Context: an optimization exercise on an open-source flow, tuned for small area, a short achievable clock period and few clock cycles. The choices shown serve that exercise and are no tape-out recipe. The RTL was checked by simulation tests, not by an equivalence proof against the original design. The series may have gaps, and a smaller design here may also do less where the tests do not look.

Run 1, wiring by layer:
Bar = 50 um.
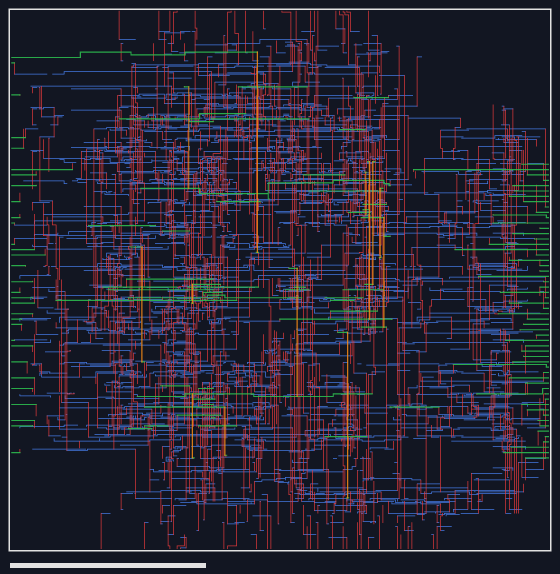
Run 1, routing view:
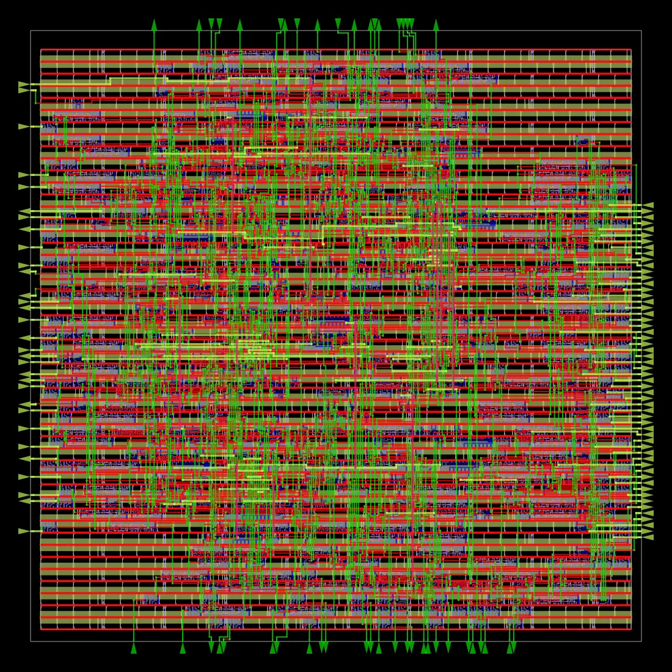
Run 1, placement by cell class:
Bar = 50 um.
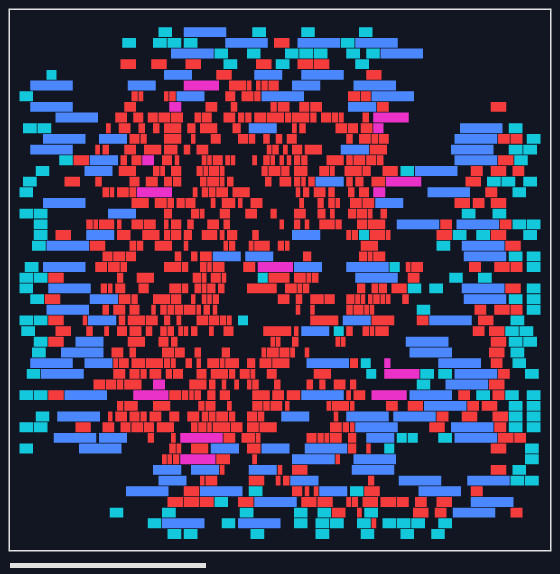
===== flow/config.mk =====
export PLATFORM = sky130hd
export DESIGN_NAME = multiplier
export DESIGN_NICKNAME = multiplier
export VERILOG_FILES = /design/flow/design.v
export SDC_FILE = /design/flow/constraint.sdc
export NUM_CORES = 4
export LEC_CHECK = 0
export CAP_MARGIN = 20
export CORE_MARGIN = 2
export CORE_UTILIZATION = 40
export SLEW_MARGIN = 20

===== flow/constraint.sdc =====
create_clock -name core_clock -period 6.0 [get_ports {clk}]
set_input_delay 1.2000 -clock core_clock [delete_from_list [all_inputs] [get_ports {clk}]]
set_output_delay 1.2000 -clock core_clock [all_outputs]
set_load 0.01 [all_outputs]

===== flow/design.v =====
module multiplier ( input  wire clk, start, is_signed,
                    input  wire [31:0] a, b, 
                    output wire [63:0] s,
                    output wire done
                   );
reg  is_signed_reg;
reg  [31:0] a_reg;
reg  enable;					
reg  [ 4:0] count ;
reg  [66:0] accumulator ;  
wire IsZero, IsDouble, IsNegative ;
wire [33:0] a_0, a_1, a_2 ;  
wire [33:0] Sum ;
always@(posedge clk)
   if( start )
	 begin
	  a_reg         <=  a;
	  enable        <=  1;
	  is_signed_reg <= is_signed;
	  if( is_signed )
	   count <= 15;  
	  else
	   count <= 16;  
	 end 
	else if ( count != 5'b0 )
	 begin
	  count  <= (count  - 1);  
	  enable <= (count != 0); 
	 end
	else
	  enable <= 0;
always@(posedge clk)
   if( start )        
    accumulator <= { 32'b0, 2'b0,  b, 1'b0};
   else if ( enable ) 
    accumulator <= { Sum[33:0], accumulator[34:2]};  
 assign a_0[33:0] = (IsDouble)? {{(is_signed_reg)? a_reg[31] : 1'b0}, a_reg[31:0], 1'b0} : { {2{(is_signed_reg)? a_reg[31] : 1'b0}}, a_reg[31:0]};
 assign a_1[33:0] = a_0 ^ {34{IsNegative}};
 assign a_2[33:0] = a_1 & {34{~IsZero   }};
 assign   s[63:0] = is_signed_reg? accumulator[66:3] : accumulator[64:1] ;
 assign   done     = ~enable & (count == 5'b0);
 FullAdder    module0( a_2[33:0], { {2{accumulator[66]} }, accumulator[66:35]}, (IsNegative)&(~IsZero), Sum);
 BoothEncoder module1( accumulator[2:0], IsZero, IsDouble, IsNegative);
endmodule 
module BoothEncoder( input wire [2:0] in, output wire IsZero, IsDouble, IsNegative);
  assign IsZero     = (in == 3'b000)|(in == 3'b111);
  assign IsDouble   = (in == 3'b011)|(in == 3'b100);  
  assign IsNegative =  in[2]; 
endmodule
module FullAdder   ( input wire [33:0] In1,In2, input wire Cin, output wire [33:0] Sum);  
  assign Sum[33:0] = In1[33:0] + In2[33:0] + { 33'b0 , Cin } ;						
endmodule

===== flow/run.sh =====
#!/bin/bash
# synth_recipe.tcl (not shown) runs the flow's synth.tcl, then flattens the netlist and writes it again
# the make line also repeats each setting of config.mk as NAME=value (left out here)
make -C /OpenROAD-flow-scripts/flow DESIGN_CONFIG=/design/flow/config.mk WORK_HOME=/design/flow/orfs CLKGATE_MAP_FILE= SYNTH_SCRIPT=/design/flow/synth_recipe.tcl finish

==> out/metrics.csv, run 1 <==
stage,metric,value,unit
timing,finClkSkew,0.00517,ns
critical_path,worst_path_max_delay_cell,and3_1,
drt,dr.pass1.iters,6,
run_status,outcome,timing/DRC/antenna clean,
drt,wl_per_cell,17.9,um
synth,synth_area_leaders,"edfxtp_1, dfxtp_1, mux2_2",
critical_path,crit_family,simple AND/OR/NAND/NOR gates,
final_layout,stdcell_count,1065,
critical_path,critPathLaunchType,flip-flop,
clock_network,clk_latency,0.36,ns
clock_network,post_cts_buffers,0,
floorplanning,io_pins,132,
critical_path,required,6.29,ns
timing,fin_crit_sh,72.6,%
timing,worstMarginPinSlew,0.941,ns
placement,dp.cells,1049,
clock_network,clk_pin_slew_worst_paths,0.07,ns
synth,synth_edf_count,70,
timing,rsz0062_at_grt,false,
clock_network,root_buffer,clkbuf_16,
synth,yosysTopAreaCellShare,29.5,%
critical_path,crit_buf_inv,1,
timing,max-slew-margin-rel,37.2,%
timing,setup_tns,0,ns
floorplanning,die_w,138,um
drt,routed_wl,19.1,mm
grt,overflow,0,
final_layout,area_delta_synth_final,25.3,%
drt,vias_per_cell,5.62,
critical_path,path_cells,"and3_1, buf_4, a221oi_1, fa_1, nand2b_1, a211oi_2, o21ai_1, and3_1, o311a_1, nor3_1, mux2_1, a21oi_1",
clock_network,cts_hold_buf,0,
grt,grt_first_pass_wirelength,30.5,mm
placement,gp_congestion,0.887,
synth,synth_warnings,1,
critical_path,cp_data_arrival_time,4.65,ns
clock_network,cts_tree,yes,
final_layout,regArea,2820,um^2
critical_path,crit_top_cell,and3_1,
flow_run,timing.max_cap.violations,0,
clock_network,cts_buffer_depth,2,
floorplanning,num_rows,48,
synth,synth_top_area_cell,edfxtp_1,
Testbench counts for the RTL of run 1, summed over its fixed seeds: cycles 27,997.
Back to the opening pictures, 'wiring by layer':
Blue marks metal 1, wire length 8660 um. Green marks metal 3, wire length 1310 um. Orange marks metal 4, wire length 342 um. Red marks metal 2, wire length 8780 um.

Back to the opening pictures, 'routing view':
M1 WL: 8.66 mm
WL met3: 1.31 mm

Back to the opening pictures, 'placement by cell class':
Red marks combinational and other logic, cells 577. Magenta marks clock drivers and dummy loads, cells 16. Cyan marks other buffers and delay cells, cells 141. Blue marks flops, cells 106.

run 1: layer usage:
| layer | track usage (%) | up-vias | part of all wire (%) |
|---|---|---|---|
| li1 | - | 2930 | - |
| met1 | 26.9 | 2823 | 45 |
| met2 | 34.2 | 206 | 46 |
| met3 | 3.94 | 27 | 6.9 |
| met4 | 6.53 | 0 | 1.8 |
| met5 | 0 | - | 0 |
run 1: area by class of cell:
| type | instances | area share [%] |
|---|---|---|
| Clock buffer | 9 | 2.52 |
| Clock inverter | 7 | 0.867 |
| Inverter | 23 | 0.965 |
| Multi-Input combinational cell | 554 | 45.5 |
| Sequential cell | 106 | 31.6 |
| Tap cell | 225 | 3.15 |
| Timing Repair Buffer | 141 | 15.5 |
run 1: cell usage after synthesis (3+ instances only):
| master | number |
|---|---|
| a211oi_1 | 4 |
| a21o_1 | 13 |
| a21oi_1 | 49 |
| a221oi_1 | 3 |
| a22o_1 | 31 |
| a22oi_1 | 31 |
| and3_1 | 3 |
| buf_1 | 4 |
| clkbuf_1 | 34 |
| dfxtp_1 | 36 |
| edfxtp_1 | 70 |
| ha_1 | 34 |
| inv_1 | 22 |
| mux2_2 | 62 |
| mux2i_1 | 12 |
| nand2_1 | 48 |
| nand3_1 | 5 |
| nand4_1 | 11 |
| nor2_1 | 54 |
| nor3_1 | 9 |
| o211ai_1 | 4 |
| o21ai_0 | 63 |
| o21ai_1 | 7 |
| o21bai_1 | 6 |
| xnor2_1 | 17 |
| xor2_1 | 45 |
run 1: path summary, 6_finish.rpt:
| path | startpoint | end |
|---|---|---|
| worst min-delay path | accumulator[62] | accumulator[62] |
| worst min register to register | accumulator[62] | accumulator[62] |
| worst max register to register | accumulator[1] | accumulator[63] |
| worst max-delay path | accumulator[1] | accumulator[63] |
run 1: placed cells by master, fill, tap and decap left out, types with 7 or more instances in the layout:
| cell | n |
|---|---|
| a21oi_1 | 49 |
| nand2_1 | 48 |
| clkdlybuf4s50_1 | 130 |
| a22o_1 | 31 |
| clkbuf_16 | 9 |
| o21ai_0 | 63 |
| nand4_1 | 11 |
| xnor2_1 | 17 |
| mux2i_1 | 12 |
| edfxtp_1 | 70 |
| buf_4 | 11 |
| xor2_1 | 44 |
| o21ai_1 | 7 |
| mux2_2 | 62 |
| a22oi_1 | 31 |
| inv_1 | 22 |
| nor3_1 | 9 |
| nor2_1 | 53 |
| a21o_1 | 13 |
| dfxtp_1 | 36 |
| ha_1 | 34 |
run 1: cell families (layout without fill, tap and decap cells):
family / after synthesis / in the layout / share of synthesized area [%]
xor+xnor: 62 / 62 / 7.61
mux: 75 / 75 / 11.6
simple gates: 148 / 148 / 9.66
fa+ha+maj: 36 / 36 / 6.52
compound gates: 233 / 233 / 21.4
buf+inv: 65 / 180 / 3.61
flops: 106 / 106 / 39.6
run 1: per-stage QoR:
step	utilization, %	setup slack [ns]	instance area [um^2]	hold slack (ns)
6_report	51.5	1.64	8940	0.501
5_1_grt	51.5	1.37	8940	0.537
4_1_cts	51.5	1.71	8940	0.510
3_5_place_dp	49.8	1.72	8640	0.497
3_3_place_gp	49.8	1.90	8640	0.492
2_1_floorplan	-	2.27	7140	0.450
run 1: worst reg2reg max path, stage by stage (launching register included):
cell      delay, ns
edfxtp_1       0.57
and3_1         0.72
buf_4          0.36
a221oi_1       0.15
fa_1           0.49
nand2b_1       0.19
a211oi_2       0.22
o21ai_1        0.19
and3_1         0.25
o311a_1        0.41
nor3_1         0.26
mux2_1         0.35
a21oi_1        0.13
==> run 2: a larger rewrite; changed files in full <==
==> flow/design.v <==
module multiplier ( input  wire clk, start, is_signed,
                    input  wire [31:0] a, b,
                    output wire [63:0] s,
                    output reg  done
                   );
  reg  [32:0] ar;       
  reg  [65:0] r;        
  reg         bp;       
  reg         corr;     
  reg  [1:0] step;
  wire [33:0] h = r[65:32];
  wire [31:0] l = r[31:0];
  wire last = (step == 2'd3);
  wire cl = corr & last;
  wire hs1 = ~h[33];
  wire one2 = l[0] ^ bp;
  wire two3 = (l[1] & ~l[0] & ~bp) | (~l[1] & l[0] & bp);
  wire pp4 = (one2 & ar[0]) ^ l[1];
  wire pp5;
  PP u6 (one2, two3, l[1], ar[1], ar[0], pp5);
  wire pp7;
  PP u8 (one2, two3, l[1], ar[2], ar[1], pp7);
  wire pp9;
  PP u10 (one2, two3, l[1], ar[3], ar[2], pp9);
  wire pp11;
  PP u12 (one2, two3, l[1], ar[4], ar[3], pp11);
  wire pp13;
  PP u14 (one2, two3, l[1], ar[5], ar[4], pp13);
  wire pp15;
  PP u16 (one2, two3, l[1], ar[6], ar[5], pp15);
  wire pp17;
  PP u18 (one2, two3, l[1], ar[7], ar[6], pp17);
  wire pp19;
  PP u20 (one2, two3, l[1], ar[8], ar[7], pp19);
  wire pp21;
  PP u22 (one2, two3, l[1], ar[9], ar[8], pp21);
  wire pp23;
  PP u24 (one2, two3, l[1], ar[10], ar[9], pp23);
  wire pp25;
  PP u26 (one2, two3, l[1], ar[11], ar[10], pp25);
  wire pp27;
  PP u28 (one2, two3, l[1], ar[12], ar[11], pp27);
  wire pp29;
  PP u30 (one2, two3, l[1], ar[13], ar[12], pp29);
  wire pp31;
  PP u32 (one2, two3, l[1], ar[14], ar[13], pp31);
  wire pp33;
  PP u34 (one2, two3, l[1], ar[15], ar[14], pp33);
  wire pp35;
  PP u36 (one2, two3, l[1], ar[16], ar[15], pp35);
  wire pp37;
  PP u38 (one2, two3, l[1], ar[17], ar[16], pp37);
  wire pp39;
  PP u40 (one2, two3, l[1], ar[18], ar[17], pp39);
  wire pp41;
  PP u42 (one2, two3, l[1], ar[19], ar[18], pp41);
  wire pp43;
  PP u44 (one2, two3, l[1], ar[20], ar[19], pp43);
  wire pp45;
  PP u46 (one2, two3, l[1], ar[21], ar[20], pp45);
  wire pp47;
  PP u48 (one2, two3, l[1], ar[22], ar[21], pp47);
  wire pp49;
  PP u50 (one2, two3, l[1], ar[23], ar[22], pp49);
  wire pp51;
  PP u52 (one2, two3, l[1], ar[24], ar[23], pp51);
  wire pp53;
  PP u54 (one2, two3, l[1], ar[25], ar[24], pp53);
  wire pp55;
  PP u56 (one2, two3, l[1], ar[26], ar[25], pp55);
  wire pp57;
  PP u58 (one2, two3, l[1], ar[27], ar[26], pp57);
  wire pp59;
  PP u60 (one2, two3, l[1], ar[28], ar[27], pp59);
  wire pp61;
  PP u62 (one2, two3, l[1], ar[29], ar[28], pp61);
  wire pp63;
  PP u64 (one2, two3, l[1], ar[30], ar[29], pp63);
  wire pp65;
  PP u66 (one2, two3, l[1], ar[31], ar[30], pp65);
  wire pp67;
  PP u68 (one2, two3, l[1], ar[32], ar[31], pp67);
  wire pp69 = ~(((one2 | two3) & ar[32]) ^ l[1]);
  wire one70 = l[2] ^ l[1];
  wire two71 = (l[3] & ~l[2] & ~l[1]) | (~l[3] & l[2] & l[1]);
  wire pp72 = (one70 & ar[0]) ^ l[3];
  wire pp73;
  PP u74 (one70, two71, l[3], ar[1], ar[0], pp73);
  wire pp75;
  PP u76 (one70, two71, l[3], ar[2], ar[1], pp75);
  wire pp77;
  PP u78 (one70, two71, l[3], ar[3], ar[2], pp77);
  wire pp79;
  PP u80 (one70, two71, l[3], ar[4], ar[3], pp79);
  wire pp81;
  PP u82 (one70, two71, l[3], ar[5], ar[4], pp81);
  wire pp83;
  PP u84 (one70, two71, l[3], ar[6], ar[5], pp83);
  wire pp85;
  PP u86 (one70, two71, l[3], ar[7], ar[6], pp85);
  wire pp87;
  PP u88 (one70, two71, l[3], ar[8], ar[7], pp87);
  wire pp89;
  PP u90 (one70, two71, l[3], ar[9], ar[8], pp89);
  wire pp91;
  PP u92 (one70, two71, l[3], ar[10], ar[9], pp91);
  wire pp93;
  PP u94 (one70, two71, l[3], ar[11], ar[10], pp93);
  wire pp95;
  PP u96 (one70, two71, l[3], ar[12], ar[11], pp95);
  wire pp97;
  PP u98 (one70, two71, l[3], ar[13], ar[12], pp97);
  wire pp99;
  PP u100 (one70, two71, l[3], ar[14], ar[13], pp99);
  wire pp101;
  PP u102 (one70, two71, l[3], ar[15], ar[14], pp101);
  wire pp103;
  PP u104 (one70, two71, l[3], ar[16], ar[15], pp103);
  wire pp105;
  PP u106 (one70, two71, l[3], ar[17], ar[16], pp105);
  wire pp107;
  PP u108 (one70, two71, l[3], ar[18], ar[17], pp107);
  wire pp109;
  PP u110 (one70, two71, l[3], ar[19], ar[18], pp109);
  wire pp111;
  PP u112 (one70, two71, l[3], ar[20], ar[19], pp111);
  wire pp113;
  PP u114 (one70, two71, l[3], ar[21], ar[20], pp113);
  wire pp115;
  PP u116 (one70, two71, l[3], ar[22], ar[21], pp115);
  wire pp117;
  PP u118 (one70, two71, l[3], ar[23], ar[22], pp117);
  wire pp119;
  PP u120 (one70, two71, l[3], ar[24], ar[23], pp119);
  wire pp121;
  PP u122 (one70, two71, l[3], ar[25], ar[24], pp121);
  wire pp123;
  PP u124 (one70, two71, l[3], ar[26], ar[25], pp123);
  wire pp125;
  PP u126 (one70, two71, l[3], ar[27], ar[26], pp125);
  wire pp127;
  PP u128 (one70, two71, l[3], ar[28], ar[27], pp127);
  wire pp129;
  PP u130 (one70, two71, l[3], ar[29], ar[28], pp129);
  wire pp131;
  PP u132 (one70, two71, l[3], ar[30], ar[29], pp131);
  wire pp133;
  PP u134 (one70, two71, l[3], ar[31], ar[30], pp133);
  wire pp135;
  PP u136 (one70, two71, l[3], ar[32], ar[31], pp135);
  wire pp137 = ~(((one70 | two71) & ar[32]) ^ l[3]);
  wire one138 = l[4] ^ l[3];
  wire two139 = (l[5] & ~l[4] & ~l[3]) | (~l[5] & l[4] & l[3]);
  wire pp140 = (one138 & ar[0]) ^ l[5];
  wire pp141;
  PP u142 (one138, two139, l[5], ar[1], ar[0], pp141);
  wire pp143;
  PP u144 (one138, two139, l[5], ar[2], ar[1], pp143);
  wire pp145;
  PP u146 (one138, two139, l[5], ar[3], ar[2], pp145);
  wire pp147;
  PP u148 (one138, two139, l[5], ar[4], ar[3], pp147);
  wire pp149;
  PP u150 (one138, two139, l[5], ar[5], ar[4], pp149);
  wire pp151;
  PP u152 (one138, two139, l[5], ar[6], ar[5], pp151);
  wire pp153;
  PP u154 (one138, two139, l[5], ar[7], ar[6], pp153);
  wire pp155;
  PP u156 (one138, two139, l[5], ar[8], ar[7], pp155);
  wire pp157;
  PP u158 (one138, two139, l[5], ar[9], ar[8], pp157);
  wire pp159;
  PP u160 (one138, two139, l[5], ar[10], ar[9], pp159);
  wire pp161;
  PP u162 (one138, two139, l[5], ar[11], ar[10], pp161);
  wire pp163;
  PP u164 (one138, two139, l[5], ar[12], ar[11], pp163);
  wire pp165;
  PP u166 (one138, two139, l[5], ar[13], ar[12], pp165);
  wire pp167;
  PP u168 (one138, two139, l[5], ar[14], ar[13], pp167);
  wire pp169;
  PP u170 (one138, two139, l[5], ar[15], ar[14], pp169);
  wire pp171;
  PP u172 (one138, two139, l[5], ar[16], ar[15], pp171);
  wire pp173;
  PP u174 (one138, two139, l[5], ar[17], ar[16], pp173);
  wire pp175;
  PP u176 (one138, two139, l[5], ar[18], ar[17], pp175);
  wire pp177;
  PP u178 (one138, two139, l[5], ar[19], ar[18], pp177);
  wire pp179;
  PP u180 (one138, two139, l[5], ar[20], ar[19], pp179);
  wire pp181;
  PP u182 (one138, two139, l[5], ar[21], ar[20], pp181);
  wire pp183;
  PP u184 (one138, two139, l[5], ar[22], ar[21], pp183);
  wire pp185;
  PP u186 (one138, two139, l[5], ar[23], ar[22], pp185);
  wire pp187;
  PP u188 (one138, two139, l[5], ar[24], ar[23], pp187);
  wire pp189;
  PP u190 (one138, two139, l[5], ar[25], ar[24], pp189);
  wire pp191;
  PP u192 (one138, two139, l[5], ar[26], ar[25], pp191);
  wire pp193;
  PP u194 (one138, two139, l[5], ar[27], ar[26], pp193);
  wire pp195;
  PP u196 (one138, two139, l[5], ar[28], ar[27], pp195);
  wire pp197;
  PP u198 (one138, two139, l[5], ar[29], ar[28], pp197);
  wire pp199;
  PP u200 (one138, two139, l[5], ar[30], ar[29], pp199);
  wire pp201;
  PP u202 (one138, two139, l[5], ar[31], ar[30], pp201);
  wire pp203;
  PP u204 (one138, two139, l[5], ar[32], ar[31], pp203);
  wire pp205 = ~(((one138 | two139) & ar[32]) ^ l[5]);
  wire one206 = l[6] ^ l[5];
  wire two207 = (l[7] & ~l[6] & ~l[5]) | (~l[7] & l[6] & l[5]);
  wire pp208 = (one206 & ar[0]) ^ l[7];
  wire pp209;
  PP u210 (one206, two207, l[7], ar[1], ar[0], pp209);
  wire pp211;
  PP u212 (one206, two207, l[7], ar[2], ar[1], pp211);
  wire pp213;
  PP u214 (one206, two207, l[7], ar[3], ar[2], pp213);
  wire pp215;
  PP u216 (one206, two207, l[7], ar[4], ar[3], pp215);
  wire pp217;
  PP u218 (one206, two207, l[7], ar[5], ar[4], pp217);
  wire pp219;
  PP u220 (one206, two207, l[7], ar[6], ar[5], pp219);
  wire pp221;
  PP u222 (one206, two207, l[7], ar[7], ar[6], pp221);
  wire pp223;
  PP u224 (one206, two207, l[7], ar[8], ar[7], pp223);
  wire pp225;
  PP u226 (one206, two207, l[7], ar[9], ar[8], pp225);
  wire pp227;
  PP u228 (one206, two207, l[7], ar[10], ar[9], pp227);
  wire pp229;
  PP u230 (one206, two207, l[7], ar[11], ar[10], pp229);
  wire pp231;
  PP u232 (one206, two207, l[7], ar[12], ar[11], pp231);
  wire pp233;
  PP u234 (one206, two207, l[7], ar[13], ar[12], pp233);
  wire pp235;
  PP u236 (one206, two207, l[7], ar[14], ar[13], pp235);
  wire pp237;
  PP u238 (one206, two207, l[7], ar[15], ar[14], pp237);
  wire pp239;
  PP u240 (one206, two207, l[7], ar[16], ar[15], pp239);
  wire pp241;
  PP u242 (one206, two207, l[7], ar[17], ar[16], pp241);
  wire pp243;
  PP u244 (one206, two207, l[7], ar[18], ar[17], pp243);
  wire pp245;
  PP u246 (one206, two207, l[7], ar[19], ar[18], pp245);
  wire pp247;
  PP u248 (one206, two207, l[7], ar[20], ar[19], pp247);
  wire pp249;
  PP u250 (one206, two207, l[7], ar[21], ar[20], pp249);
  wire pp251;
  PP u252 (one206, two207, l[7], ar[22], ar[21], pp251);
  wire pp253;
  PP u254 (one206, two207, l[7], ar[23], ar[22], pp253);
  wire pp255;
  PP u256 (one206, two207, l[7], ar[24], ar[23], pp255);
  wire pp257;
  PP u258 (one206, two207, l[7], ar[25], ar[24], pp257);
  wire pp259;
  PP u260 (one206, two207, l[7], ar[26], ar[25], pp259);
  wire pp261;
  PP u262 (one206, two207, l[7], ar[27], ar[26], pp261);
  wire pp263;
  PP u264 (one206, two207, l[7], ar[28], ar[27], pp263);
  wire pp265;
  PP u266 (one206, two207, l[7], ar[29], ar[28], pp265);
  wire pp267;
  PP u268 (one206, two207, l[7], ar[30], ar[29], pp267);
  wire pp269;
  PP u270 (one206, two207, l[7], ar[31], ar[30], pp269);
  wire pp271;
  PP u272 (one206, two207, l[7], ar[32], ar[31], pp271);
  wire pp273 = ~(((one206 | two207) & ar[32]) ^ l[7]);
  wire pc274 = cl & ar[0];
  wire pc275 = cl & ar[1];
  wire pc276 = cl & ar[2];
  wire pc277 = cl & ar[3];
  wire pc278 = cl & ar[4];
  wire pc279 = cl & ar[5];
  wire pc280 = cl & ar[6];
  wire pc281 = cl & ar[7];
  wire pc282 = cl & ar[8];
  wire pc283 = cl & ar[9];
  wire pc284 = cl & ar[10];
  wire pc285 = cl & ar[11];
  wire pc286 = cl & ar[12];
  wire pc287 = cl & ar[13];
  wire pc288 = cl & ar[14];
  wire pc289 = cl & ar[15];
  wire pc290 = cl & ar[16];
  wire pc291 = cl & ar[17];
  wire pc292 = cl & ar[18];
  wire pc293 = cl & ar[19];
  wire pc294 = cl & ar[20];
  wire pc295 = cl & ar[21];
  wire pc296 = cl & ar[22];
  wire pc297 = cl & ar[23];
  wire pc298 = cl & ar[24];
  wire pc299 = cl & ar[25];
  wire pc300 = cl & ar[26];
  wire pc301 = cl & ar[27];
  wire pc302 = cl & ar[28];
  wire pc303 = cl & ar[29];
  wire pc304 = cl & ar[30];
  wire pc305 = cl & ar[31];
  wire cf306 = ~pc300;
  wire cf307 = ~pc302;
  wire cf308 = ~pc304;
  wire h309, h310;
  HA u311 (h[0], l[1], h309, h310);
  wire h312, h313;
  HA u314 (h[1], h310, h312, h313);
  wire f315, f316;
  FA u317 (pp7, h[2], l[3], f315, f316);
  wire h318, h319;
  HA u320 (pp72, h313, h318, h319);
  wire f321, f322;
  FA u323 (pp9, h[3], pp73, f321, f322);
  wire h324, h325;
  HA u326 (h319, f316, h324, h325);
  wire f327, f328;
  FA u329 (pp11, h[4], l[5], f327, f328);
  wire f330, f331;
  FA u332 (f322, pp140, pp75, f330, f331);
  wire h333, h334;
  HA u335 (f327, h325, h333, h334);
  wire f336, f337;
  FA u338 (pp141, h[5], pp13, f336, f337);
  wire f339, f340;
  FA u341 (f336, pp77, f328, f339, f340);
  wire h342, h343;
  HA u344 (f331, h334, h342, h343);
  wire f345, f346;
  FA u347 (pp143, h[6], l[7], f345, f346);
  wire f348, f349;
  FA u350 (pp79, pp15, pp208, f348, f349);
  wire f351, f352;
  FA u353 (f348, f337, f345, f351, f352);
  wire h354, h355;
  HA u356 (f340, f351, h354, h355);
  wire f357, f358;
  FA u359 (pp17, h[7], pp145, f357, f358);
  wire f360, f361;
  FA u362 (f346, pp209, pp81, f360, f361);
  wire f363, f364;
  FA u365 (f360, f349, f357, f363, f364);
  wire h366, h367;
  HA u368 (f352, h355, h366, h367);
  wire f369, f370;
  FA u371 (pp147, h[8], pc274, f369, f370);
  wire f372, f373;
  FA u374 (pp83, pp19, pp211, f372, f373);
  wire f375, f376;
  FA u377 (f372, f358, f369, f375, f376);
  wire f378, f379;
  FA u380 (f364, f361, f375, f378, f379);
  wire f381, f382;
  FA u383 (pp149, h[9], pc275, f381, f382);
  wire f384, f385;
  FA u386 (pp85, pp21, pp213, f384, f385);
  wire f387, f388;
  FA u389 (f381, f370, f373, f387, f388);
  wire f390, f391;
  FA u392 (f387, f384, f376, f390, f391);
  wire f393, f394;
  FA u395 (pp151, h[10], pc276, f393, f394);
  wire f396, f397;
  FA u398 (pp87, pp215, pp23, f396, f397);
  wire f399, f400;
  FA u401 (f393, f382, f385, f399, f400);
  wire f402, f403;
  FA u404 (f399, f396, f388, f402, f403);
  wire f405, f406;
  FA u407 (pp153, h[11], pc277, f405, f406);
  wire f408, f409;
  FA u410 (pp89, pp217, pp25, f408, f409);
  wire f411, f412;
  FA u413 (f405, f394, f397, f411, f412);
  wire f414, f415;
  FA u416 (f411, f408, f400, f414, f415);
  wire f417, f418;
  FA u419 (pp155, h[12], pc278, f417, f418);
  wire f420, f421;
  FA u422 (pp91, pp219, pp27, f420, f421);
  wire f423, f424;
  FA u425 (f417, f406, f409, f423, f424);
  wire f426, f427;
  FA u428 (f423, f420, f412, f426, f427);
  wire f429, f430;
  FA u431 (pp157, h[13], pc279, f429, f430);
  wire f432, f433;
  FA u434 (pp93, pp221, pp29, f432, f433);
  wire f435, f436;
  FA u437 (f429, f418, f421, f435, f436);
  wire f438, f439;
  FA u440 (f435, f432, f424, f438, f439);
  wire f441, f442;
  FA u443 (pp159, h[14], pc280, f441, f442);
  wire f444, f445;
  FA u446 (pp95, pp223, pp31, f444, f445);
  wire f447, f448;
  FA u449 (f441, f430, f433, f447, f448);
  wire f450, f451;
  FA u452 (f447, f444, f436, f450, f451);
  wire f453, f454;
  FA u455 (pp161, h[15], pc281, f453, f454);
  wire f456, f457;
  FA u458 (pp97, pp225, pp33, f456, f457);
  wire f459, f460;
  FA u461 (f453, f442, f445, f459, f460);
  wire f462, f463;
  FA u464 (f459, f456, f448, f462, f463);
  wire f465, f466;
  FA u467 (pp163, h[16], pc282, f465, f466);
  wire f468, f469;
  FA u470 (pp99, pp227, pp35, f468, f469);
  wire f471, f472;
  FA u473 (f465, f454, f457, f471, f472);
  wire f474, f475;
  FA u476 (f471, f468, f460, f474, f475);
  wire f477, f478;
  FA u479 (pp101, h[17], pc283, f477, f478);
  wire f480, f481;
  FA u482 (pp37, pp165, pp229, f480, f481);
  wire f483, f484;
  FA u485 (f477, f466, f469, f483, f484);
  wire f486, f487;
  FA u488 (f483, f480, f472, f486, f487);
  wire f489, f490;
  FA u491 (pp103, h[18], pc284, f489, f490);
  wire f492, f493;
  FA u494 (pp39, pp167, pp231, f492, f493);
  wire f495, f496;
  FA u497 (f489, f478, f481, f495, f496);
  wire f498, f499;
  FA u500 (f495, f492, f484, f498, f499);
  wire f501, f502;
  FA u503 (pp105, h[19], pc285, f501, f502);
  wire f504, f505;
  FA u506 (pp41, pp169, pp233, f504, f505);
  wire f507, f508;
  FA u509 (f501, f490, f493, f507, f508);
  wire f510, f511;
  FA u512 (f507, f504, f496, f510, f511);
  wire f513, f514;
  FA u515 (pp107, h[20], pc286, f513, f514);
  wire f516, f517;
  FA u518 (pp43, pp171, pp235, f516, f517);
  wire f519, f520;
  FA u521 (f513, f502, f505, f519, f520);
  wire f522, f523;
  FA u524 (f519, f516, f508, f522, f523);
  wire f525, f526;
  FA u527 (pp109, h[21], pc287, f525, f526);
  wire f528, f529;
  FA u530 (pp45, pp173, pp237, f528, f529);
  wire f531, f532;
  FA u533 (f525, f514, f517, f531, f532);
  wire f534, f535;
  FA u536 (f531, f528, f520, f534, f535);
  wire f537, f538;
  FA u539 (pp111, h[22], pc288, f537, f538);
  wire f540, f541;
  FA u542 (pp47, pp175, pp239, f540, f541);
  wire f543, f544;
  FA u545 (f537, f526, f529, f543, f544);
  wire f546, f547;
  FA u548 (f543, f540, f532, f546, f547);
  wire f549, f550;
  FA u551 (pp113, h[23], pc289, f549, f550);
  wire f552, f553;
  FA u554 (pp49, pp177, pp241, f552, f553);
  wire f555, f556;
  FA u557 (f549, f538, f541, f555, f556);
  wire f558, f559;
  FA u560 (f555, f552, f544, f558, f559);
  wire f561, f562;
  FA u563 (pp115, h[24], pc290, f561, f562);
  wire f564, f565;
  FA u566 (pp51, pp179, pp243, f564, f565);
  wire f567, f568;
  FA u569 (f561, f550, f553, f567, f568);
  wire f570, f571;
  FA u572 (f567, f564, f556, f570, f571);
  wire f573, f574;
  FA u575 (pp117, h[25], pc291, f573, f574);
  wire f576, f577;
  FA u578 (pp53, pp181, pp245, f576, f577);
  wire f579, f580;
  FA u581 (f573, f562, f565, f579, f580);
  wire f582, f583;
  FA u584 (f579, f576, f568, f582, f583);
  wire f585, f586;
  FA u587 (pp119, h[26], pc292, f585, f586);
  wire f588, f589;
  FA u590 (pp55, pp183, pp247, f588, f589);
  wire f591, f592;
  FA u593 (f585, f574, f577, f591, f592);
  wire f594, f595;
  FA u596 (f591, f588, f580, f594, f595);
  wire f597, f598;
  FA u599 (pp121, h[27], pc293, f597, f598);
  wire f600, f601;
  FA u602 (pp57, pp185, pp249, f600, f601);
  wire f603, f604;
  FA u605 (f597, f586, f589, f603, f604);
  wire f606, f607;
  FA u608 (f603, f600, f592, f606, f607);
  wire f609, f610;
  FA u611 (pp123, h[28], pc294, f609, f610);
  wire f612, f613;
  FA u614 (pp59, pp187, pp251, f612, f613);
  wire f615, f616;
  FA u617 (f609, f598, f601, f615, f616);
  wire f618, f619;
  FA u620 (f615, f612, f604, f618, f619);
  wire f621, f622;
  FA u623 (pp125, h[29], pc295, f621, f622);
  wire f624, f625;
  FA u626 (pp61, pp189, pp253, f624, f625);
  wire f627, f628;
  FA u629 (f621, f610, f613, f627, f628);
  wire f630, f631;
  FA u632 (f627, f624, f616, f630, f631);
  wire f633, f634;
  FA u635 (pp127, h[30], pc296, f633, f634);
  wire f636, f637;
  FA u638 (pp63, pp191, pp255, f636, f637);
  wire f639, f640;
  FA u641 (f633, f622, f625, f639, f640);
  wire f642, f643;
  FA u644 (f639, f636, f628, f642, f643);
  wire f645, f646;
  FA u647 (pp129, h[31], pc297, f645, f646);
  wire f648, f649;
  FA u650 (pp65, pp193, pp257, f648, f649);
  wire f651, f652;
  FA u653 (f645, f634, f637, f651, f652);
  wire f654, f655;
  FA u656 (f651, f648, f640, f654, f655);
  wire f657, f658;
  FA u659 (pp131, h[32], pc298, f657, f658);
  wire f660, f661;
  FA u662 (pp67, pp195, pp259, f660, f661);
  wire f663, f664;
  FA u665 (f657, f646, f649, f663, f664);
  wire f666, f667;
  FA u668 (f663, f660, f652, f666, f667);
  wire f669, f670;
  FA u671 (pp133, hs1, pc299, f669, f670);
  wire f672, f673;
  FA u674 (pp69, pp197, pp261, f672, f673);
  wire f675, f676;
  FA u677 (f669, f658, f661, f675, f676);
  wire f678, f679;
  FA u680 (f675, f672, f664, f678, f679);
  wire f681, f682;
  FA u683 (pp199, cf306, pp135, f681, f682);
  wire f684, f685;
  FA u686 (f673, pp263, f670, f684, f685);
  wire f687, f688;
  FA u689 (f676, f681, f684, f687, f688);
  wire f690, f691;
  FA u692 (pp137, pc300, pc301, f690, f691);
  wire f693, f694;
  FA u695 (f682, pp201, pp265, f693, f694);
  wire f696, f697;
  FA u698 (f693, f690, f685, f696, f697);
  wire f699, f700;
  FA u701 (pp267, cf307, pp203, f699, f700);
  wire f702, f703;
  FA u704 (f694, f691, f699, f702, f703);
  wire f705, f706;
  FA u707 (pp205, pc302, pc303, f705, f706);
  wire f708, f709;
  FA u710 (f705, pp269, f700, f708, f709);
  wire f711, f712;
  FA u713 (f706, cf308, pp271, f711, f712);
  wire f714, f715;
  FA u716 (pp273, pc304, pc305, f714, f715);
  wire g717, g718;
  PGN u719 (pp4, h309, g717, g718);
  wire g720, g721;
  PGN u722 (pp5, h312, g720, g721);
  wire g723, g724;
  PGN u725 (f315, h318, g723, g724);
  wire g726, g727;
  PGN u728 (f321, h324, g726, g727);
  wire g729, g730;
  PGN u731 (f330, h333, g729, g730);
  wire g732, g733;
  PGN u734 (f339, h342, g732, g733);
  wire g735, g736;
  PGN u737 (h343, h354, g735, g736);
  wire g738, g739;
  PGN u740 (f363, h366, g738, g739);
  wire g741, g742;
  PGN u743 (h367, f378, g741, g742);
  wire g744, g745;
  PGN u746 (f379, f390, g744, g745);
  wire g747, g748;
  PGN u749 (f391, f402, g747, g748);
  wire g750, g751;
  PGN u752 (f403, f414, g750, g751);
  wire g753, g754;
  PGN u755 (f415, f426, g753, g754);
  wire g756, g757;
  PGN u758 (f427, f438, g756, g757);
  wire g759, g760;
  PGN u761 (f439, f450, g759, g760);
  wire g762, g763;
  PGN u764 (f451, f462, g762, g763);
  wire g765, g766;
  PGN u767 (f463, f474, g765, g766);
  wire g768, g769;
  PGN u770 (f475, f486, g768, g769);
  wire g771, g772;
  PGN u773 (f487, f498, g771, g772);
  wire g774, g775;
  PGN u776 (f499, f510, g774, g775);
  wire g777, g778;
  PGN u779 (f511, f522, g777, g778);
  wire g780, g781;
  PGN u782 (f523, f534, g780, g781);
  wire g783, g784;
  PGN u785 (f535, f546, g783, g784);
  wire g786, g787;
  PGN u788 (f547, f558, g786, g787);
  wire g789, g790;
  PGN u791 (f559, f570, g789, g790);
  wire g792, g793;
  PGN u794 (f571, f582, g792, g793);
  wire g795, g796;
  PGN u797 (f583, f594, g795, g796);
  wire g798, g799;
  PGN u800 (f595, f606, g798, g799);
  wire g801, g802;
  PGN u803 (f607, f618, g801, g802);
  wire g804, g805;
  PGN u806 (f619, f630, g804, g805);
  wire g807, g808;
  PGN u809 (f631, f642, g807, g808);
  wire g810, g811;
  PGN u812 (f643, f654, g810, g811);
  wire g813, g814;
  PGN u815 (f655, f666, g813, g814);
  wire g816, g817;
  PGN u818 (f667, f678, g816, g817);
  wire g819, g820;
  PGN u821 (f679, f687, g819, g820);
  wire g822, g823;
  PGN u824 (f688, f696, g822, g823);
  wire g825, g826;
  PGN u827 (f697, f702, g825, g826);
  wire g828, g829;
  PGN u830 (f703, f708, g828, g829);
  wire g831, g832;
  PGN u833 (f709, f711, g831, g832);
  wire g834, g835;
  PGN u836 (f712, f714, g834, g835);
  wire g837, g838;
  PGN u839 (1'b1, f715, g837, g838);
  wire n840 = ~1'b1;
  wire k841;
  NODEI u842 (g721, g720, g718, k841);
  wire k843, k844;
  NODEIP u845 (g724, g723, g721, g720, k843, k844);
  wire k846, k847;
  NODEIP u848 (g727, g726, g724, g723, k846, k847);
  wire k849, k850;
  NODEIP u851 (g730, g729, g727, g726, k849, k850);
  wire k852, k853;
  NODEIP u854 (g733, g732, g730, g729, k852, k853);
  wire k855, k856;
  NODEIP u857 (g736, g735, g733, g732, k855, k856);
  wire k858, k859;
  NODEIP u860 (g739, g738, g736, g735, k858, k859);
  wire k861, k862;
  NODEIP u863 (g742, g741, g739, g738, k861, k862);
  wire k864, k865;
  NODEIP u866 (g745, g744, g742, g741, k864, k865);
  wire k867, k868;
  NODEIP u869 (g748, g747, g745, g744, k867, k868);
  wire k870, k871;
  NODEIP u872 (g751, g750, g748, g747, k870, k871);
  wire k873, k874;
  NODEIP u875 (g754, g753, g751, g750, k873, k874);
  wire k876, k877;
  NODEIP u878 (g757, g756, g754, g753, k876, k877);
  wire k879, k880;
  NODEIP u881 (g760, g759, g757, g756, k879, k880);
  wire k882, k883;
  NODEIP u884 (g763, g762, g760, g759, k882, k883);
  wire k885, k886;
  NODEIP u887 (g766, g765, g763, g762, k885, k886);
  wire k888, k889;
  NODEIP u890 (g769, g768, g766, g765, k888, k889);
  wire k891, k892;
  NODEIP u893 (g772, g771, g769, g768, k891, k892);
  wire k894, k895;
  NODEIP u896 (g775, g774, g772, g771, k894, k895);
  wire k897, k898;
  NODEIP u899 (g778, g777, g775, g774, k897, k898);
  wire k900, k901;
  NODEIP u902 (g781, g780, g778, g777, k900, k901);
  wire k903, k904;
  NODEIP u905 (g784, g783, g781, g780, k903, k904);
  wire k906, k907;
  NODEIP u908 (g787, g786, g784, g783, k906, k907);
  wire k909, k910;
  NODEIP u911 (g790, g789, g787, g786, k909, k910);
  wire k912, k913;
  NODEIP u914 (g793, g792, g790, g789, k912, k913);
  wire k915, k916;
  NODEIP u917 (g796, g795, g793, g792, k915, k916);
  wire k918, k919;
  NODEIP u920 (g799, g798, g796, g795, k918, k919);
  wire k921, k922;
  NODEIP u923 (g802, g801, g799, g798, k921, k922);
  wire k924, k925;
  NODEIP u926 (g805, g804, g802, g801, k924, k925);
  wire k927, k928;
  NODEIP u929 (g808, g807, g805, g804, k927, k928);
  wire k930, k931;
  NODEIP u932 (g811, g810, g808, g807, k930, k931);
  wire k933, k934;
  NODEIP u935 (g814, g813, g811, g810, k933, k934);
  wire k936, k937;
  NODEIP u938 (g817, g816, g814, g813, k936, k937);
  wire k939, k940;
  NODEIP u941 (g820, g819, g817, g816, k939, k940);
  wire k942, k943;
  NODEIP u944 (g823, g822, g820, g819, k942, k943);
  wire k945, k946;
  NODEIP u947 (g826, g825, g823, g822, k945, k946);
  wire k948, k949;
  NODEIP u950 (g829, g828, g826, g825, k948, k949);
  wire k951, k952;
  NODEIP u953 (g832, g831, g829, g828, k951, k952);
  wire k954, k955;
  NODEIP u956 (g835, g834, g832, g831, k954, k955);
  wire k957, k958;
  NODEIP u959 (g838, g837, g835, g834, k957, k958);
  wire n960 = ~n840;
  wire n961 = ~g838;
  wire q962 = n960 & n961;
  wire n963 = ~g837;
  wire q964 = n960 & n963;
  wire n965 = ~g718;
  wire k966;
  NODE u967 (k843, k844, n965, k966);
  wire k968;
  NODE u969 (k846, k847, k841, k968);
  wire k970, k971;
  NODEP u972 (k849, k850, k843, k844, k970, k971);
  wire k973, k974;
  NODEP u975 (k852, k853, k846, k847, k973, k974);
  wire k976, k977;
  NODEP u978 (k855, k856, k849, k850, k976, k977);
  wire k979, k980;
  NODEP u981 (k858, k859, k852, k853, k979, k980);
  wire k982, k983;
  NODEP u984 (k861, k862, k855, k856, k982, k983);
  wire k985, k986;
  NODEP u987 (k864, k865, k858, k859, k985, k986);
  wire k988, k989;
  NODEP u990 (k867, k868, k861, k862, k988, k989);
  wire k991, k992;
  NODEP u993 (k870, k871, k864, k865, k991, k992);
  wire k994, k995;
  NODEP u996 (k873, k874, k867, k868, k994, k995);
  wire k997, k998;
  NODEP u999 (k876, k877, k870, k871, k997, k998);
  wire k1000, k1001;
  NODEP u1002 (k879, k880, k873, k874, k1000, k1001);
  wire k1003, k1004;
  NODEP u1005 (k882, k883, k876, k877, k1003, k1004);
  wire k1006, k1007;
  NODEP u1008 (k885, k886, k879, k880, k1006, k1007);
  wire k1009, k1010;
  NODEP u1011 (k888, k889, k882, k883, k1009, k1010);
  wire k1012, k1013;
  NODEP u1014 (k891, k892, k885, k886, k1012, k1013);
  wire k1015, k1016;
  NODEP u1017 (k894, k895, k888, k889, k1015, k1016);
  wire k1018, k1019;
  NODEP u1020 (k897, k898, k891, k892, k1018, k1019);
  wire k1021, k1022;
  NODEP u1023 (k900, k901, k894, k895, k1021, k1022);
  wire k1024, k1025;
  NODEP u1026 (k903, k904, k897, k898, k1024, k1025);
  wire k1027, k1028;
  NODEP u1029 (k906, k907, k900, k901, k1027, k1028);
  wire k1030, k1031;
  NODEP u1032 (k909, k910, k903, k904, k1030, k1031);
  wire k1033, k1034;
  NODEP u1035 (k912, k913, k906, k907, k1033, k1034);
  wire k1036, k1037;
  NODEP u1038 (k915, k916, k909, k910, k1036, k1037);
  wire k1039, k1040;
  NODEP u1041 (k918, k919, k912, k913, k1039, k1040);
  wire k1042, k1043;
  NODEP u1044 (k921, k922, k915, k916, k1042, k1043);
  wire k1045, k1046;
  NODEP u1047 (k924, k925, k918, k919, k1045, k1046);
  wire k1048, k1049;
  NODEP u1050 (k927, k928, k921, k922, k1048, k1049);
  wire k1051, k1052;
  NODEP u1053 (k930, k931, k924, k925, k1051, k1052);
  wire k1054, k1055;
  NODEP u1056 (k933, k934, k927, k928, k1054, k1055);
  wire k1057, k1058;
  NODEP u1059 (k936, k937, k930, k931, k1057, k1058);
  wire k1060, k1061;
  NODEP u1062 (k939, k940, k933, k934, k1060, k1061);
  wire k1063, k1064;
  NODEP u1065 (k942, k943, k936, k937, k1063, k1064);
  wire k1066, k1067;
  NODEP u1068 (k945, k946, k939, k940, k1066, k1067);
  wire k1069, k1070;
  NODEP u1071 (k948, k949, k942, k943, k1069, k1070);
  wire k1072, k1073;
  NODEP u1074 (k951, k952, k945, k946, k1072, k1073);
  wire k1075, k1076;
  NODEP u1077 (k954, k955, k948, k949, k1075, k1076);
  wire k1078, k1079;
  NODEP u1080 (k957, k958, k951, k952, k1078, k1079);
  wire k1081, k1082;
  NODEP u1083 (q962, q964, k954, k955, k1081, k1082);
  wire k1084;
  NODEI u1085 (k970, k971, g718, k1084);
  wire n1086 = ~k841;
  wire k1087;
  NODEI u1088 (k973, k974, n1086, k1087);
  wire k1089;
  NODEI u1090 (k976, k977, k966, k1089);
  wire k1091;
  NODEI u1092 (k979, k980, k968, k1091);
  wire k1093, k1094;
  NODEIP u1095 (k982, k983, k970, k971, k1093, k1094);
  wire k1096, k1097;
  NODEIP u1098 (k985, k986, k973, k974, k1096, k1097);
  wire k1099, k1100;
  NODEIP u1101 (k988, k989, k976, k977, k1099, k1100);
  wire k1102, k1103;
  NODEIP u1104 (k991, k992, k979, k980, k1102, k1103);
  wire k1105, k1106;
  NODEIP u1107 (k994, k995, k982, k983, k1105, k1106);
  wire k1108, k1109;
  NODEIP u1110 (k997, k998, k985, k986, k1108, k1109);
  wire k1111, k1112;
  NODEIP u1113 (k1000, k1001, k988, k989, k1111, k1112);
  wire k1114, k1115;
  NODEIP u1116 (k1003, k1004, k991, k992, k1114, k1115);
  wire k1117, k1118;
  NODEIP u1119 (k1006, k1007, k994, k995, k1117, k1118);
  wire k1120, k1121;
  NODEIP u1122 (k1009, k1010, k997, k998, k1120, k1121);
  wire k1123, k1124;
  NODEIP u1125 (k1012, k1013, k1000, k1001, k1123, k1124);
  wire k1126, k1127;
  NODEIP u1128 (k1015, k1016, k1003, k1004, k1126, k1127);
  wire k1129, k1130;
  NODEIP u1131 (k1018, k1019, k1006, k1007, k1129, k1130);
  wire k1132, k1133;
  NODEIP u1134 (k1021, k1022, k1009, k1010, k1132, k1133);
  wire k1135, k1136;
  NODEIP u1137 (k1024, k1025, k1012, k1013, k1135, k1136);
  wire k1138, k1139;
  NODEIP u1140 (k1027, k1028, k1015, k1016, k1138, k1139);
  wire k1141, k1142;
  NODEIP u1143 (k1030, k1031, k1018, k1019, k1141, k1142);
  wire k1144, k1145;
  NODEIP u1146 (k1033, k1034, k1021, k1022, k1144, k1145);
  wire k1147, k1148;
  NODEIP u1149 (k1036, k1037, k1024, k1025, k1147, k1148);
  wire k1150, k1151;
  NODEIP u1152 (k1039, k1040, k1027, k1028, k1150, k1151);
  wire k1153, k1154;
  NODEIP u1155 (k1042, k1043, k1030, k1031, k1153, k1154);
  wire k1156, k1157;
  NODEIP u1158 (k1045, k1046, k1033, k1034, k1156, k1157);
  wire k1159, k1160;
  NODEIP u1161 (k1048, k1049, k1036, k1037, k1159, k1160);
  wire k1162, k1163;
  NODEIP u1164 (k1051, k1052, k1039, k1040, k1162, k1163);
  wire k1165, k1166;
  NODEIP u1167 (k1054, k1055, k1042, k1043, k1165, k1166);
  wire k1168, k1169;
  NODEIP u1170 (k1057, k1058, k1045, k1046, k1168, k1169);
  wire k1171, k1172;
  NODEIP u1173 (k1060, k1061, k1048, k1049, k1171, k1172);
  wire k1174, k1175;
  NODEIP u1176 (k1063, k1064, k1051, k1052, k1174, k1175);
  wire k1177, k1178;
  NODEIP u1179 (k1066, k1067, k1054, k1055, k1177, k1178);
  wire k1180, k1181;
  NODEIP u1182 (k1069, k1070, k1057, k1058, k1180, k1181);
  wire k1183, k1184;
  NODEIP u1185 (k1072, k1073, k1060, k1061, k1183, k1184);
  wire k1186, k1187;
  NODEIP u1188 (k1075, k1076, k1063, k1064, k1186, k1187);
  wire k1189, k1190;
  NODEIP u1191 (k1078, k1079, k1066, k1067, k1189, k1190);
  wire k1192, k1193;
  NODEIP u1194 (k1081, k1082, k1069, k1070, k1192, k1193);
  wire k1195;
  NODE u1196 (k1093, k1094, n965, k1195);
  wire k1197;
  NODE u1198 (k1096, k1097, k841, k1197);
  wire n1199 = ~k966;
  wire k1200;
  NODE u1201 (k1099, k1100, n1199, k1200);
  wire n1202 = ~k968;
  wire k1203;
  NODE u1204 (k1102, k1103, n1202, k1203);
  wire k1205;
  NODE u1206 (k1105, k1106, k1084, k1205);
  wire k1207;
  NODE u1208 (k1108, k1109, k1087, k1207);
  wire k1209;
  NODE u1210 (k1111, k1112, k1089, k1209);
  wire k1211;
  NODE u1212 (k1114, k1115, k1091, k1211);
  wire k1213, k1214;
  NODEP u1215 (k1117, k1118, k1093, k1094, k1213, k1214);
  wire k1216, k1217;
  NODEP u1218 (k1120, k1121, k1096, k1097, k1216, k1217);
  wire k1219, k1220;
  NODEP u1221 (k1123, k1124, k1099, k1100, k1219, k1220);
  wire k1222, k1223;
  NODEP u1224 (k1126, k1127, k1102, k1103, k1222, k1223);
  wire k1225, k1226;
  NODEP u1227 (k1129, k1130, k1105, k1106, k1225, k1226);
  wire k1228, k1229;
  NODEP u1230 (k1132, k1133, k1108, k1109, k1228, k1229);
  wire k1231, k1232;
  NODEP u1233 (k1135, k1136, k1111, k1112, k1231, k1232);
  wire k1234, k1235;
  NODEP u1236 (k1138, k1139, k1114, k1115, k1234, k1235);
  wire k1237, k1238;
  NODEP u1239 (k1141, k1142, k1117, k1118, k1237, k1238);
  wire k1240, k1241;
  NODEP u1242 (k1144, k1145, k1120, k1121, k1240, k1241);
  wire k1243, k1244;
  NODEP u1245 (k1147, k1148, k1123, k1124, k1243, k1244);
  wire k1246, k1247;
  NODEP u1248 (k1150, k1151, k1126, k1127, k1246, k1247);
  wire k1249, k1250;
  NODEP u1251 (k1153, k1154, k1129, k1130, k1249, k1250);
  wire k1252, k1253;
  NODEP u1254 (k1156, k1157, k1132, k1133, k1252, k1253);
  wire k1255, k1256;
  NODEP u1257 (k1159, k1160, k1135, k1136, k1255, k1256);
  wire k1258, k1259;
  NODEP u1260 (k1162, k1163, k1138, k1139, k1258, k1259);
  wire k1261, k1262;
  NODEP u1263 (k1165, k1166, k1141, k1142, k1261, k1262);
  wire k1264, k1265;
  NODEP u1266 (k1168, k1169, k1144, k1145, k1264, k1265);
  wire k1267, k1268;
  NODEP u1269 (k1171, k1172, k1147, k1148, k1267, k1268);
  wire k1270, k1271;
  NODEP u1272 (k1174, k1175, k1150, k1151, k1270, k1271);
  wire k1273, k1274;
  NODEP u1275 (k1177, k1178, k1153, k1154, k1273, k1274);
  wire k1276, k1277;
  NODEP u1278 (k1180, k1181, k1156, k1157, k1276, k1277);
  wire k1279, k1280;
  NODEP u1281 (k1183, k1184, k1159, k1160, k1279, k1280);
  wire k1282, k1283;
  NODEP u1284 (k1186, k1187, k1162, k1163, k1282, k1283);
  wire k1285, k1286;
  NODEP u1287 (k1189, k1190, k1165, k1166, k1285, k1286);
  wire k1288, k1289;
  NODEP u1290 (k1192, k1193, k1168, k1169, k1288, k1289);
  wire k1291;
  NODEI u1292 (k1213, k1214, g718, k1291);
  wire k1293;
  NODEI u1294 (k1216, k1217, n1086, k1293);
  wire k1295;
  NODEI u1296 (k1219, k1220, k966, k1295);
  wire k1297;
  NODEI u1298 (k1222, k1223, k968, k1297);
  wire n1299 = ~k1084;
  wire k1300;
  NODEI u1301 (k1225, k1226, n1299, k1300);
  wire n1302 = ~k1087;
  wire k1303;
  NODEI u1304 (k1228, k1229, n1302, k1303);
  wire n1305 = ~k1089;
  wire k1306;
  NODEI u1307 (k1231, k1232, n1305, k1306);
  wire n1308 = ~k1091;
  wire k1309;
  NODEI u1310 (k1234, k1235, n1308, k1309);
  wire k1311;
  NODEI u1312 (k1237, k1238, k1195, k1311);
  wire k1313;
  NODEI u1314 (k1240, k1241, k1197, k1313);
  wire k1315;
  NODEI u1316 (k1243, k1244, k1200, k1315);
  wire k1317;
  NODEI u1318 (k1246, k1247, k1203, k1317);
  wire k1319;
  NODEI u1320 (k1249, k1250, k1205, k1319);
  wire k1321;
  NODEI u1322 (k1252, k1253, k1207, k1321);
  wire k1323;
  NODEI u1324 (k1255, k1256, k1209, k1323);
  wire k1325;
  NODEI u1326 (k1258, k1259, k1211, k1325);
  wire k1327, k1328;
  NODEIP u1329 (k1261, k1262, k1213, k1214, k1327, k1328);
  wire k1330, k1331;
  NODEIP u1332 (k1264, k1265, k1216, k1217, k1330, k1331);
  wire k1333, k1334;
  NODEIP u1335 (k1267, k1268, k1219, k1220, k1333, k1334);
  wire k1336, k1337;
  NODEIP u1338 (k1270, k1271, k1222, k1223, k1336, k1337);
  wire k1339, k1340;
  NODEIP u1341 (k1273, k1274, k1225, k1226, k1339, k1340);
  wire k1342, k1343;
  NODEIP u1344 (k1276, k1277, k1228, k1229, k1342, k1343);
  wire k1345, k1346;
  NODEIP u1347 (k1279, k1280, k1231, k1232, k1345, k1346);
  wire k1348, k1349;
  NODEIP u1350 (k1282, k1283, k1234, k1235, k1348, k1349);
  wire k1351, k1352;
  NODEIP u1353 (k1285, k1286, k1237, k1238, k1351, k1352);
  wire k1354, k1355;
  NODEIP u1356 (k1288, k1289, k1240, k1241, k1354, k1355);
  wire k1357;
  NODE u1358 (k1327, k1328, n965, k1357);
  wire k1359;
  NODE u1360 (k1330, k1331, k841, k1359);
  wire k1361;
  NODE u1362 (k1333, k1334, n1199, k1361);
  wire k1363;
  NODE u1364 (k1336, k1337, n1202, k1363);
  wire k1365;
  NODE u1366 (k1339, k1340, k1084, k1365);
  wire k1367;
  NODE u1368 (k1342, k1343, k1087, k1367);
  wire k1369;
  NODE u1370 (k1345, k1346, k1089, k1369);
  wire k1371;
  NODE u1372 (k1348, k1349, k1091, k1371);
  wire n1373 = ~k1195;
  wire k1374;
  NODE u1375 (k1351, k1352, n1373, k1374);
  wire n1376 = ~k1197;
  wire k1377;
  NODE u1378 (k1354, k1355, n1376, k1377);
  wire r1379 = ~g717;
  wire r1380 = g720 ^ g718;
  wire r1381 = ~(g723 ^ k841);
  wire r1382 = g726 ^ k966;
  wire r1383 = g729 ^ k968;
  wire r1384 = ~(g732 ^ k1084);
  wire r1385 = ~(g735 ^ k1087);
  wire r1386 = ~(g738 ^ k1089);
  wire r1387 = ~(g741 ^ k1091);
  wire r1388 = g744 ^ k1195;
  wire r1389 = g747 ^ k1197;
  wire r1390 = g750 ^ k1200;
  wire r1391 = g753 ^ k1203;
  wire r1392 = g756 ^ k1205;
  wire r1393 = g759 ^ k1207;
  wire r1394 = g762 ^ k1209;
  wire r1395 = g765 ^ k1211;
  wire r1396 = ~(g768 ^ k1291);
  wire r1397 = ~(g771 ^ k1293);
  wire r1398 = ~(g774 ^ k1295);
  wire r1399 = ~(g777 ^ k1297);
  wire r1400 = ~(g780 ^ k1300);
  wire r1401 = ~(g783 ^ k1303);
  wire r1402 = ~(g786 ^ k1306);
  wire r1403 = ~(g789 ^ k1309);
  wire r1404 = ~(g792 ^ k1311);
  wire r1405 = ~(g795 ^ k1313);
  wire r1406 = ~(g798 ^ k1315);
  wire r1407 = ~(g801 ^ k1317);
  wire r1408 = ~(g804 ^ k1319);
  wire r1409 = ~(g807 ^ k1321);
  wire r1410 = ~(g810 ^ k1323);
  wire r1411 = ~(g813 ^ k1325);
  wire r1412 = g816 ^ k1357;
  wire r1413 = g819 ^ k1359;
  wire r1414 = g822 ^ k1361;
  wire r1415 = g825 ^ k1363;
  wire r1416 = g828 ^ k1365;
  wire r1417 = g831 ^ k1367;
  wire r1418 = g834 ^ k1369;
  wire r1419 = g837 ^ k1371;
  wire r1420 = ~(1'b1 ^ k1374);
  wire [41:0] v = {r1420, r1419, r1418, r1417, r1416, r1415, r1414, r1413, r1412, r1411, r1410, r1409, r1408, r1407, r1406, r1405, r1404, r1403, r1402, r1401, r1400, r1399, r1398, r1397, r1396, r1395, r1394, r1393, r1392, r1391, r1390, r1389, r1388, r1387, r1386, r1385, r1384, r1383, r1382, r1381, r1380, r1379};
  assign s = r[63:0];
  always @(posedge clk)
    if (start) begin
      ar   <= {is_signed & a[31], a};
      r    <= {34'd0, b};
      bp   <= 1'b0;
      corr <= b[31] & ~is_signed;
      step <= 2'd0;
      done <= 1'b0;
    end else if (!done) begin
      r    <= {v, l[31:8]};
      bp   <= l[7];
      step <= step + 2'd1;
      done <= last;
    end
endmodule
module PP (input wire one, two, neg, x, y, output wire p);
  assign p = ((one & x) | (two & y)) ^ neg;
endmodule
module FA (input wire x, y, z, output wire s, c);
  assign s = x ^ y ^ z;
  assign c = (x & y) | (x & z) | (y & z);
endmodule
module FX (input wire x, y, z, output wire s, c);
  wire t;
  X2 x1 (x, y, t);
  X2 x2 (t, z, s);
  MAJ m (x, y, z, c);
endmodule
module X2 (input wire x, y, output wire s);
  assign s = x ^ y;
endmodule
module MAJ (input wire x, y, z, output wire c);
  assign c = (x & y) | (x & z) | (y & z);
endmodule
module HA (input wire x, y, output wire s, c);
  assign s = x ^ y;
  assign c = x & y;
endmodule
module PGN (input wire x, y, output wire pn, gn);
  assign pn = ~(x ^ y);
  assign gn = ~(x & y);
endmodule
module NODE (input wire gh, ph, gl, output wire gn);
  assign gn = ~(gh | (ph & gl));
endmodule
module NODEP (input wire gh, ph, gl, pl, output wire gn, pn);
  assign gn = ~(gh | (ph & gl));
  assign pn = ~(ph & pl);
endmodule
module NODEI (input wire ghn, phn, gln, output wire g);
  assign g = ~(ghn & (phn | gln));
endmodule
module NODEIP (input wire ghn, phn, gln, pln, output wire g, p);
  assign g = ~(ghn & (phn | gln));
  assign p = ~(phn | pln);
endmodule
==> flow/config.mk <==
export PLATFORM = sky130hd
export DESIGN_NAME = multiplier
export DESIGN_NICKNAME = multiplier
export VERILOG_FILES = /design/flow/design.v
export SDC_FILE = /design/flow/constraint.sdc
export NUM_CORES = 4
export LEC_CHECK = 0
export CAP_MARGIN = 20
export CORE_MARGIN = 2
export CORE_UTILIZATION = 40
export SETUP_SLACK_MARGIN = 2.0
export SLEW_MARGIN = 20
export SYNTH_HIERARCHICAL = 1
Run 2, wiring by layer:
Bar = 50 um.
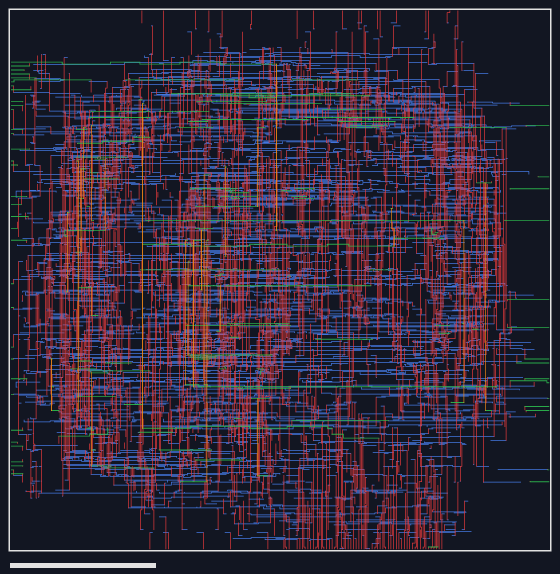
Orange marks metal 4, wire length 1010 um. Red marks metal 2, wire length 20.4 mm. Green marks metal 3, wire length 1960 um. Blue marks metal 1, wire length 18400 um.

Run 2, PDN straps and rails:
Bar = 50 um. Pins as bars on the die edge. Tap cells in grey.
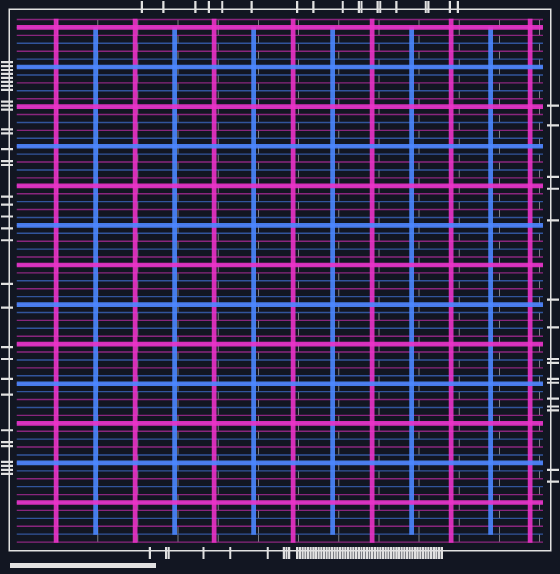
Magenta marks VSS. Blue marks VDD.
67 met1 rails follow the rows. 13 straps on met4. The core has 66 rows. 13 straps on met5. 442 tap cells.

Run 2, track usage over the die:
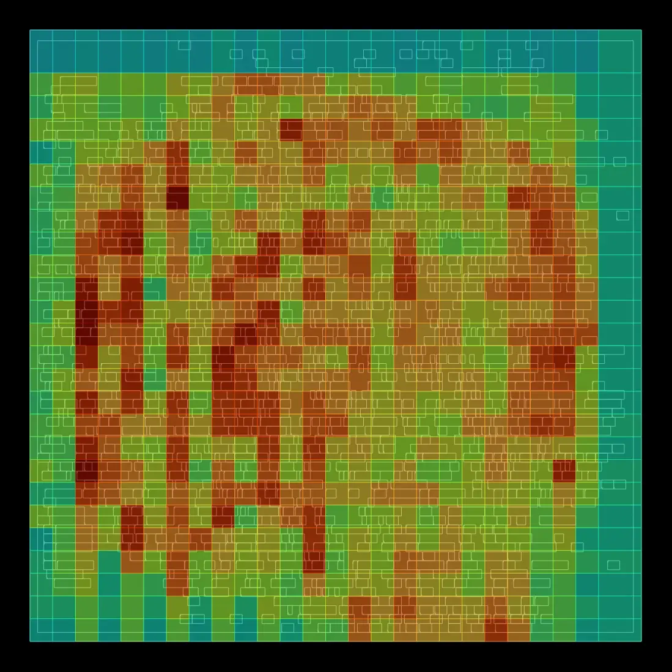
M1 GR Usage: 32.4%
Total GRT Usage: 24.5%

==> out/metrics.csv, run 2 <==
stage,metric,value,unit,change
run_status,outcome,timing/DRC/antenna clean,,
clock_network,root_buffer,clkbuf_16,,
floorplanning,die_w,186,um,+35%
min_path,min_from,step[1],,
grt,use_met2,41.3,%,+7.2 points
critical_path,worst_path_max_delay_cell,fa_2,,
clock_network,clk_pin_slew_worst_paths,0.08,ns,about the same
floorplanning,num_rows,66,,+38%
final_layout,final_cell_mix,"clkdlybuf4s50_1, a22oi_2, xnor2_1",,
drt,wl_per_cell,22.4,um,+25%
critical_path,reg2reg_from,r[1],,
synth,yosys.area_share.simple,7.77,%,-1.9 points
final_layout,layout_commonest_cell,clkdlybuf4s50_1,,
placement,place_area,15300,um^2,+77%
final_layout,final_core_util,53.8,%,+2.2 points
synth,synth_warnings,7,,+6
min_path,holdPathEnd,step[1],,
grt,busiest_layer,met2,,
clock_network,cts_hold_buf,0,,unchanged
clock_network,clk_latency,0.39,ns,+0.03 ns
timing,max-slew-margin-rel,44.3,%,+7.1 points
grt,grt_first_pass_wirelength,62.7,mm,+110%
critical_path,required,6.32,ns,+0.03 ns
synth,synth_top_family_by_area,compound AO/OA/AOI/OAI gates,,
synth,ys_top_cells_by_count,"xnor2_1, a22oi_2, fa_1, nor2_1, inv_1",,
drt,vias_per_cell,5.40,,-3.9%
floorplanning,io_pins,132,,unchanged
flow_run,timing.max_cap.violations,0,,unchanged
synth,synth_most_common_cell,xnor2_1,,
synth,synthMuxAreaShare,4.94,%,-6.7 points
synth,synth_edf_count,66,,-5.7%
synth,yosysTopAreaCellShare,19.4,%,-10 points
timing,fin_crit_sh,80.8,%,+8.2 points
grt,gr-usage-met3,4.73,%,+0.80 points
timing,finClkSkew,0.0154,ns,+0.0103 ns
synth,synthAdderAreaFrac,24.2,%,+18 points
clock_network,cts_buffer_depth,2,,unchanged
critical_path,critPathLaunchType,flip-flop,,
critical_path,crit_family,adder cells,,
drt,routed_wl,41.7,mm,+120%
drt,dr.pass1.iters,6,,unchanged
synth,syn_area,13200,um^2,
clock_network,cts_max_level,3,,
synth,synth_top_area_cell,fa_1,,
synth,synth_xor_area_share,11.9,%,+4.3 points
critical_path,cp_data_arrival_time,5.17,ns,+0.52 ns
final_layout,area_delta_synth_final,32.4,%,
critical_path,timing.rr.end,r[50],,
timing,rsz0062_at_grt,true,,
Testbench counts for the RTL of run 2, summed over its fixed seeds: cycles 8,000.
run 2: cell count changes in the layout (fill, tap and decap cells not counted), sizes merged, moves of 46 or more:
cell	change
a22oi	+97
fa	+126
xnor2	+135
buf	+73
nor2	+69
inv	+75
o21ai	+46
run 2: worst max path at each step:
stage               from    end  slack (ns)  depth (start not counted)
floorplan           r[5]  r[59]       -1.99                         19
global placement    r[4]  r[53]        0.63                         18
detailed placement  r[4]  r[54]        0.72                         18
CTS                 r[1]  r[62]        1.22                         21
global route        r[1]  r[63]        0.96                         21
finish              r[1]  r[50]        1.15                         20
run 2: kinds of logic (layout without fill, tap and decap cells):
logic type      count (synthesis)  after routing
compound gates                329            329
simple gates                  245            245
fa+ha+maj                     178            178
xor+xnor                      177            177
buf+inv                       151            328
flops                         104            104
mux                            62             62
other cells                     1              1
run 2: tightest hold or removal path, stage by stage, from the launching register on:
cell	delay, ns
dfxtp_1	0.33
mux2i_1	0.07
nor2_1	0.08
run 2: layer usage:
metal | wire length [um] | vias up
met5 | 0 | -
met4 | 1010 | 0
met3 | 1960 | 55
met2 | 20400 | 266
met1 | 18400 | 5096
li1 | - | 4661
run 2: metrics by stage:
| stage | setup slack (ns) | std cells | setup TNS, ns | hold WS (ns) |
|---|---|---|---|---|
| final | 1.15 | 1866 | 0 | 0.514 |
| after global routing | 0.955 | 1866 | 0 | 0.555 |
| after CTS | 1.22 | 1842 | 0 | 0.523 |
| after detailed placement | 0.721 | 1790 | 0 | 0.503 |
| after global placement | 0.634 | 1790 | 0 | 0.479 |
| after floorplan | -1.99 | 1247 | -64.74 | 0.464 |
run 2: timing repair:
item / CTS / global route
gates cloned: 1 / 3
gates resized for setup: 118 / 144
setup endpoints to repair: 37 / 36
buffers inserted: 35 / 20
pin swaps: 38 / 56
run 2: final cells by class:
type / count / area, um^2 / area share [%]
inverters: 95 / 407 / 2.33
flip-flops and latches: 104 / 2740 / 15.7
clock inverters: 7 / 70.1 / 0.402
well taps: 442 / 553 / 3.17
repair buffers: 217 / 2290 / 13.1
multi-input cells: 992 / 11200 / 64.0
clock buffers: 9 / 225 / 1.29
run 2: modules after synthesis, one instance, submodules excluded, excerpt:
module	cell area [um^2]	copies in the design	flip-flops and latches	cells inside
multiplier	4910	1	104	406
PP	21.3	128	0	2
PGN	20.0	41	0	3
FA	20.0	128	0	1
HA	12.5	8	0	1
NODEIP	12.5	81	0	2
--- run 3: outline of the changes from run 2 ---
flow/design.v: 1168 -> 1349 lines; modules unchanged: 10
  multiplier: edited, 1127 -> 1287 lines
  ENC: new, 5 lines
  MX: new, 3 lines
  HX: new, 4 lines
  AN2: new, 3 lines
  PGN: edited, 4 -> 4 lines
  XN2: new, 3 lines
  ND2: new, 3 lines
==> module XN2 as of run 3 <==
module XN2 (input wire x, y, output wire s);
  assign s = ~(x ^ y);
endmodule
==> module ENC as of run 3 <==
module ENC (input wire b2, b1, b0, output wire one, two, neg);
  assign one = b1 ^ b0;
  assign two = (b2 & ~b1 & ~b0) | (~b2 & b1 & b0);
  assign neg = b2 & ~(b1 & b0);
endmodule
==> module PGN as of run 3 <==
module PGN (input wire x, y, output wire pn, gn);
  XN2 p (x, y, pn);
  ND2 g (x, y, gn);
endmodule
==> module ND2 as of run 3 <==
module ND2 (input wire x, y, output wire s);
  assign s = ~(x & y);
endmodule
==> module AN2 as of run 3 <==
module AN2 (input wire x, y, output wire s);
  assign s = x & y;
endmodule
==> module MX as of run 3 <==
module MX (input wire s, a, b, output wire y);
  assign y = s ? a : b;
endmodule
==> module HX as of run 3 <==
module HX (input wire x, y, output wire s, c);
  X2 u1 (x, y, s);
  AN2 u2 (x, y, c);
endmodule
==> flow/flow/run.sh (new file) <==
#!/bin/bash
# The standard layout, with faster port buffers (buf_2 instead of the
# default delay-cell buffer) so register-to-port paths are not limited by them.
set -euo pipefail
bash standard.sh "BUFFER_PORTS_ARGS=-buffer_cell sky130_fd_sc_hd__buf_2" finish > standard_flow.log 2>&1
==> flow/standard.sh (new file) <==
#!/bin/bash
# synth_recipe.tcl (not shown) runs the flow's synth.tcl, then flattens the netlist and writes it again
# the make line also repeats each setting of config.mk as NAME=value (left out here)
make -C /OpenROAD-flow-scripts/flow DESIGN_CONFIG=/design/flow/config.mk WORK_HOME=/design/flow/orfs CLKGATE_MAP_FILE= SYNTH_SCRIPT=/design/flow/synth_recipe.tcl "${@:-finish}"
--- a/flow/config.mk
+++ b/flow/config.mk
@@ -9,5 +9,5 @@
 export CORE_MARGIN = 2
 export CORE_UTILIZATION = 40
-export SETUP_SLACK_MARGIN = 2.0
+export SETUP_SLACK_MARGIN = 4.2
 export SLEW_MARGIN = 20
 export SYNTH_HIERARCHICAL = 1
removed: flow/run.sh
Run 3, PDN straps and rails:
Bar = 50 um. Pins as bars on the die edge. Tap cells in grey.
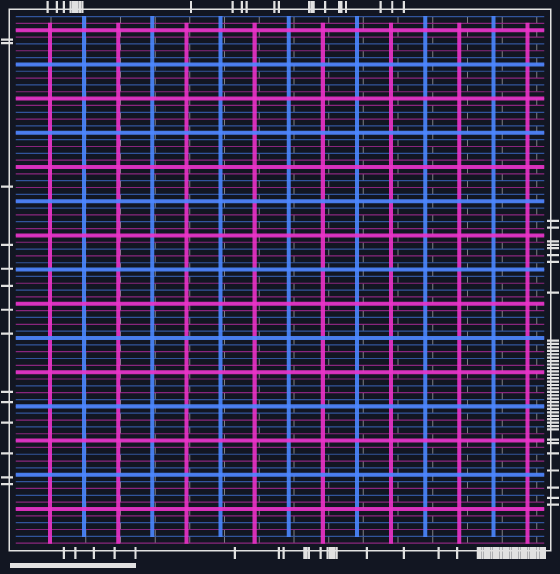
Magenta marks VSS. Blue marks VDD.
132 signal pins sit on the boundary. 15 straps on met5. 15 straps on met4.

Run 3, routing view:
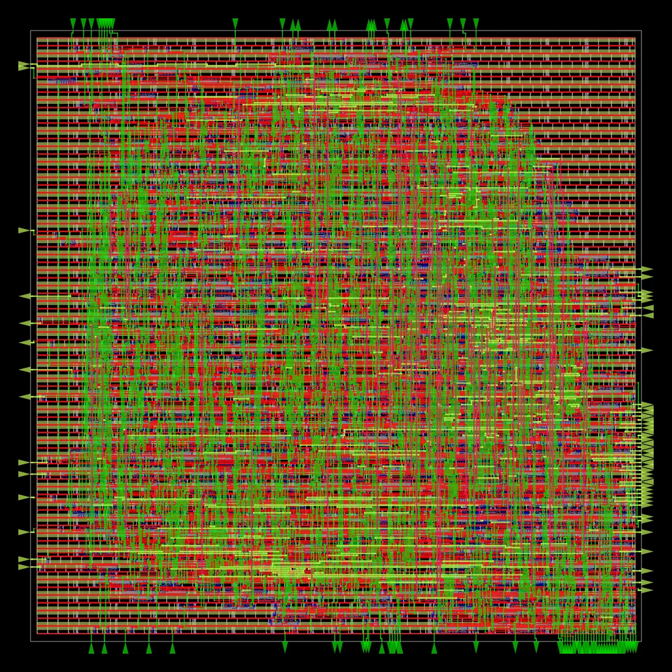
WL/cell: 24.0 um
WL met3: 3.46 mm
M1 WL: 27.3 mm
Total GRT Usage: 26.5%
routed wire length: 66.6 mm

Run 3, wiring by layer:
Bar = 50 um.
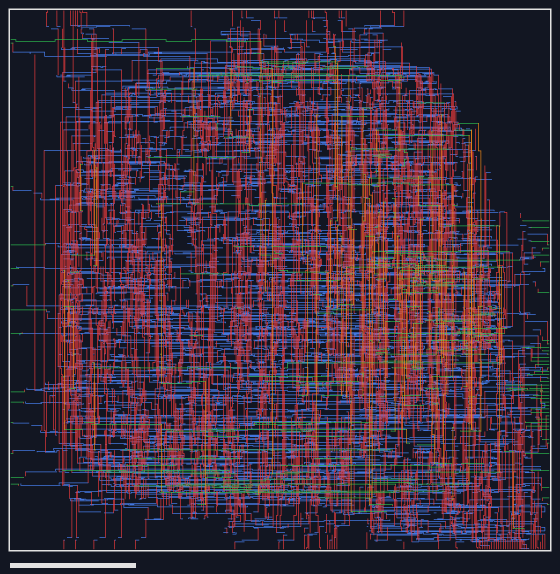
Red marks metal 2, wire length 32.2 mm. Blue marks metal 1, wire length 27.3 mm. Green marks metal 3, wire length 3460 um. Orange marks metal 4, wire length 3720 um.

==> out/metrics.csv, run 3 <==
stage,metric,value,unit,change
final_layout,final_core_util,59.4,%,+5.6 points
critical_path,worst_path_max_delay_cell,dfxtp_4,,
clock_network,cts_hold_buf,0,,unchanged
timing,rsz0062_at_grt,true,,
clock_network,cts_buffer_depth,2,,unchanged
grt,grt_first_pass_wirelength,92.0,mm,+47%
timing,fin_crit_sh,41.2,%,-40 points
drt,vias_per_cell,5.47,,+1.3%
drt,dr.pass1.iters,5,,-1
critical_path,critPathLaunchType,flip-flop,,
final_layout,layout_commonest_cell,xor2_1,,
critical_path,cp_data_arrival_time,2.85,ns,-2.32 ns
timing,hold_viol,0,,
final_layout,regArea,4890,um^2,+78%
clock_network,clk_latency,0.49,ns,+0.10 ns
final_layout,area_delta_synth_final,47.2,%,
timing,setup_tns,0,ns,unchanged
run_status,outcome,timing/DRC/antenna clean,,
synth,synth_warnings,7,,unchanged
flow_run,timing.max_cap.violations,0,,unchanged
timing,finClkSkew,0.0182,ns,+0.00274 ns
clock_network,cts_max_level,4,,+1
final_layout,multi_input_area,16100,um^2,+44%
final_layout,final_cell_mix,"xor2_1, buf_4, maj3_2",,
timing,whs,0.594,ns,+0.0804 ns
clock_network,clk_pin_slew_worst_paths,0.09,ns,about the same
floorplanning,die_w,215,um,+16%
clock_network,root_buffer,clkbuf_16,,
floorplanning,num_rows,77,,+17%
placement,gp_congestion,0.880,,
placement,portBuffers,131,,
synth,syn_area,17800,um^2,+35%
critical_path,required,6.38,ns,+0.06 ns
Testbench counts for the RTL of run 3, summed over its fixed seeds: cycles 9,600.
[run 3: critical path, delay by kind of cell (launching register included)]
family,cells,cell delay [ns]
fa+ha+maj,4,1.37
flops,1,0.49
buf+inv,1,0.21
xor+xnor,1,0.19
compound gates,1,0.09
[run 3: per-layer routing]
metal  wire length [um]  GRT usage (%)  share of wire, %
met5                  0              0                 0
met2              32200           44.0                48
met1              27300           32.9                41
met3               3460           4.01               5.2
met4               3720           14.8               5.6
[run 3: cell type report]
type | count | share of cell area, %
multi-input combinational | 1521 | 61.4
sequential | 200 | 18.7
timing repair buffer | 421 | 14.5
tap | 592 | 2.83
clock buffer | 19 | 1.69
clock inverter | 13 | 0.584
inverter | 13 | 0.258
[run 3: final timing paths]
check	depth (start not counted)	slack [ns]	end	startpoint
setup reg to reg	7	3.53	sr[22]	e1[0]
hold / removal	1	0.59	l[17]	l[25]
hold reg to reg	1	0.59	l[17]	l[25]
setup / recovery	7	3.53	sr[22]	e1[0]
[run 3: timing repair]
action,CTS,global route
pin swaps,251,281
resized for setup,472,183
cloned,6,3
endpoints found under the hold margin,0,0
setup endpoints to repair,318,180
setup buffers,168,112
[run 3: per-stage QoR]
step / std cells / setup WS, ns / area, um^2
after CTS: 2664 / 3.64 / 24300
final: 2779 / 3.53 / 26200
after global routing: 2779 / 3.44 / 26200
after detailed placement: 2458 / 2.87 / 19600
after global placement: 2458 / 2.89 / 19600
after floorplan: 1751 / 3.67 / 18300
## Run 4: what changed since run 3
--- a/flow/config.mk
+++ b/flow/config.mk
@@ -10,3 +10,3 @@
 export CORE_UTILIZATION = 40
-export SETUP_SLACK_MARGIN = 4.2
+export SETUP_SLACK_MARGIN = 3.6
 export SLEW_MARGIN = 20
Run 4, track usage over the die:
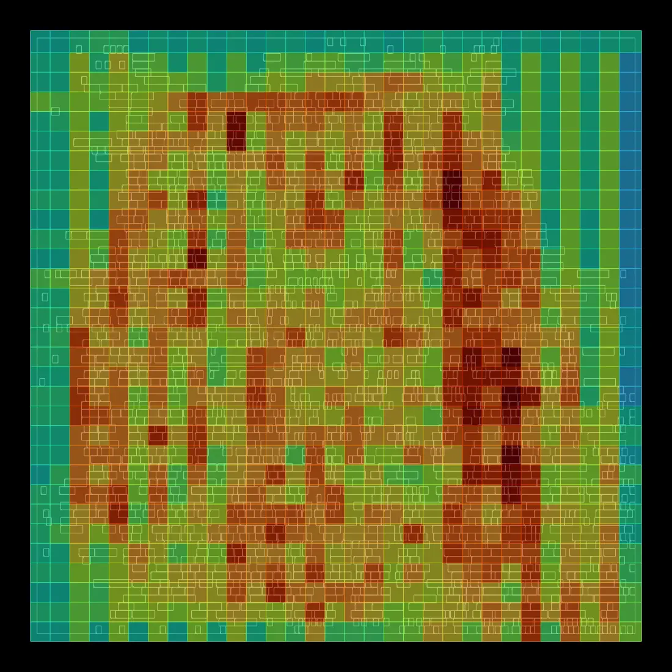
GRT busiest layer: met2
WL/cell: 22.2 um
M1 GR Usage: 31.1%

Run 4, wiring by layer:
Bar = 50 um.
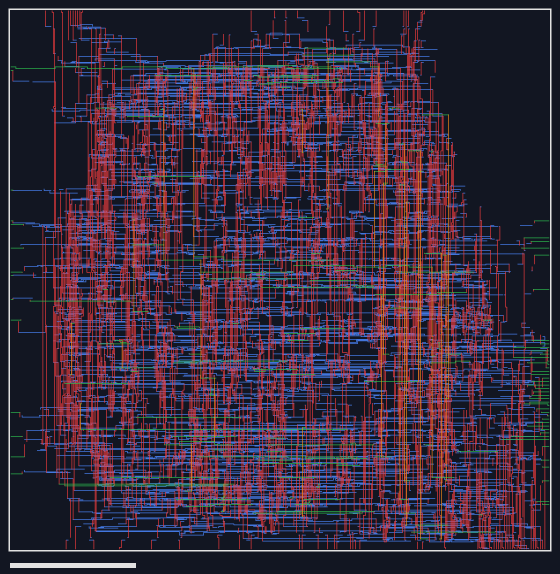
Red marks metal 2, wire length 28.3 mm. Orange marks metal 4, wire length 1690 um. Blue marks metal 1, wire length 25.8 mm. Green marks metal 3, wire length 2340 um.

Run 4, clock distribution:
Bar = 50 um.
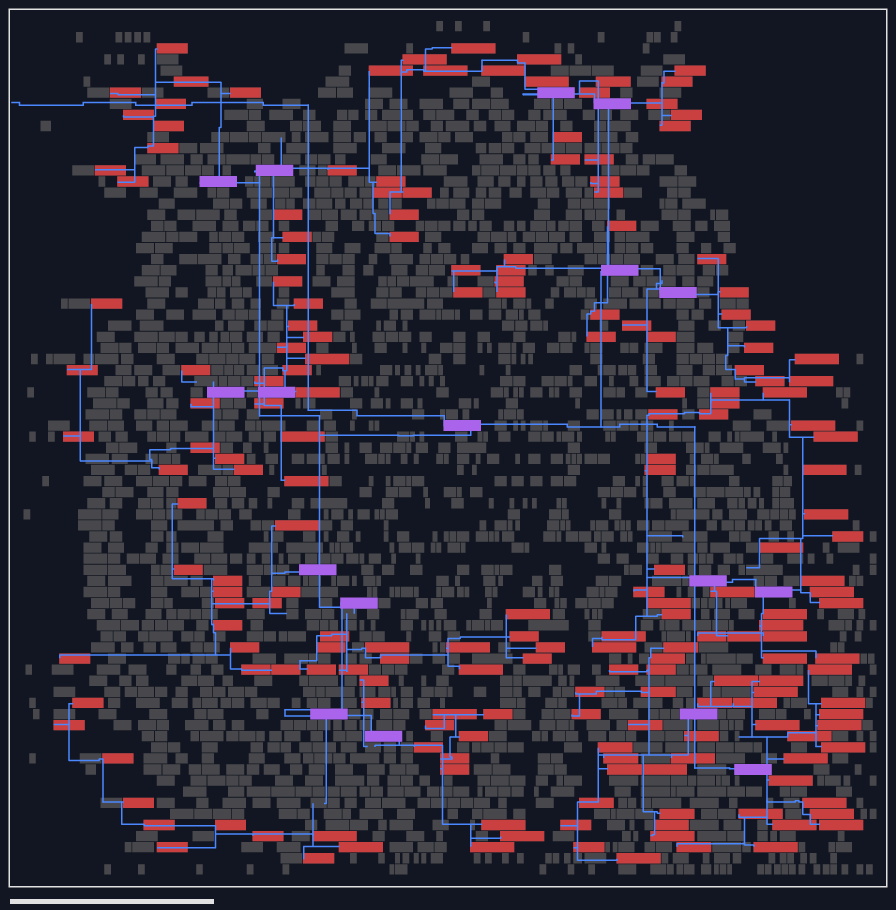
Purple marks clock drivers, count 17. Red marks flip-flops, count 200. Blue marks clock wires, length 2840 um.
Position of the flops: spread over the die.

==> out/metrics.csv, run 4 <==
stage,metric,value,unit,change
floorplanning,num_rows,77,,unchanged
timing,setup_tns,0,ns,unchanged
timing,finalCriticalPeriod,2.48,ns,
critical_path,cp_data_arrival_time,2.86,ns,about the same
floorplanning,initial_utilization,40.4,%,
floorplanning,core-area,44000,um^2,
final_layout,nets,2095,,
clock_network,clk_pin_slew_worst_paths,0.09,ns,about the same
grt,grt_pass1_vias,13750,,
final_layout,multi_input_area,13800,um^2,-14%
timing,finClkSkew,0.0129,ns,-0.00532 ns
clock_network,cts_max_level,4,,unchanged
critical_path,worst_path_max_delay_cell,dfxtp_4,,
synth,avgSynthCellArea,10.2,um^2,
final_layout,stdcell_count,2613,,-6.0%
final_layout,regArea,4760,um^2,-2.8%
timing,fmax,0.403,GHz,
grt,track_usage,23.8,%,-2.7 points
timing,worstMarginPinSlew,0.687,ns,
run_status,outcome,timing/DRC/antenna clean,,
critical_path,required,6.37,ns,about the same
final_layout,stdcell_area,22100,um^2,-15%
drt,num_vias,13951,,
floorplanning,die_y,215,um,
floorplanning,die_w,215,um,unchanged
placement,gp_congestion,0.883,,+0.32%
clock_network,cts_buffer_depth,2,,unchanged
synth,syn_area,17800,um^2,unchanged
clock_network,cts_hold_buf,0,,unchanged
grt,grt_first_pass_wirelength,83.7,mm,-9.1%
drt,routed_wl,58.1,mm,-13%
synth,synth_warnings,7,,unchanged
flow_run,timing.max_cap.violations,0,,unchanged
placement,portBuffers,131,,unchanged
clock_network,root_buffer,clkbuf_16,,
critical_path,path_cells,"buf_6, a22oi_2, xnor2_2, maj3_2, xor2_1, xor2_1, maj3_2, maj3_2",,
timing,whs,0.520,ns,-0.0738 ns
grt,antenna_found_initial,0,,
final_layout,layout_commonest_cell,xor2_1,,
drt,vias_per_cell,5.34,,-2.4%
timing,rsz0062_at_grt,true,,
drt,dr.pass1.iters,6,,+1
timing,hold_viol,0,,unchanged
final_layout,nFillCells,4061,,
placement,place_area,19300,um^2,-1.5%
critical_path,critPathLaunchType,flip-flop,,
final_layout,final_cell_mix,"xor2_1, maj3_2, buf_2",,
timing,fin_crit_sh,41.4,%,+0.22 points
final_layout,area_delta_synth_final,24.4,%,
clock_network,clk_latency,0.48,ns,about the same
placement,dp.cells,2462,,+0.16%
-- run 4: worst max-delay path: cells and delay by family, from the launching register on --
family	cells	cell delay, ns
adders and majority gates	3	1.00
DFF	1	0.50
xor gates and xnor gates	3	0.56
buffers and inverters	1	0.19
AOI/OAI and AO/OA	1	0.10
-- run 4: per-layer routing --
layer	up-vias	routed length, um	GRT usage, %
met3	61	2340	3.30
met1	6944	25800	31.1
met2	323	28300	39.9
li1	6623	-	-
met5	-	0	0
met4	0	1690	9.00
-- run 4: what timing repair did --
action | in CTS | in global routing
gates resized for setup | 55 | 113
setup buffers | 45 | 69
setup endpoints to repair | 84 | 68
pin swaps | 1 | 212
gates cloned | 0 | 5
-- run 4: layout make-up --
class	instances	share of cell area, %
multi-input cells	1520	62.5
flip-flops and latches	200	21.5
repair buffers	256	9.55
well taps	592	3.35
clock buffers	19	2.05
clock inverters	13	0.775
inverters	13	0.221
-- run 4: final timing paths --
path / start / endpoint / slack, ns / cells after the start
hold / removal: cl / cl / 0.52 / 2
setup / recovery: e1[1] / sr[27] / 3.52 / 8
hold reg to reg: cl / cl / 0.52 / 2
setup reg to reg: e1[1] / sr[27] / 3.52 / 8
-- run 4: metrics by stage --
| stage | worst slack (ns) | utilization [%] |
|---|---|---|
| final | 3.52 | 50.2 |
| after global routing | 3.40 | 50.2 |
| after CTS | 3.60 | 47.1 |
| after detailed placement | 3.01 | 43.7 |
| after global placement | 3.10 | 43.7 |
| after floorplan | 3.48 | - |
## Run 5: what changed since run 4
--- a/flow/config.mk
+++ b/flow/config.mk
@@ -9,3 +9,4 @@
 export CORE_MARGIN = 2
-export CORE_UTILIZATION = 40
+export CORE_UTILIZATION = 60
+export PLACE_DENSITY = 0.75
 export SETUP_SLACK_MARGIN = 3.6
Run 5, wiring by layer:
Bar = 50 um.
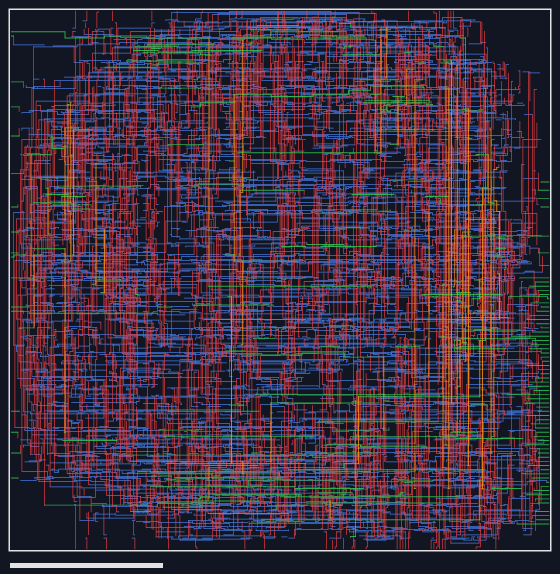
Blue marks metal 1, wire length 23.2 mm. Green marks metal 3, wire length 3600 um. Orange marks metal 4, wire length 2370 um. Red marks metal 2, wire length 26.8 mm.

Run 5, PDN straps and rails:
Bar = 50 um. Pins as bars on the die edge. Tap cells in grey.
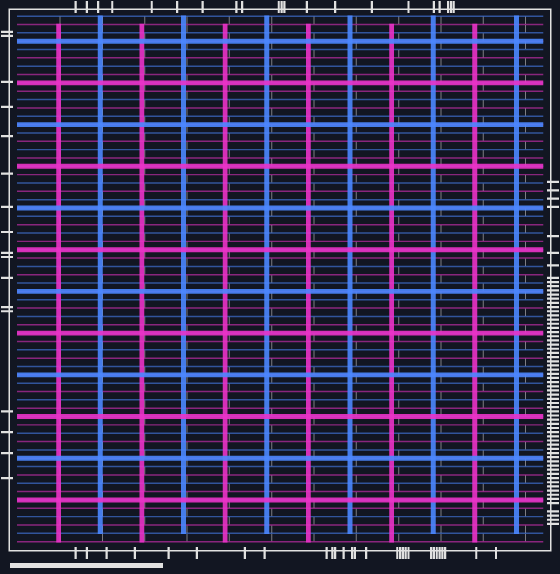
Blue marks VDD. Magenta marks VSS.
132 signal pins sit on the boundary. 12 straps on met5.

Run 5, track usage over the die:
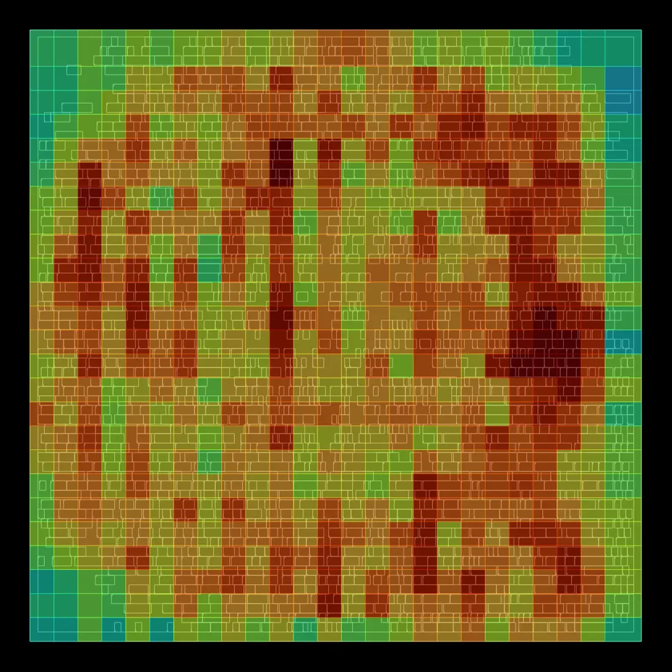
M1 GR Usage: 44.7%
met2 usage: 54.4%
WL/cell: 23.4 um
Core Util, Final: 73.8%
Total GRT Usage: 33.7%

==> out/metrics.csv, run 5 <==
stage,metric,value,unit,change
drt,dr.pass1.iters,5,,-1
synth,syn_area,17800,um^2,unchanged
final_layout,nets,2081,,-0.67%
synth,avgSynthCellArea,10.2,um^2,unchanged
final_layout,layout_commonest_cell,xor2_1,,
floorplanning,initial_utilization,60.4,%,+20 points
timing,whs,0.553,ns,+0.0323 ns
timing,hold_viol,0,,unchanged
final_layout,final_cell_mix,"xor2_1, maj3_2, buf_2",,
timing,fin_crit_sh,42.1,%,+0.76 points
critical_path,cp_data_arrival_time,2.90,ns,+0.04 ns
drt,vias_per_cell,6.03,,+13%
timing,fmax,0.395,GHz,-1.8%
floorplanning,die_area,31000,um^2,
clock_network,cts_max_level,4,,unchanged
final_layout,stdcell_count,2397,,-8.3%
grt,grt_pass1_vias,13909,,+1.2%
clock_network,root_buffer,clkbuf_16,,
final_layout,nFillCells,2064,,-49%
drt,dr_wl_met2,26.8,mm,-5.3%
grt,antenna_found_initial,1,,+1
clock_network,cts_hold_buf,0,,unchanged
timing,worstMarginPinSlew,1.04,ns,+0.358 ns
floorplanning,num_rows,63,,-18%
drt,wl_met3,3.60,mm,+54%
flow_run,timing.max_cap.violations,0,,unchanged
run_status,outcome,timing/DRC/antenna clean,,
timing,rsz0062_at_grt,true,,
drt,topRoutingLayerUsed,met4,,
clock_network,clkSinkCount,200,,
placement,portBuffers,131,,unchanged
placement,gp_congestion,0.930,,+5.4%
clock_network,cts_buffer_depth,2,,unchanged
final_layout,multi_input_area,13900,um^2,+0.67%
timing,finClkSkew,0.0199,ns,+0.00701 ns
floorplanning,die_y,176,um,-18%
final_layout,area_delta_synth_final,22.2,%,
synth,synth_warnings,7,,unchanged
drt,routed_wl,56.0,mm,-3.6%
timing,maxSlewViolCount,0,,
placement,dp.cells,2258,,-8.3%
critical_path,critPathMaxStageDelay,0.37,ns,
clock_network,clk_pin_slew_worst_paths,0.08,ns,about the same
critical_path,worst_path_max_delay_cell,dfxtp_4,,
floorplanning,core-area,29400,um^2,-33%
drt,num_vias,14465,,+3.7%
critical_path,critPathLaunchType,flip-flop,,
## run 5: layout make-up
cell class	instances	area share, %
sequential	200	21.9
tap	390	2.25
clock buffer	18	1.98
clock inverter	14	0.599
timing repair buffer	242	8.91
multi-input combinational	1520	64.1
inverter	13	0.225
## run 5: critical path: cells and delay by family, from the launching register on
kind	cells	cell delay (ns)
flip-flops	1	0.37
XOR/XNOR	7	1.57
buffers and inverters	2	0.31
AO/OA/AOI/OAI	1	0.19
## run 5: layer usage
layer	up-vias	track usage, %
li1	6597	-
met1	7207	44.7
met2	552	54.4
met3	109	4.41
met4	0	16.0
met5	-	0
## run 5: per-stage QoR
step | util (%) | setup WS (ns) | instance area, um^2
after floorplan | - | 3.48 | 17900
after global placement | 64.5 | 2.98 | 19000
after detailed placement | 64.5 | 2.95 | 19000
after CTS | 68.7 | 3.57 | 20200
after global routing | 73.8 | 3.40 | 21700
final | 73.8 | 3.47 | 21700
## run 5: path summary, 6_finish.rpt
kind / startpoint / end / slack (ns) / cells after the start
max: e1[2] / cr[5] / 3.47 / 10
min: corr / cl / 0.55 / 2
max reg2reg: e1[2] / cr[5] / 3.47 / 10
min reg2reg: corr / cl / 0.55 / 2
## run 5: what timing repair did
action / 4_1_cts / 5_1_grt
buffers inserted: 37 / 67
endpoints found under the setup margin: 140 / 87
gates resized for setup: 47 / 143
hold endpoints to repair: 0 / 0
cloned: 1 / 2
pin swaps: 0 / 159
## Run 6: what changed since run 5
==> flow/flow/run.sh (replaced) <==
#!/bin/bash
# The standard layout, with faster port buffers (buf_2 instead of the
# default delay-cell buffer) and power recovery (downsizing of gates with
# slack) after global routing.
set -euo pipefail
bash standard.sh "BUFFER_PORTS_ARGS=-buffer_cell sky130_fd_sc_hd__buf_2" RECOVER_POWER=100 finish > standard_flow.log 2>&1
--- a/flow/config.mk
+++ b/flow/config.mk
@@ -9,5 +9,4 @@
 export CORE_MARGIN = 2
-export CORE_UTILIZATION = 60
-export PLACE_DENSITY = 0.75
-export SETUP_SLACK_MARGIN = 3.6
+export CORE_UTILIZATION = 40
+export SETUP_SLACK_MARGIN = 4.2
 export SLEW_MARGIN = 20
Run 6, track usage over the die:
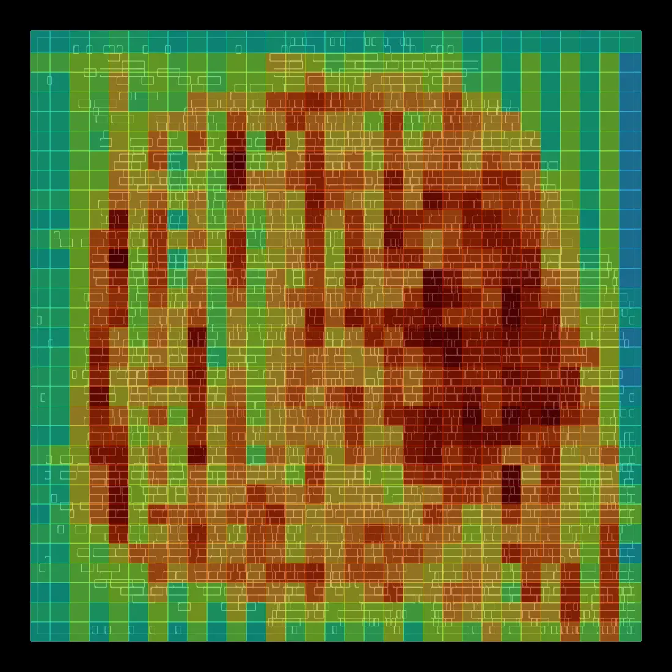
Core Util, Final: 57.0%
Total GRT Usage: 26.5%
M1 GR Usage: 32.9%

Run 6, wiring by layer:
Bar = 50 um.
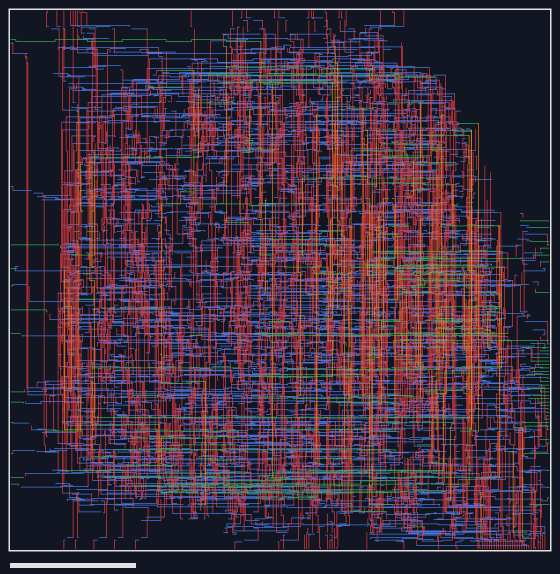
Orange marks metal 4, wire length 4180 um. Red marks metal 2, wire length 31.7 mm. Green marks metal 3, wire length 3920 um. Blue marks metal 1, wire length 26.9 mm.

Run 6, clock distribution:
Bar = 50 um.
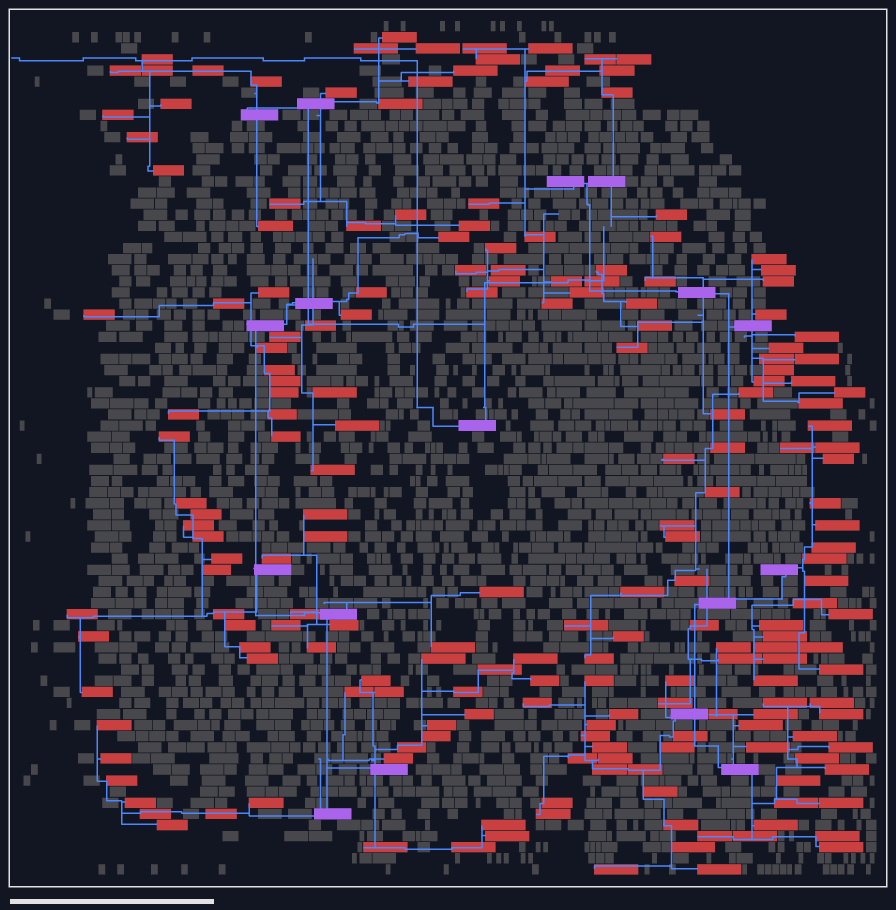
Red marks flip-flops, count 200. Purple marks clock drivers, count 17. Blue marks clock wires, length 3130 um.
There are 18 routed clock nets. Position of the flops: spread over the die.

==> out/metrics.csv, run 6 <==
stage,metric,value,unit,change
drt,num_vias,15139,,+4.7%
clock_network,cts_max_level,4,,unchanged
critical_path,crit_family,buffers and inverters,,
drt,wl_per_cell,24.0,um,+2.5%
placement,post-place-ws,2.87,ns,-0.0844 ns
flow_run,timing.max_cap.violations,2,,+2
critical_path,critPathLaunchType,primary input,,
synth,syn_area,17800,um^2,unchanged
timing,worstMarginPinSlew,2.34,ns,+1.29 ns
synth,avgSynthCellArea,10.2,um^2,unchanged
floorplanning,core-area,44000,um^2,+50%
run_status,so.violations,"capacitance limit, slew limit",,
critical_path,worst_path_max_delay_cell,clkbuf_1,,
timing,worst_slack,2.04,ns,-1.43 ns
timing,whs,0.574,ns,+0.0214 ns
run_status,outcome,finished with violations,,
placement,gp_congestion,0.880,,-5.4%
clock_network,cts_hold_buf,0,,unchanged
timing,rsz0062_at_grt,true,,
final_layout,layout_commonest_cell,xor2_1,,
placement,portBuffers,131,,unchanged
timing,maxSlewViolCount,56,,+56
run 6: changes by cell type in the layout (fill, tap and decap cells not counted), moves of 37 or more:
| cell | before | now |
|---|---|---|
| xnor2_1 | 110 | 54 |
| clkbuf_1 | 1 | 88 |
| buf_2 | 130 | 64 |
| buf_4 | 77 | 183 |
| dfxtp_1 | 84 | 29 |
| dfxtp_2 | 33 | 70 |
| nor2_1 | 89 | 25 |
| mux2_1 | 0 | 65 |
run 6: per-layer routing:
| metal | wire (um) | GRT usage [%] |
|---|---|---|
| met1 | 26900 | 32.9 |
| met2 | 31700 | 44.0 |
| met3 | 3920 | 4.01 |
| met4 | 4180 | 14.8 |
| met5 | 0 | 0 |
run 6: worst reg2reg max path, cell delays in order (launching register included):
cell	delay [ns]
dfxtp_1	0.74
clkbuf_1	0.72
clkbuf_1	0.46
a22oi_1	0.22
xnor2_2	0.18
maj3_1	0.40
maj3_1	0.41
maj3_1	0.33
run 6: what timing repair did:
item	4_1_cts	5_1_grt
resized for setup	472	183
buffers inserted	168	112
setup endpoints to repair	318	180
pin swaps	251	281
hold endpoints to repair	0	0
gates cloned	6	3
run 6: worst paths after layout:
path / startpoint / endpoint / cells after the start
min: l[25] / l[17] / 1
min reg2reg: l[25] / l[17] / 1
max: start / l[27] / 3
max reg2reg: e1[0] / sr[2] / 7
run 6: area by class of cell:
class,instances,area (um^2)
antenna,3,7.51
clock buffer,19,443
clock inverter,13,153
fill,3736,18900
inverter,13,67.6
multi-input combinational,1521,15400
sequential,200,4880
tap,592,741
timing repair buffer,421,3350
run 6: per-stage QoR:
stage,area (um^2),utilization [%],instances
after global placement,19600,44.4,2458
after CTS,24300,55.1,2664
final,25100,57.0,2782
after floorplan,18300,-,1751
after global routing,25100,57.0,2780
after detailed placement,19600,44.4,2458
==> run 7: too many edits to list; what changed since run 6 <==
flow/design.v: 1349 -> 1210 lines; modules unchanged: 17
  multiplier: edited, 1287 -> 1148 lines
==> flow/flow/run.sh (replaced) <==
#!/bin/bash
# The standard layout, with faster port buffers (buf_2 instead of the
# default delay-cell buffer) so register-to-port paths are not limited by them.
set -euo pipefail
bash standard.sh "BUFFER_PORTS_ARGS=-buffer_cell sky130_fd_sc_hd__buf_2" finish > standard_flow.log 2>&1
--- a/flow/config.mk
+++ b/flow/config.mk
@@ -9,5 +9,5 @@
 export CORE_MARGIN = 2
 export CORE_UTILIZATION = 40
-export SETUP_SLACK_MARGIN = 4.2
+export SETUP_SLACK_MARGIN = 3.6
 export SLEW_MARGIN = 20
 export SYNTH_HIERARCHICAL = 1
Run 7, clock distribution:
Bar = 50 um.
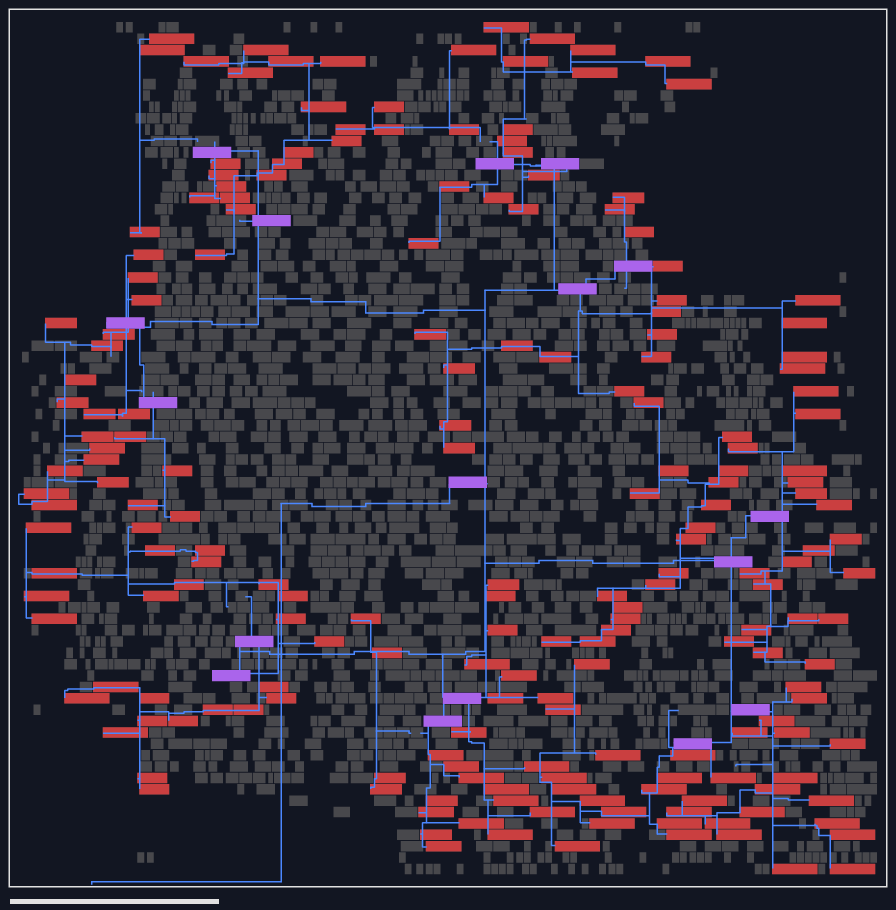
Purple marks clock drivers, count 17. Blue marks clock wires, length 2920 um. Red marks flip-flops, count 200.
There are 18 routed clock nets. Position of the flops: spread over the die.

Run 7, placement by cell class:
Bar = 50 um.
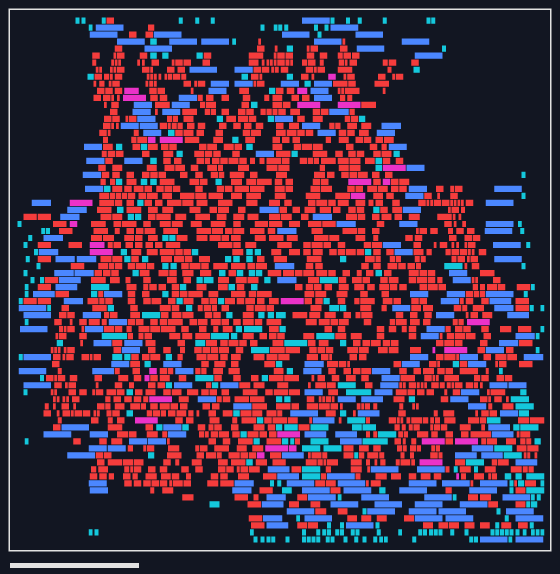
Magenta marks clock drivers and dummy loads, cells 32. Cyan marks other buffers and delay cells, cells 283. Blue marks flops, cells 200. Red marks combinational and other logic, cells 1399.

Run 7, PDN straps and rails:
Bar = 50 um. Pins as bars on the die edge. Tap cells in grey.
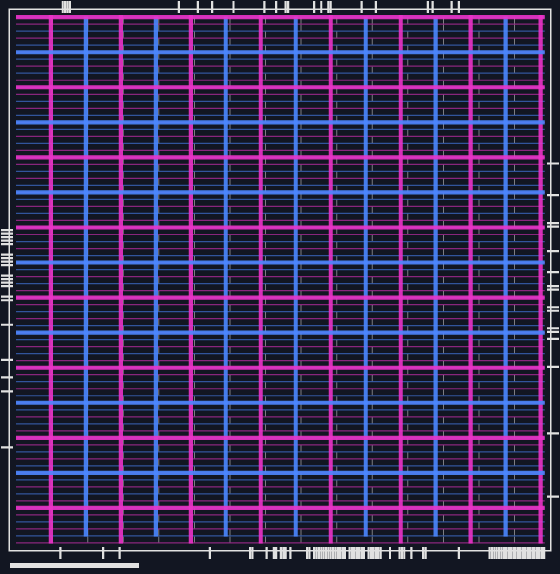
Magenta marks VSS. Blue marks VDD.
539 tap cells. 15 straps on met5.

==> out/metrics.csv, run 7 <==
stage,metric,value,unit,change
grt,track_usage,22.1,%,-4.4 points
critical_path,critPathLaunchType,flip-flop,,
critical_path,timing.rr.end,cr[19],,
placement,dp.cells,2273,,-7.5%
critical_path,ff2ff_path_depth,8,,+1
critical_path,worst_path_max_delay_cell,dfxtp_2,,
min_path,min_from,corr,,
final_layout,nets,1988,,
min_path,holdPathEnd,cl,,
clock_network,cts_hold_buf,0,,unchanged
placement,portBuffers,131,,unchanged
final_layout,largest_register_ff_count,34,,
synth,avgSynthCellArea,10.5,um^2,+2.6%
floorplanning,core-area,41900,um^2,-4.9%
critical_path,crit_family,XOR/XNOR gates,,
drt,wl_per_cell,19.6,um,-18%
final_layout,stdcell_count,2454,,-12%
clock_network,cts_max_level,4,,unchanged
critical_path,reg2reg_from,ar[22],,
flow_run,timing.max_cap.violations,0,,-2
placement,post-place-ws,2.91,ns,+0.0402 ns
timing,rsz0062_at_grt,true,,
drt,num_vias,12790,,-16%
run_status,outcome,timing/DRC/antenna clean,,
placement,gp_congestion,0.812,,-7.8%
timing,maxSlewViolCount,0,,-100%
min_path,whs_path_depth,2,,+1
final_layout,layout_commonest_cell,xor2_1,,
synth,syn_area,16900,um^2,-4.9%
Testbench counts for the RTL of run 7, summed over its fixed seeds: cycles 9,600.
run 7: timing repair:
action | 4_1_cts | 5_1_grt
endpoints found under the setup margin | 157 | 76
setup buffers | 107 | 40
cloned | 0 | 1
pin swaps | 84 | 89
gates resized for setup | 90 | 74
run 7: layout make-up:
cell class              count  area [um^2]
diodes                      1         2.50
clock buffers              18          450
clock inverters            14          135
fillers                  3835        20700
inverters                  40          154
multi-input cells        1359        12700
flip-flops and latches    200         4770
well taps                 539          674
repair buffers            283         2260
run 7: stage by stage:
step	cell area (um^2)	util (%)	hold slack, ns
after floorplan	17000	-	0.486
after global placement	18300	43.6	0.528
after detailed placement	18300	43.6	0.541
after CTS	20400	48.7	0.559
after global routing	21200	50.6	0.586
final	21200	50.6	0.542
run 7: worst max path at each step:
stage | to | cells after the start | from
after floorplan | sr[27] | 7 | e2[3]
after global placement | l[9] | 3 | start
after detailed placement | hr[19] | 8 | ply[2]
after CTS | cr[20] | 9 | e1[1]
after global routing | cr[20] | 9 | e1[1]
final | cr[19] | 8 | ar[22]
run 7: routing by layer:
metal	global-route usage, %	wire, um	vias up	part of all wire [%]
met4	6.07	904	0	1.9
li1	-	-	6180	-
met1	29.2	21800	6320	45
met5	0	0	-	0
met3	3.02	1910	53	4.0
met2	37.7	23500	237	49
run 7: worst reg2reg max path, delay by kind of cell, from the launching register on:
kind	cells	cell delay, ns
AOI/OAI and AO/OA	1	0.10
xor gates and xnor gates	7	1.73
DFF	1	0.55
## Run 8: what changed since run 7
--- a/flow/config.mk
+++ b/flow/config.mk
@@ -10,3 +10,3 @@
 export CORE_UTILIZATION = 40
-export SETUP_SLACK_MARGIN = 3.6
+export SETUP_SLACK_MARGIN = 3.8
 export SLEW_MARGIN = 20
Run 8, placement by cell class:
Bar = 50 um.
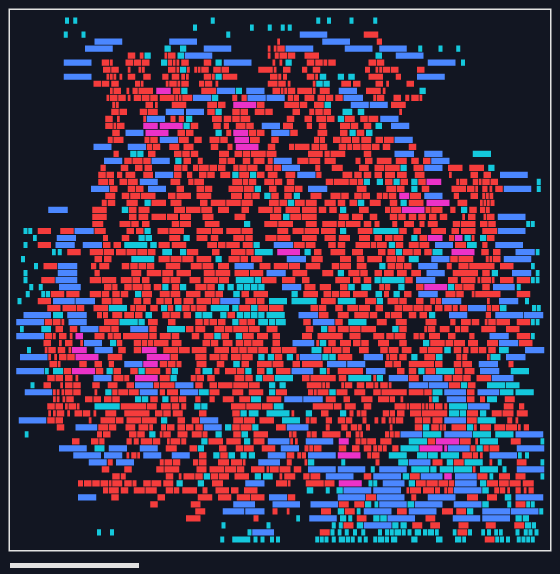
Blue marks flops, cells 200. Magenta marks clock drivers and dummy loads, cells 32. Red marks combinational and other logic, cells 1399. Cyan marks other buffers and delay cells, cells 403.

Run 8, PDN straps and rails:
Bar = 50 um. Pins as bars on the die edge. Tap cells in grey.
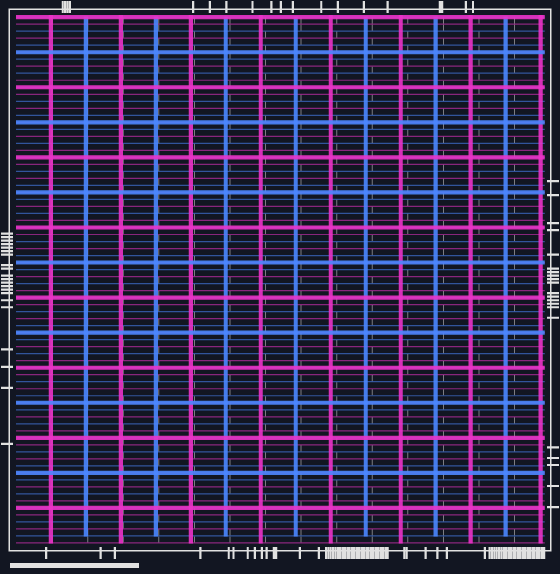
Blue marks VDD. Magenta marks VSS.
539 tap cells. 15 straps on met5. 132 signal pins sit on the boundary. 76 met1 rails follow the rows.

Run 8, clock distribution:
Bar = 50 um.
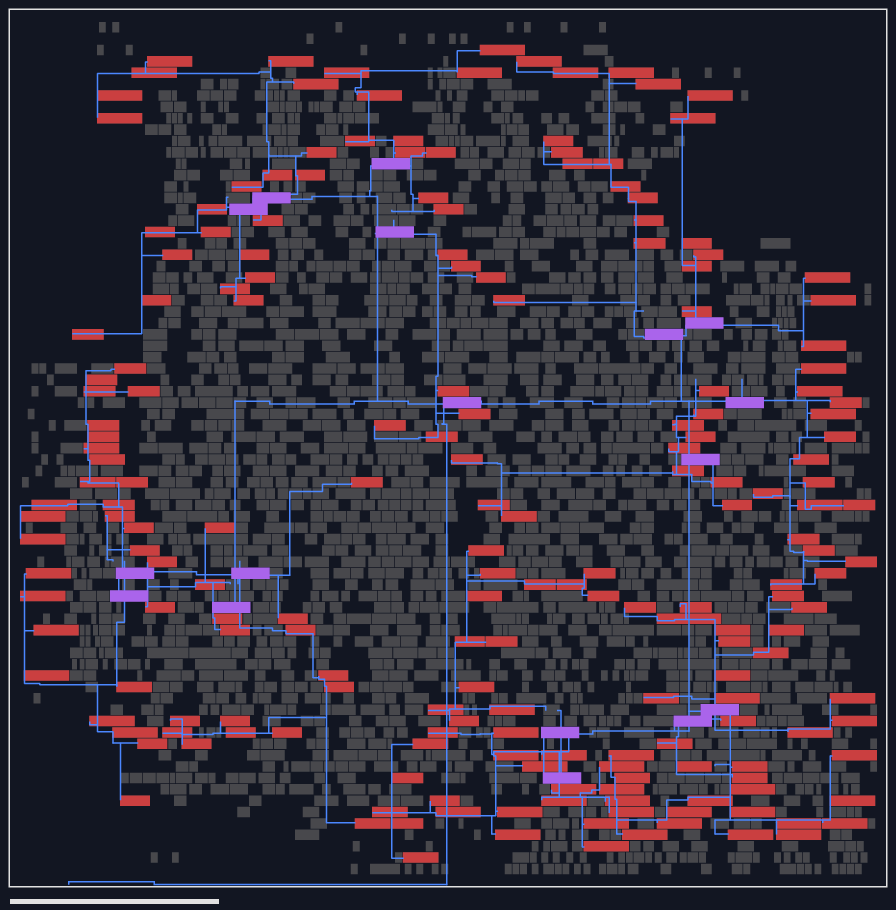
Purple marks clock drivers, count 17. Red marks flip-flops, count 200. Blue marks clock wires, length 2880 um.
Position of the flops: spread over the die. There are 18 routed clock nets.

==> out/metrics.csv, run 8 <==
stage,metric,value,unit,change
drt,vias_per_cell,5.30,,
placement,dp_hpwl,30.8,mm,
drt,routed_wl,52.8,mm,
drt,dr.pass1.iters,5,,
final_layout,nFillCells,3553,,-7.4%
floorplanning,die_area,43900,um^2,
clock_network,cts_max_level,4,,unchanged
run_status,outcome,timing/DRC/antenna clean,,
final_layout,final_cell_mix,"xor2_1, buf_4, maj3_2",,
timing,maxSlewViolCount,0,,unchanged
critical_path,critPathLaunchType,flip-flop,,
timing,fin_crit_sh,42.5,%,
clock_network,cts_hold_buf,0,,unchanged
final_layout,layout_commonest_cell,xor2_1,,
final_layout,largest_register,sr,,
final_layout,drive_gt1_share,55.4,%,
placement,gp_congestion,0.814,,+0.33%
final_layout,nets,2108,,+6.0%
clock_network,cts_buffers,17,,
grt,track_usage,23.0,%,+0.97 points
final_layout,largest_register_ff_count,34,,unchanged
floorplanning,core-area,41900,um^2,unchanged
synth,avgSynthCellArea,10.5,um^2,unchanged
final_layout,diodes,0,,-1
grt,grt_pass1_vias,13605,,
drt,drt_iter0_drc,922,,
final_layout,final_core_util,54.9,%,+4.3 points
timing,setup_violations,0,,
synth,syn_area,16900,um^2,unchanged
critical_path,end_kind,flip-flop,,
clock_network,cts_buffer_depth,2,,
drt,num_vias,13633,,+6.6%
drt,drc,0,,
grt,grt_max_degree,47,,
timing,max-slew-margin-rel,65.6,%,
placement,portBuffers,131,,unchanged
grt,grt_first_pass_wirelength,77.7,mm,
grt,overflow,0,,
synth,synthCells,1612,,
timing,rsz0062_at_grt,true,,
timing,finClkSkew,0.0179,ns,
flow_run,timing.max_cap.violations,0,,unchanged
critical_path,crit_type,reg2reg,,
floorplanning,initial_utilization,40.4,%,
drt,wl_per_cell,20.5,um,+4.6%
run 8: cell count changes in the layout (fill, tap and decap cells not counted), moves of 5 or more:
cell	change
buf_12	+6
buf_4	+91
buf_6	+19
dfxtp_1	-21
dfxtp_2	+17
o21ai_1	-6
o21ai_2	+5
xnor2_1	-49
xnor2_2	+41
xnor2_4	+8
run 8: stage by stage:
step	hold WS [ns]	setup slack [ns]	area (um^2)	instances
global route	0.590	3.31	23000	2573
global placement	0.535	2.53	18500	2273
CTS	0.571	3.54	21600	2487
detailed placement	0.555	2.50	18500	2273
finish	0.568	3.45	23000	2573
floorplan	0.486	3.63	17200	1617
run 8: cell type report:
cell class | count | area [um^2] | area share [%]
multi-input combinational | 1359 | 13300 | 58.0
timing repair buffer | 403 | 3380 | 14.7
sequential | 200 | 4810 | 20.9
clock buffer | 17 | 425 | 1.85
tap | 539 | 674 | 2.94
inverter | 40 | 163 | 0.708
clock inverter | 15 | 199 | 0.866
run 8: path summary, 6_finish.rpt:
check | from | end | slack, ns | cells past startpoint
setup / recovery | e1[2] | cr[18] | 3.45 | 10
hold / removal | st[0] | st[0] | 0.57 | 2
setup reg to reg | e1[2] | cr[18] | 3.45 | 10
hold reg to reg | st[0] | st[0] | 0.57 | 2
run 8: what timing repair did:
action	4_1_cts	5_1_grt
setup buffers	181	81
pin swaps	176	183
resized for setup	175	101
gates cloned	1	5
setup endpoints to repair	214	186
run 8: worst max-delay path: stages (launching register included):
cell     delay (ns)
dfxtp_4        0.40
buf_8          0.15
buf_12         0.13
a22oi_2        0.21
xnor2_2        0.15
xor2_1         0.21
xor2_1         0.26
xor2_1         0.20
xor2_1         0.27
xor2_1         0.21
xor2_1         0.23
run 8: metal layers:
layer | track usage, % | vias to the layer above | share of wire, %
li1 | - | 6417 | -
met1 | 30.7 | 6795 | 44
met2 | 39.8 | 350 | 49
met3 | 2.53 | 71 | 4.8
met4 | 5.97 | 0 | 2.0
met5 | 0 | - | 0
## Run 9: what changed since run 8
--- a/flow/config.mk
+++ b/flow/config.mk
@@ -10,3 +10,3 @@
 export CORE_UTILIZATION = 40
-export SETUP_SLACK_MARGIN = 3.8
+export SETUP_SLACK_MARGIN = 3.7
 export SLEW_MARGIN = 20
Run 9, PDN straps and rails:
Bar = 50 um. Pins as bars on the die edge. Tap cells in grey.
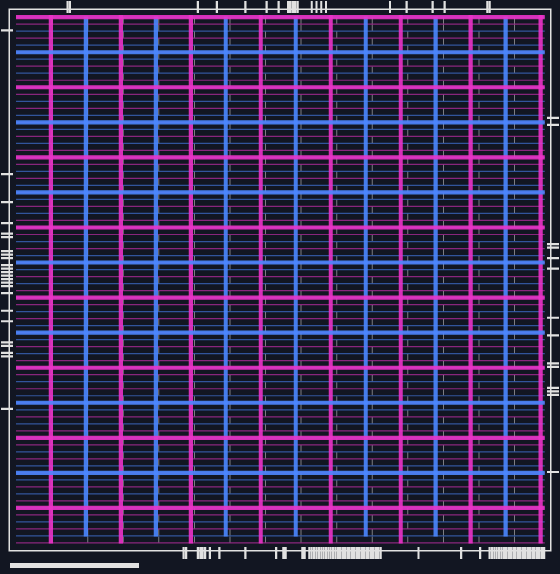
Magenta marks VSS. Blue marks VDD.
539 tap cells. 15 straps on met4.

Run 9, track usage over the die:
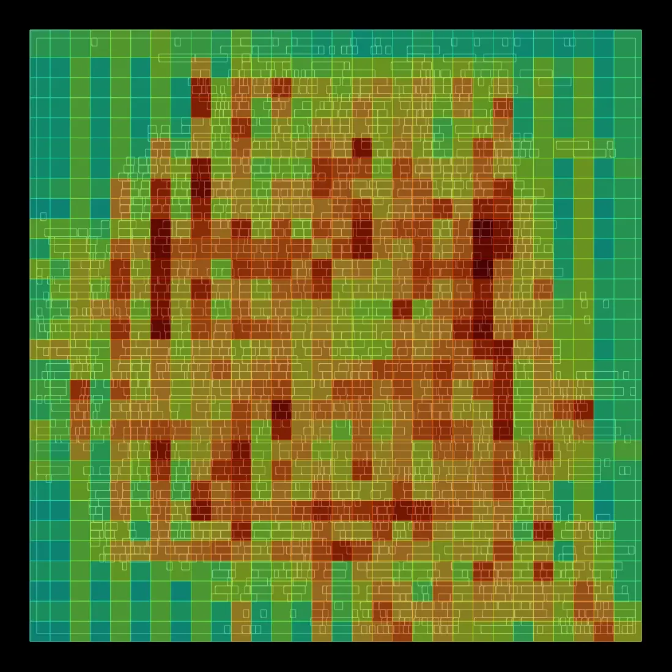
met3 Usage GRT: 4.86%
met2 usage: 38.5%
M1 GR Usage: 30.0%
Total GRT Usage: 23.2%
WL/cell: 20.4 um

Run 9, placement by cell class:
Bar = 50 um.
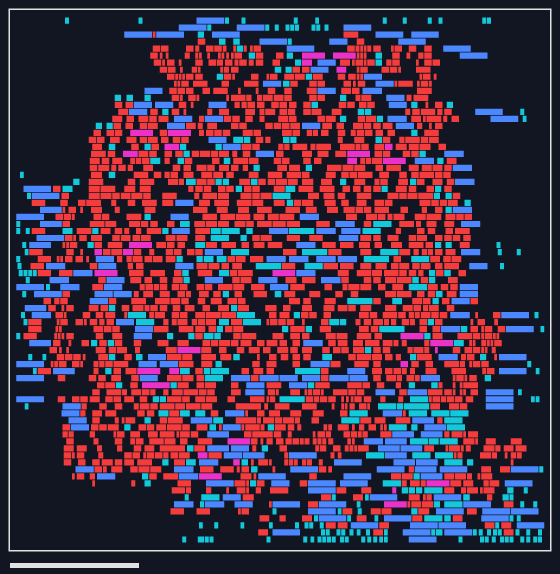
Blue marks flops, cells 200. Magenta marks clock drivers and dummy loads, cells 32. Red marks combinational and other logic, cells 1399. Cyan marks other buffers and delay cells, cells 339.

==> out/metrics.csv, run 9 <==
stage,metric,value,unit,change
drt,drt_iter0_drc,628,,-32%
final_layout,final_cell_mix,"xor2_1, maj3_2, buf_4",,
critical_path,critPathLaunchType,flip-flop,,
drt,num_vias,13154,,-3.5%
run_status,outcome,timing/DRC/antenna clean,,
critical_path,end_kind,flip-flop,,
timing,rsz0062_at_grt,true,,
clock_network,cts_buffers,17,,unchanged
timing,setup_violations,0,,unchanged
timing,whs,0.504,ns,-0.0634 ns
critical_path,crit_type,reg2reg,,
final_layout,drive_gt1_share,52.6,%,-2.8 points
floorplanning,initial_utilization,40.4,%,unchanged
final_layout,largest_register,sr,,
floorplanning,die_area,43900,um^2,unchanged
placement,dp_hpwl,30.6,mm,-0.74%
synth,avgSynthCellArea,10.5,um^2,unchanged
synth,syn_area,16900,um^2,unchanged
final_layout,largest_register_ff_count,34,,unchanged
clock_network,cts_max_level,4,,unchanged
timing,fin_crit_sh,43.1,%,+0.67 points
drt,vias_per_cell,5.24,,-1.1%
grt,overflow,0,,unchanged
floorplanning,core-area,41900,um^2,unchanged
grt,grt_pass1_vias,13149,,-3.4%
drt,drc,0,,unchanged
drt,routed_wl,51.1,mm,-3.2%
flow_run,timing.max_cap.violations,0,,unchanged
grt,grt_max_degree,47,,unchanged
placement,gp_congestion,0.804,,-1.3%
timing,finClkSkew,0.0135,ns,-0.00446 ns
run 9: cell types whose count changed in the layout (fill, tap and decap cells not counted), moves of 6 or more:
cell | previous run | this run
clkinv_8 | 7 | 1
buf_4 | 202 | 138
xnor2_2 | 98 | 86
buf_16 | 3 | 9
xnor2_4 | 8 | 1
xnor2_1 | 86 | 105
run 9: worst paths after layout:
kind         cells after the start     to  slack, ns  startpoint
max                              9  sr[8]       3.41       e1[1]
min                              2     cl       0.50          cl
max reg2reg                      9  sr[8]       3.41       e1[1]
min reg2reg                      2     cl       0.50          cl
run 9: worst max-delay path, stage by stage, from the launching register on:
cell and delay [ns]:
dfxtp_4 0.43, buf_12 0.16, buf_16 0.12, buf_12 0.12
a22oi_2 0.21, xnor2_2 0.10, maj3_2 0.34, maj3_2 0.34
maj3_2 0.33, maj3_2 0.29
run 9: per-stage QoR:
step           std cells  utilization [%]  worst slack [ns]  cell area [um^2]
2_1_floorplan       1617                -              3.64             17200
3_3_place_gp        2274             44.1              3.02             18500
3_5_place_dp        2274             44.1              2.98             18500
4_1_cts             2442             50.9              3.52             21300
5_1_grt             2509             53.1              3.34             22200
6_report            2509             53.1              3.41             22200
run 9: area by class of cell:
class	instances	area, um^2	share of cell area (%)
Timing Repair Buffer	339	2960	13.3
Sequential cell	200	4800	21.6
Inverter	40	156	0.704
Tap cell	539	674	3.03
Multi-Input combinational cell	1359	13000	58.7
Clock inverter	15	173	0.777
Clock buffer	17	425	1.91
run 9: timing repair:
action,4_1_cts,5_1_grt
setup endpoints to repair,127,120
pin swaps,152,159
endpoints found under the hold margin,0,0
hold buffers,0,0
gates cloned,8,0
setup buffers,128,67
resized for setup,141,94
run 9: routing by layer:
metal	GRT usage, %	up-vias	routed length (um)
met2	38.5	275	24400
met1	30.0	6505	22700
li1	-	6298	-
met4	8.24	0	1550
met3	4.86	76	2490
met5	0	-	0

==> what the ideal ports hide <==
The results above use ideal ports. As a check the final layouts listed here were re-extracted and re-timed, cells and wires unchanged. Step 1: set_driving_cell puts a clkbuf_16 on clk and a buf_2 on each other input, an assumption about the parent block. Step 2 times the ports against the registers' clock, not the clock port: input delays grow and output delays shrink by t, the midpoint of the rising clock arrivals with the driver on. a / b / c = ideal / step 1 / step 2; a / b = the first two.
run | t, ns | setup slack, ns | slew at the worst register clock pin (ns) | cell pins on the clock port's net
run 1 | 0.402 | 1.641 / 1.641 / 1.641 | 0.08 / 0.08 | 1
run 2 | 0.438 | 1.150 / 1.150 / 1.150 | 0.09 / 0.09 | 1
run 3 | 0.536 | 3.530 / 3.530 / 3.447 | 0.09 / 0.09 | 1
run 4 | 0.533 | 3.517 / 3.517 / 3.181 | 0.09 / 0.09 | 1
run 5 | 0.502 | 3.471 / 3.471 / 3.145 | 0.09 / 0.09 | 1
run 6 | 0.536 | 2.037 / 1.851 / 1.315 | 0.09 / 0.09 | 1
run 7 | 0.525 | 3.476 / 3.476 / 3.177 | 0.08 / 0.08 | 1
run 8 | 0.513 | 3.452 / 3.452 / 3.397 | 0.09 / 0.09 | 1
run 9 | 0.528 | 3.412 / 3.412 / 3.334 | 0.08 / 0.08 | 1
For run 6, which loses most, drivers alone change the setup slack by -0.186 ns; drivers and shift together by -0.722 ns.
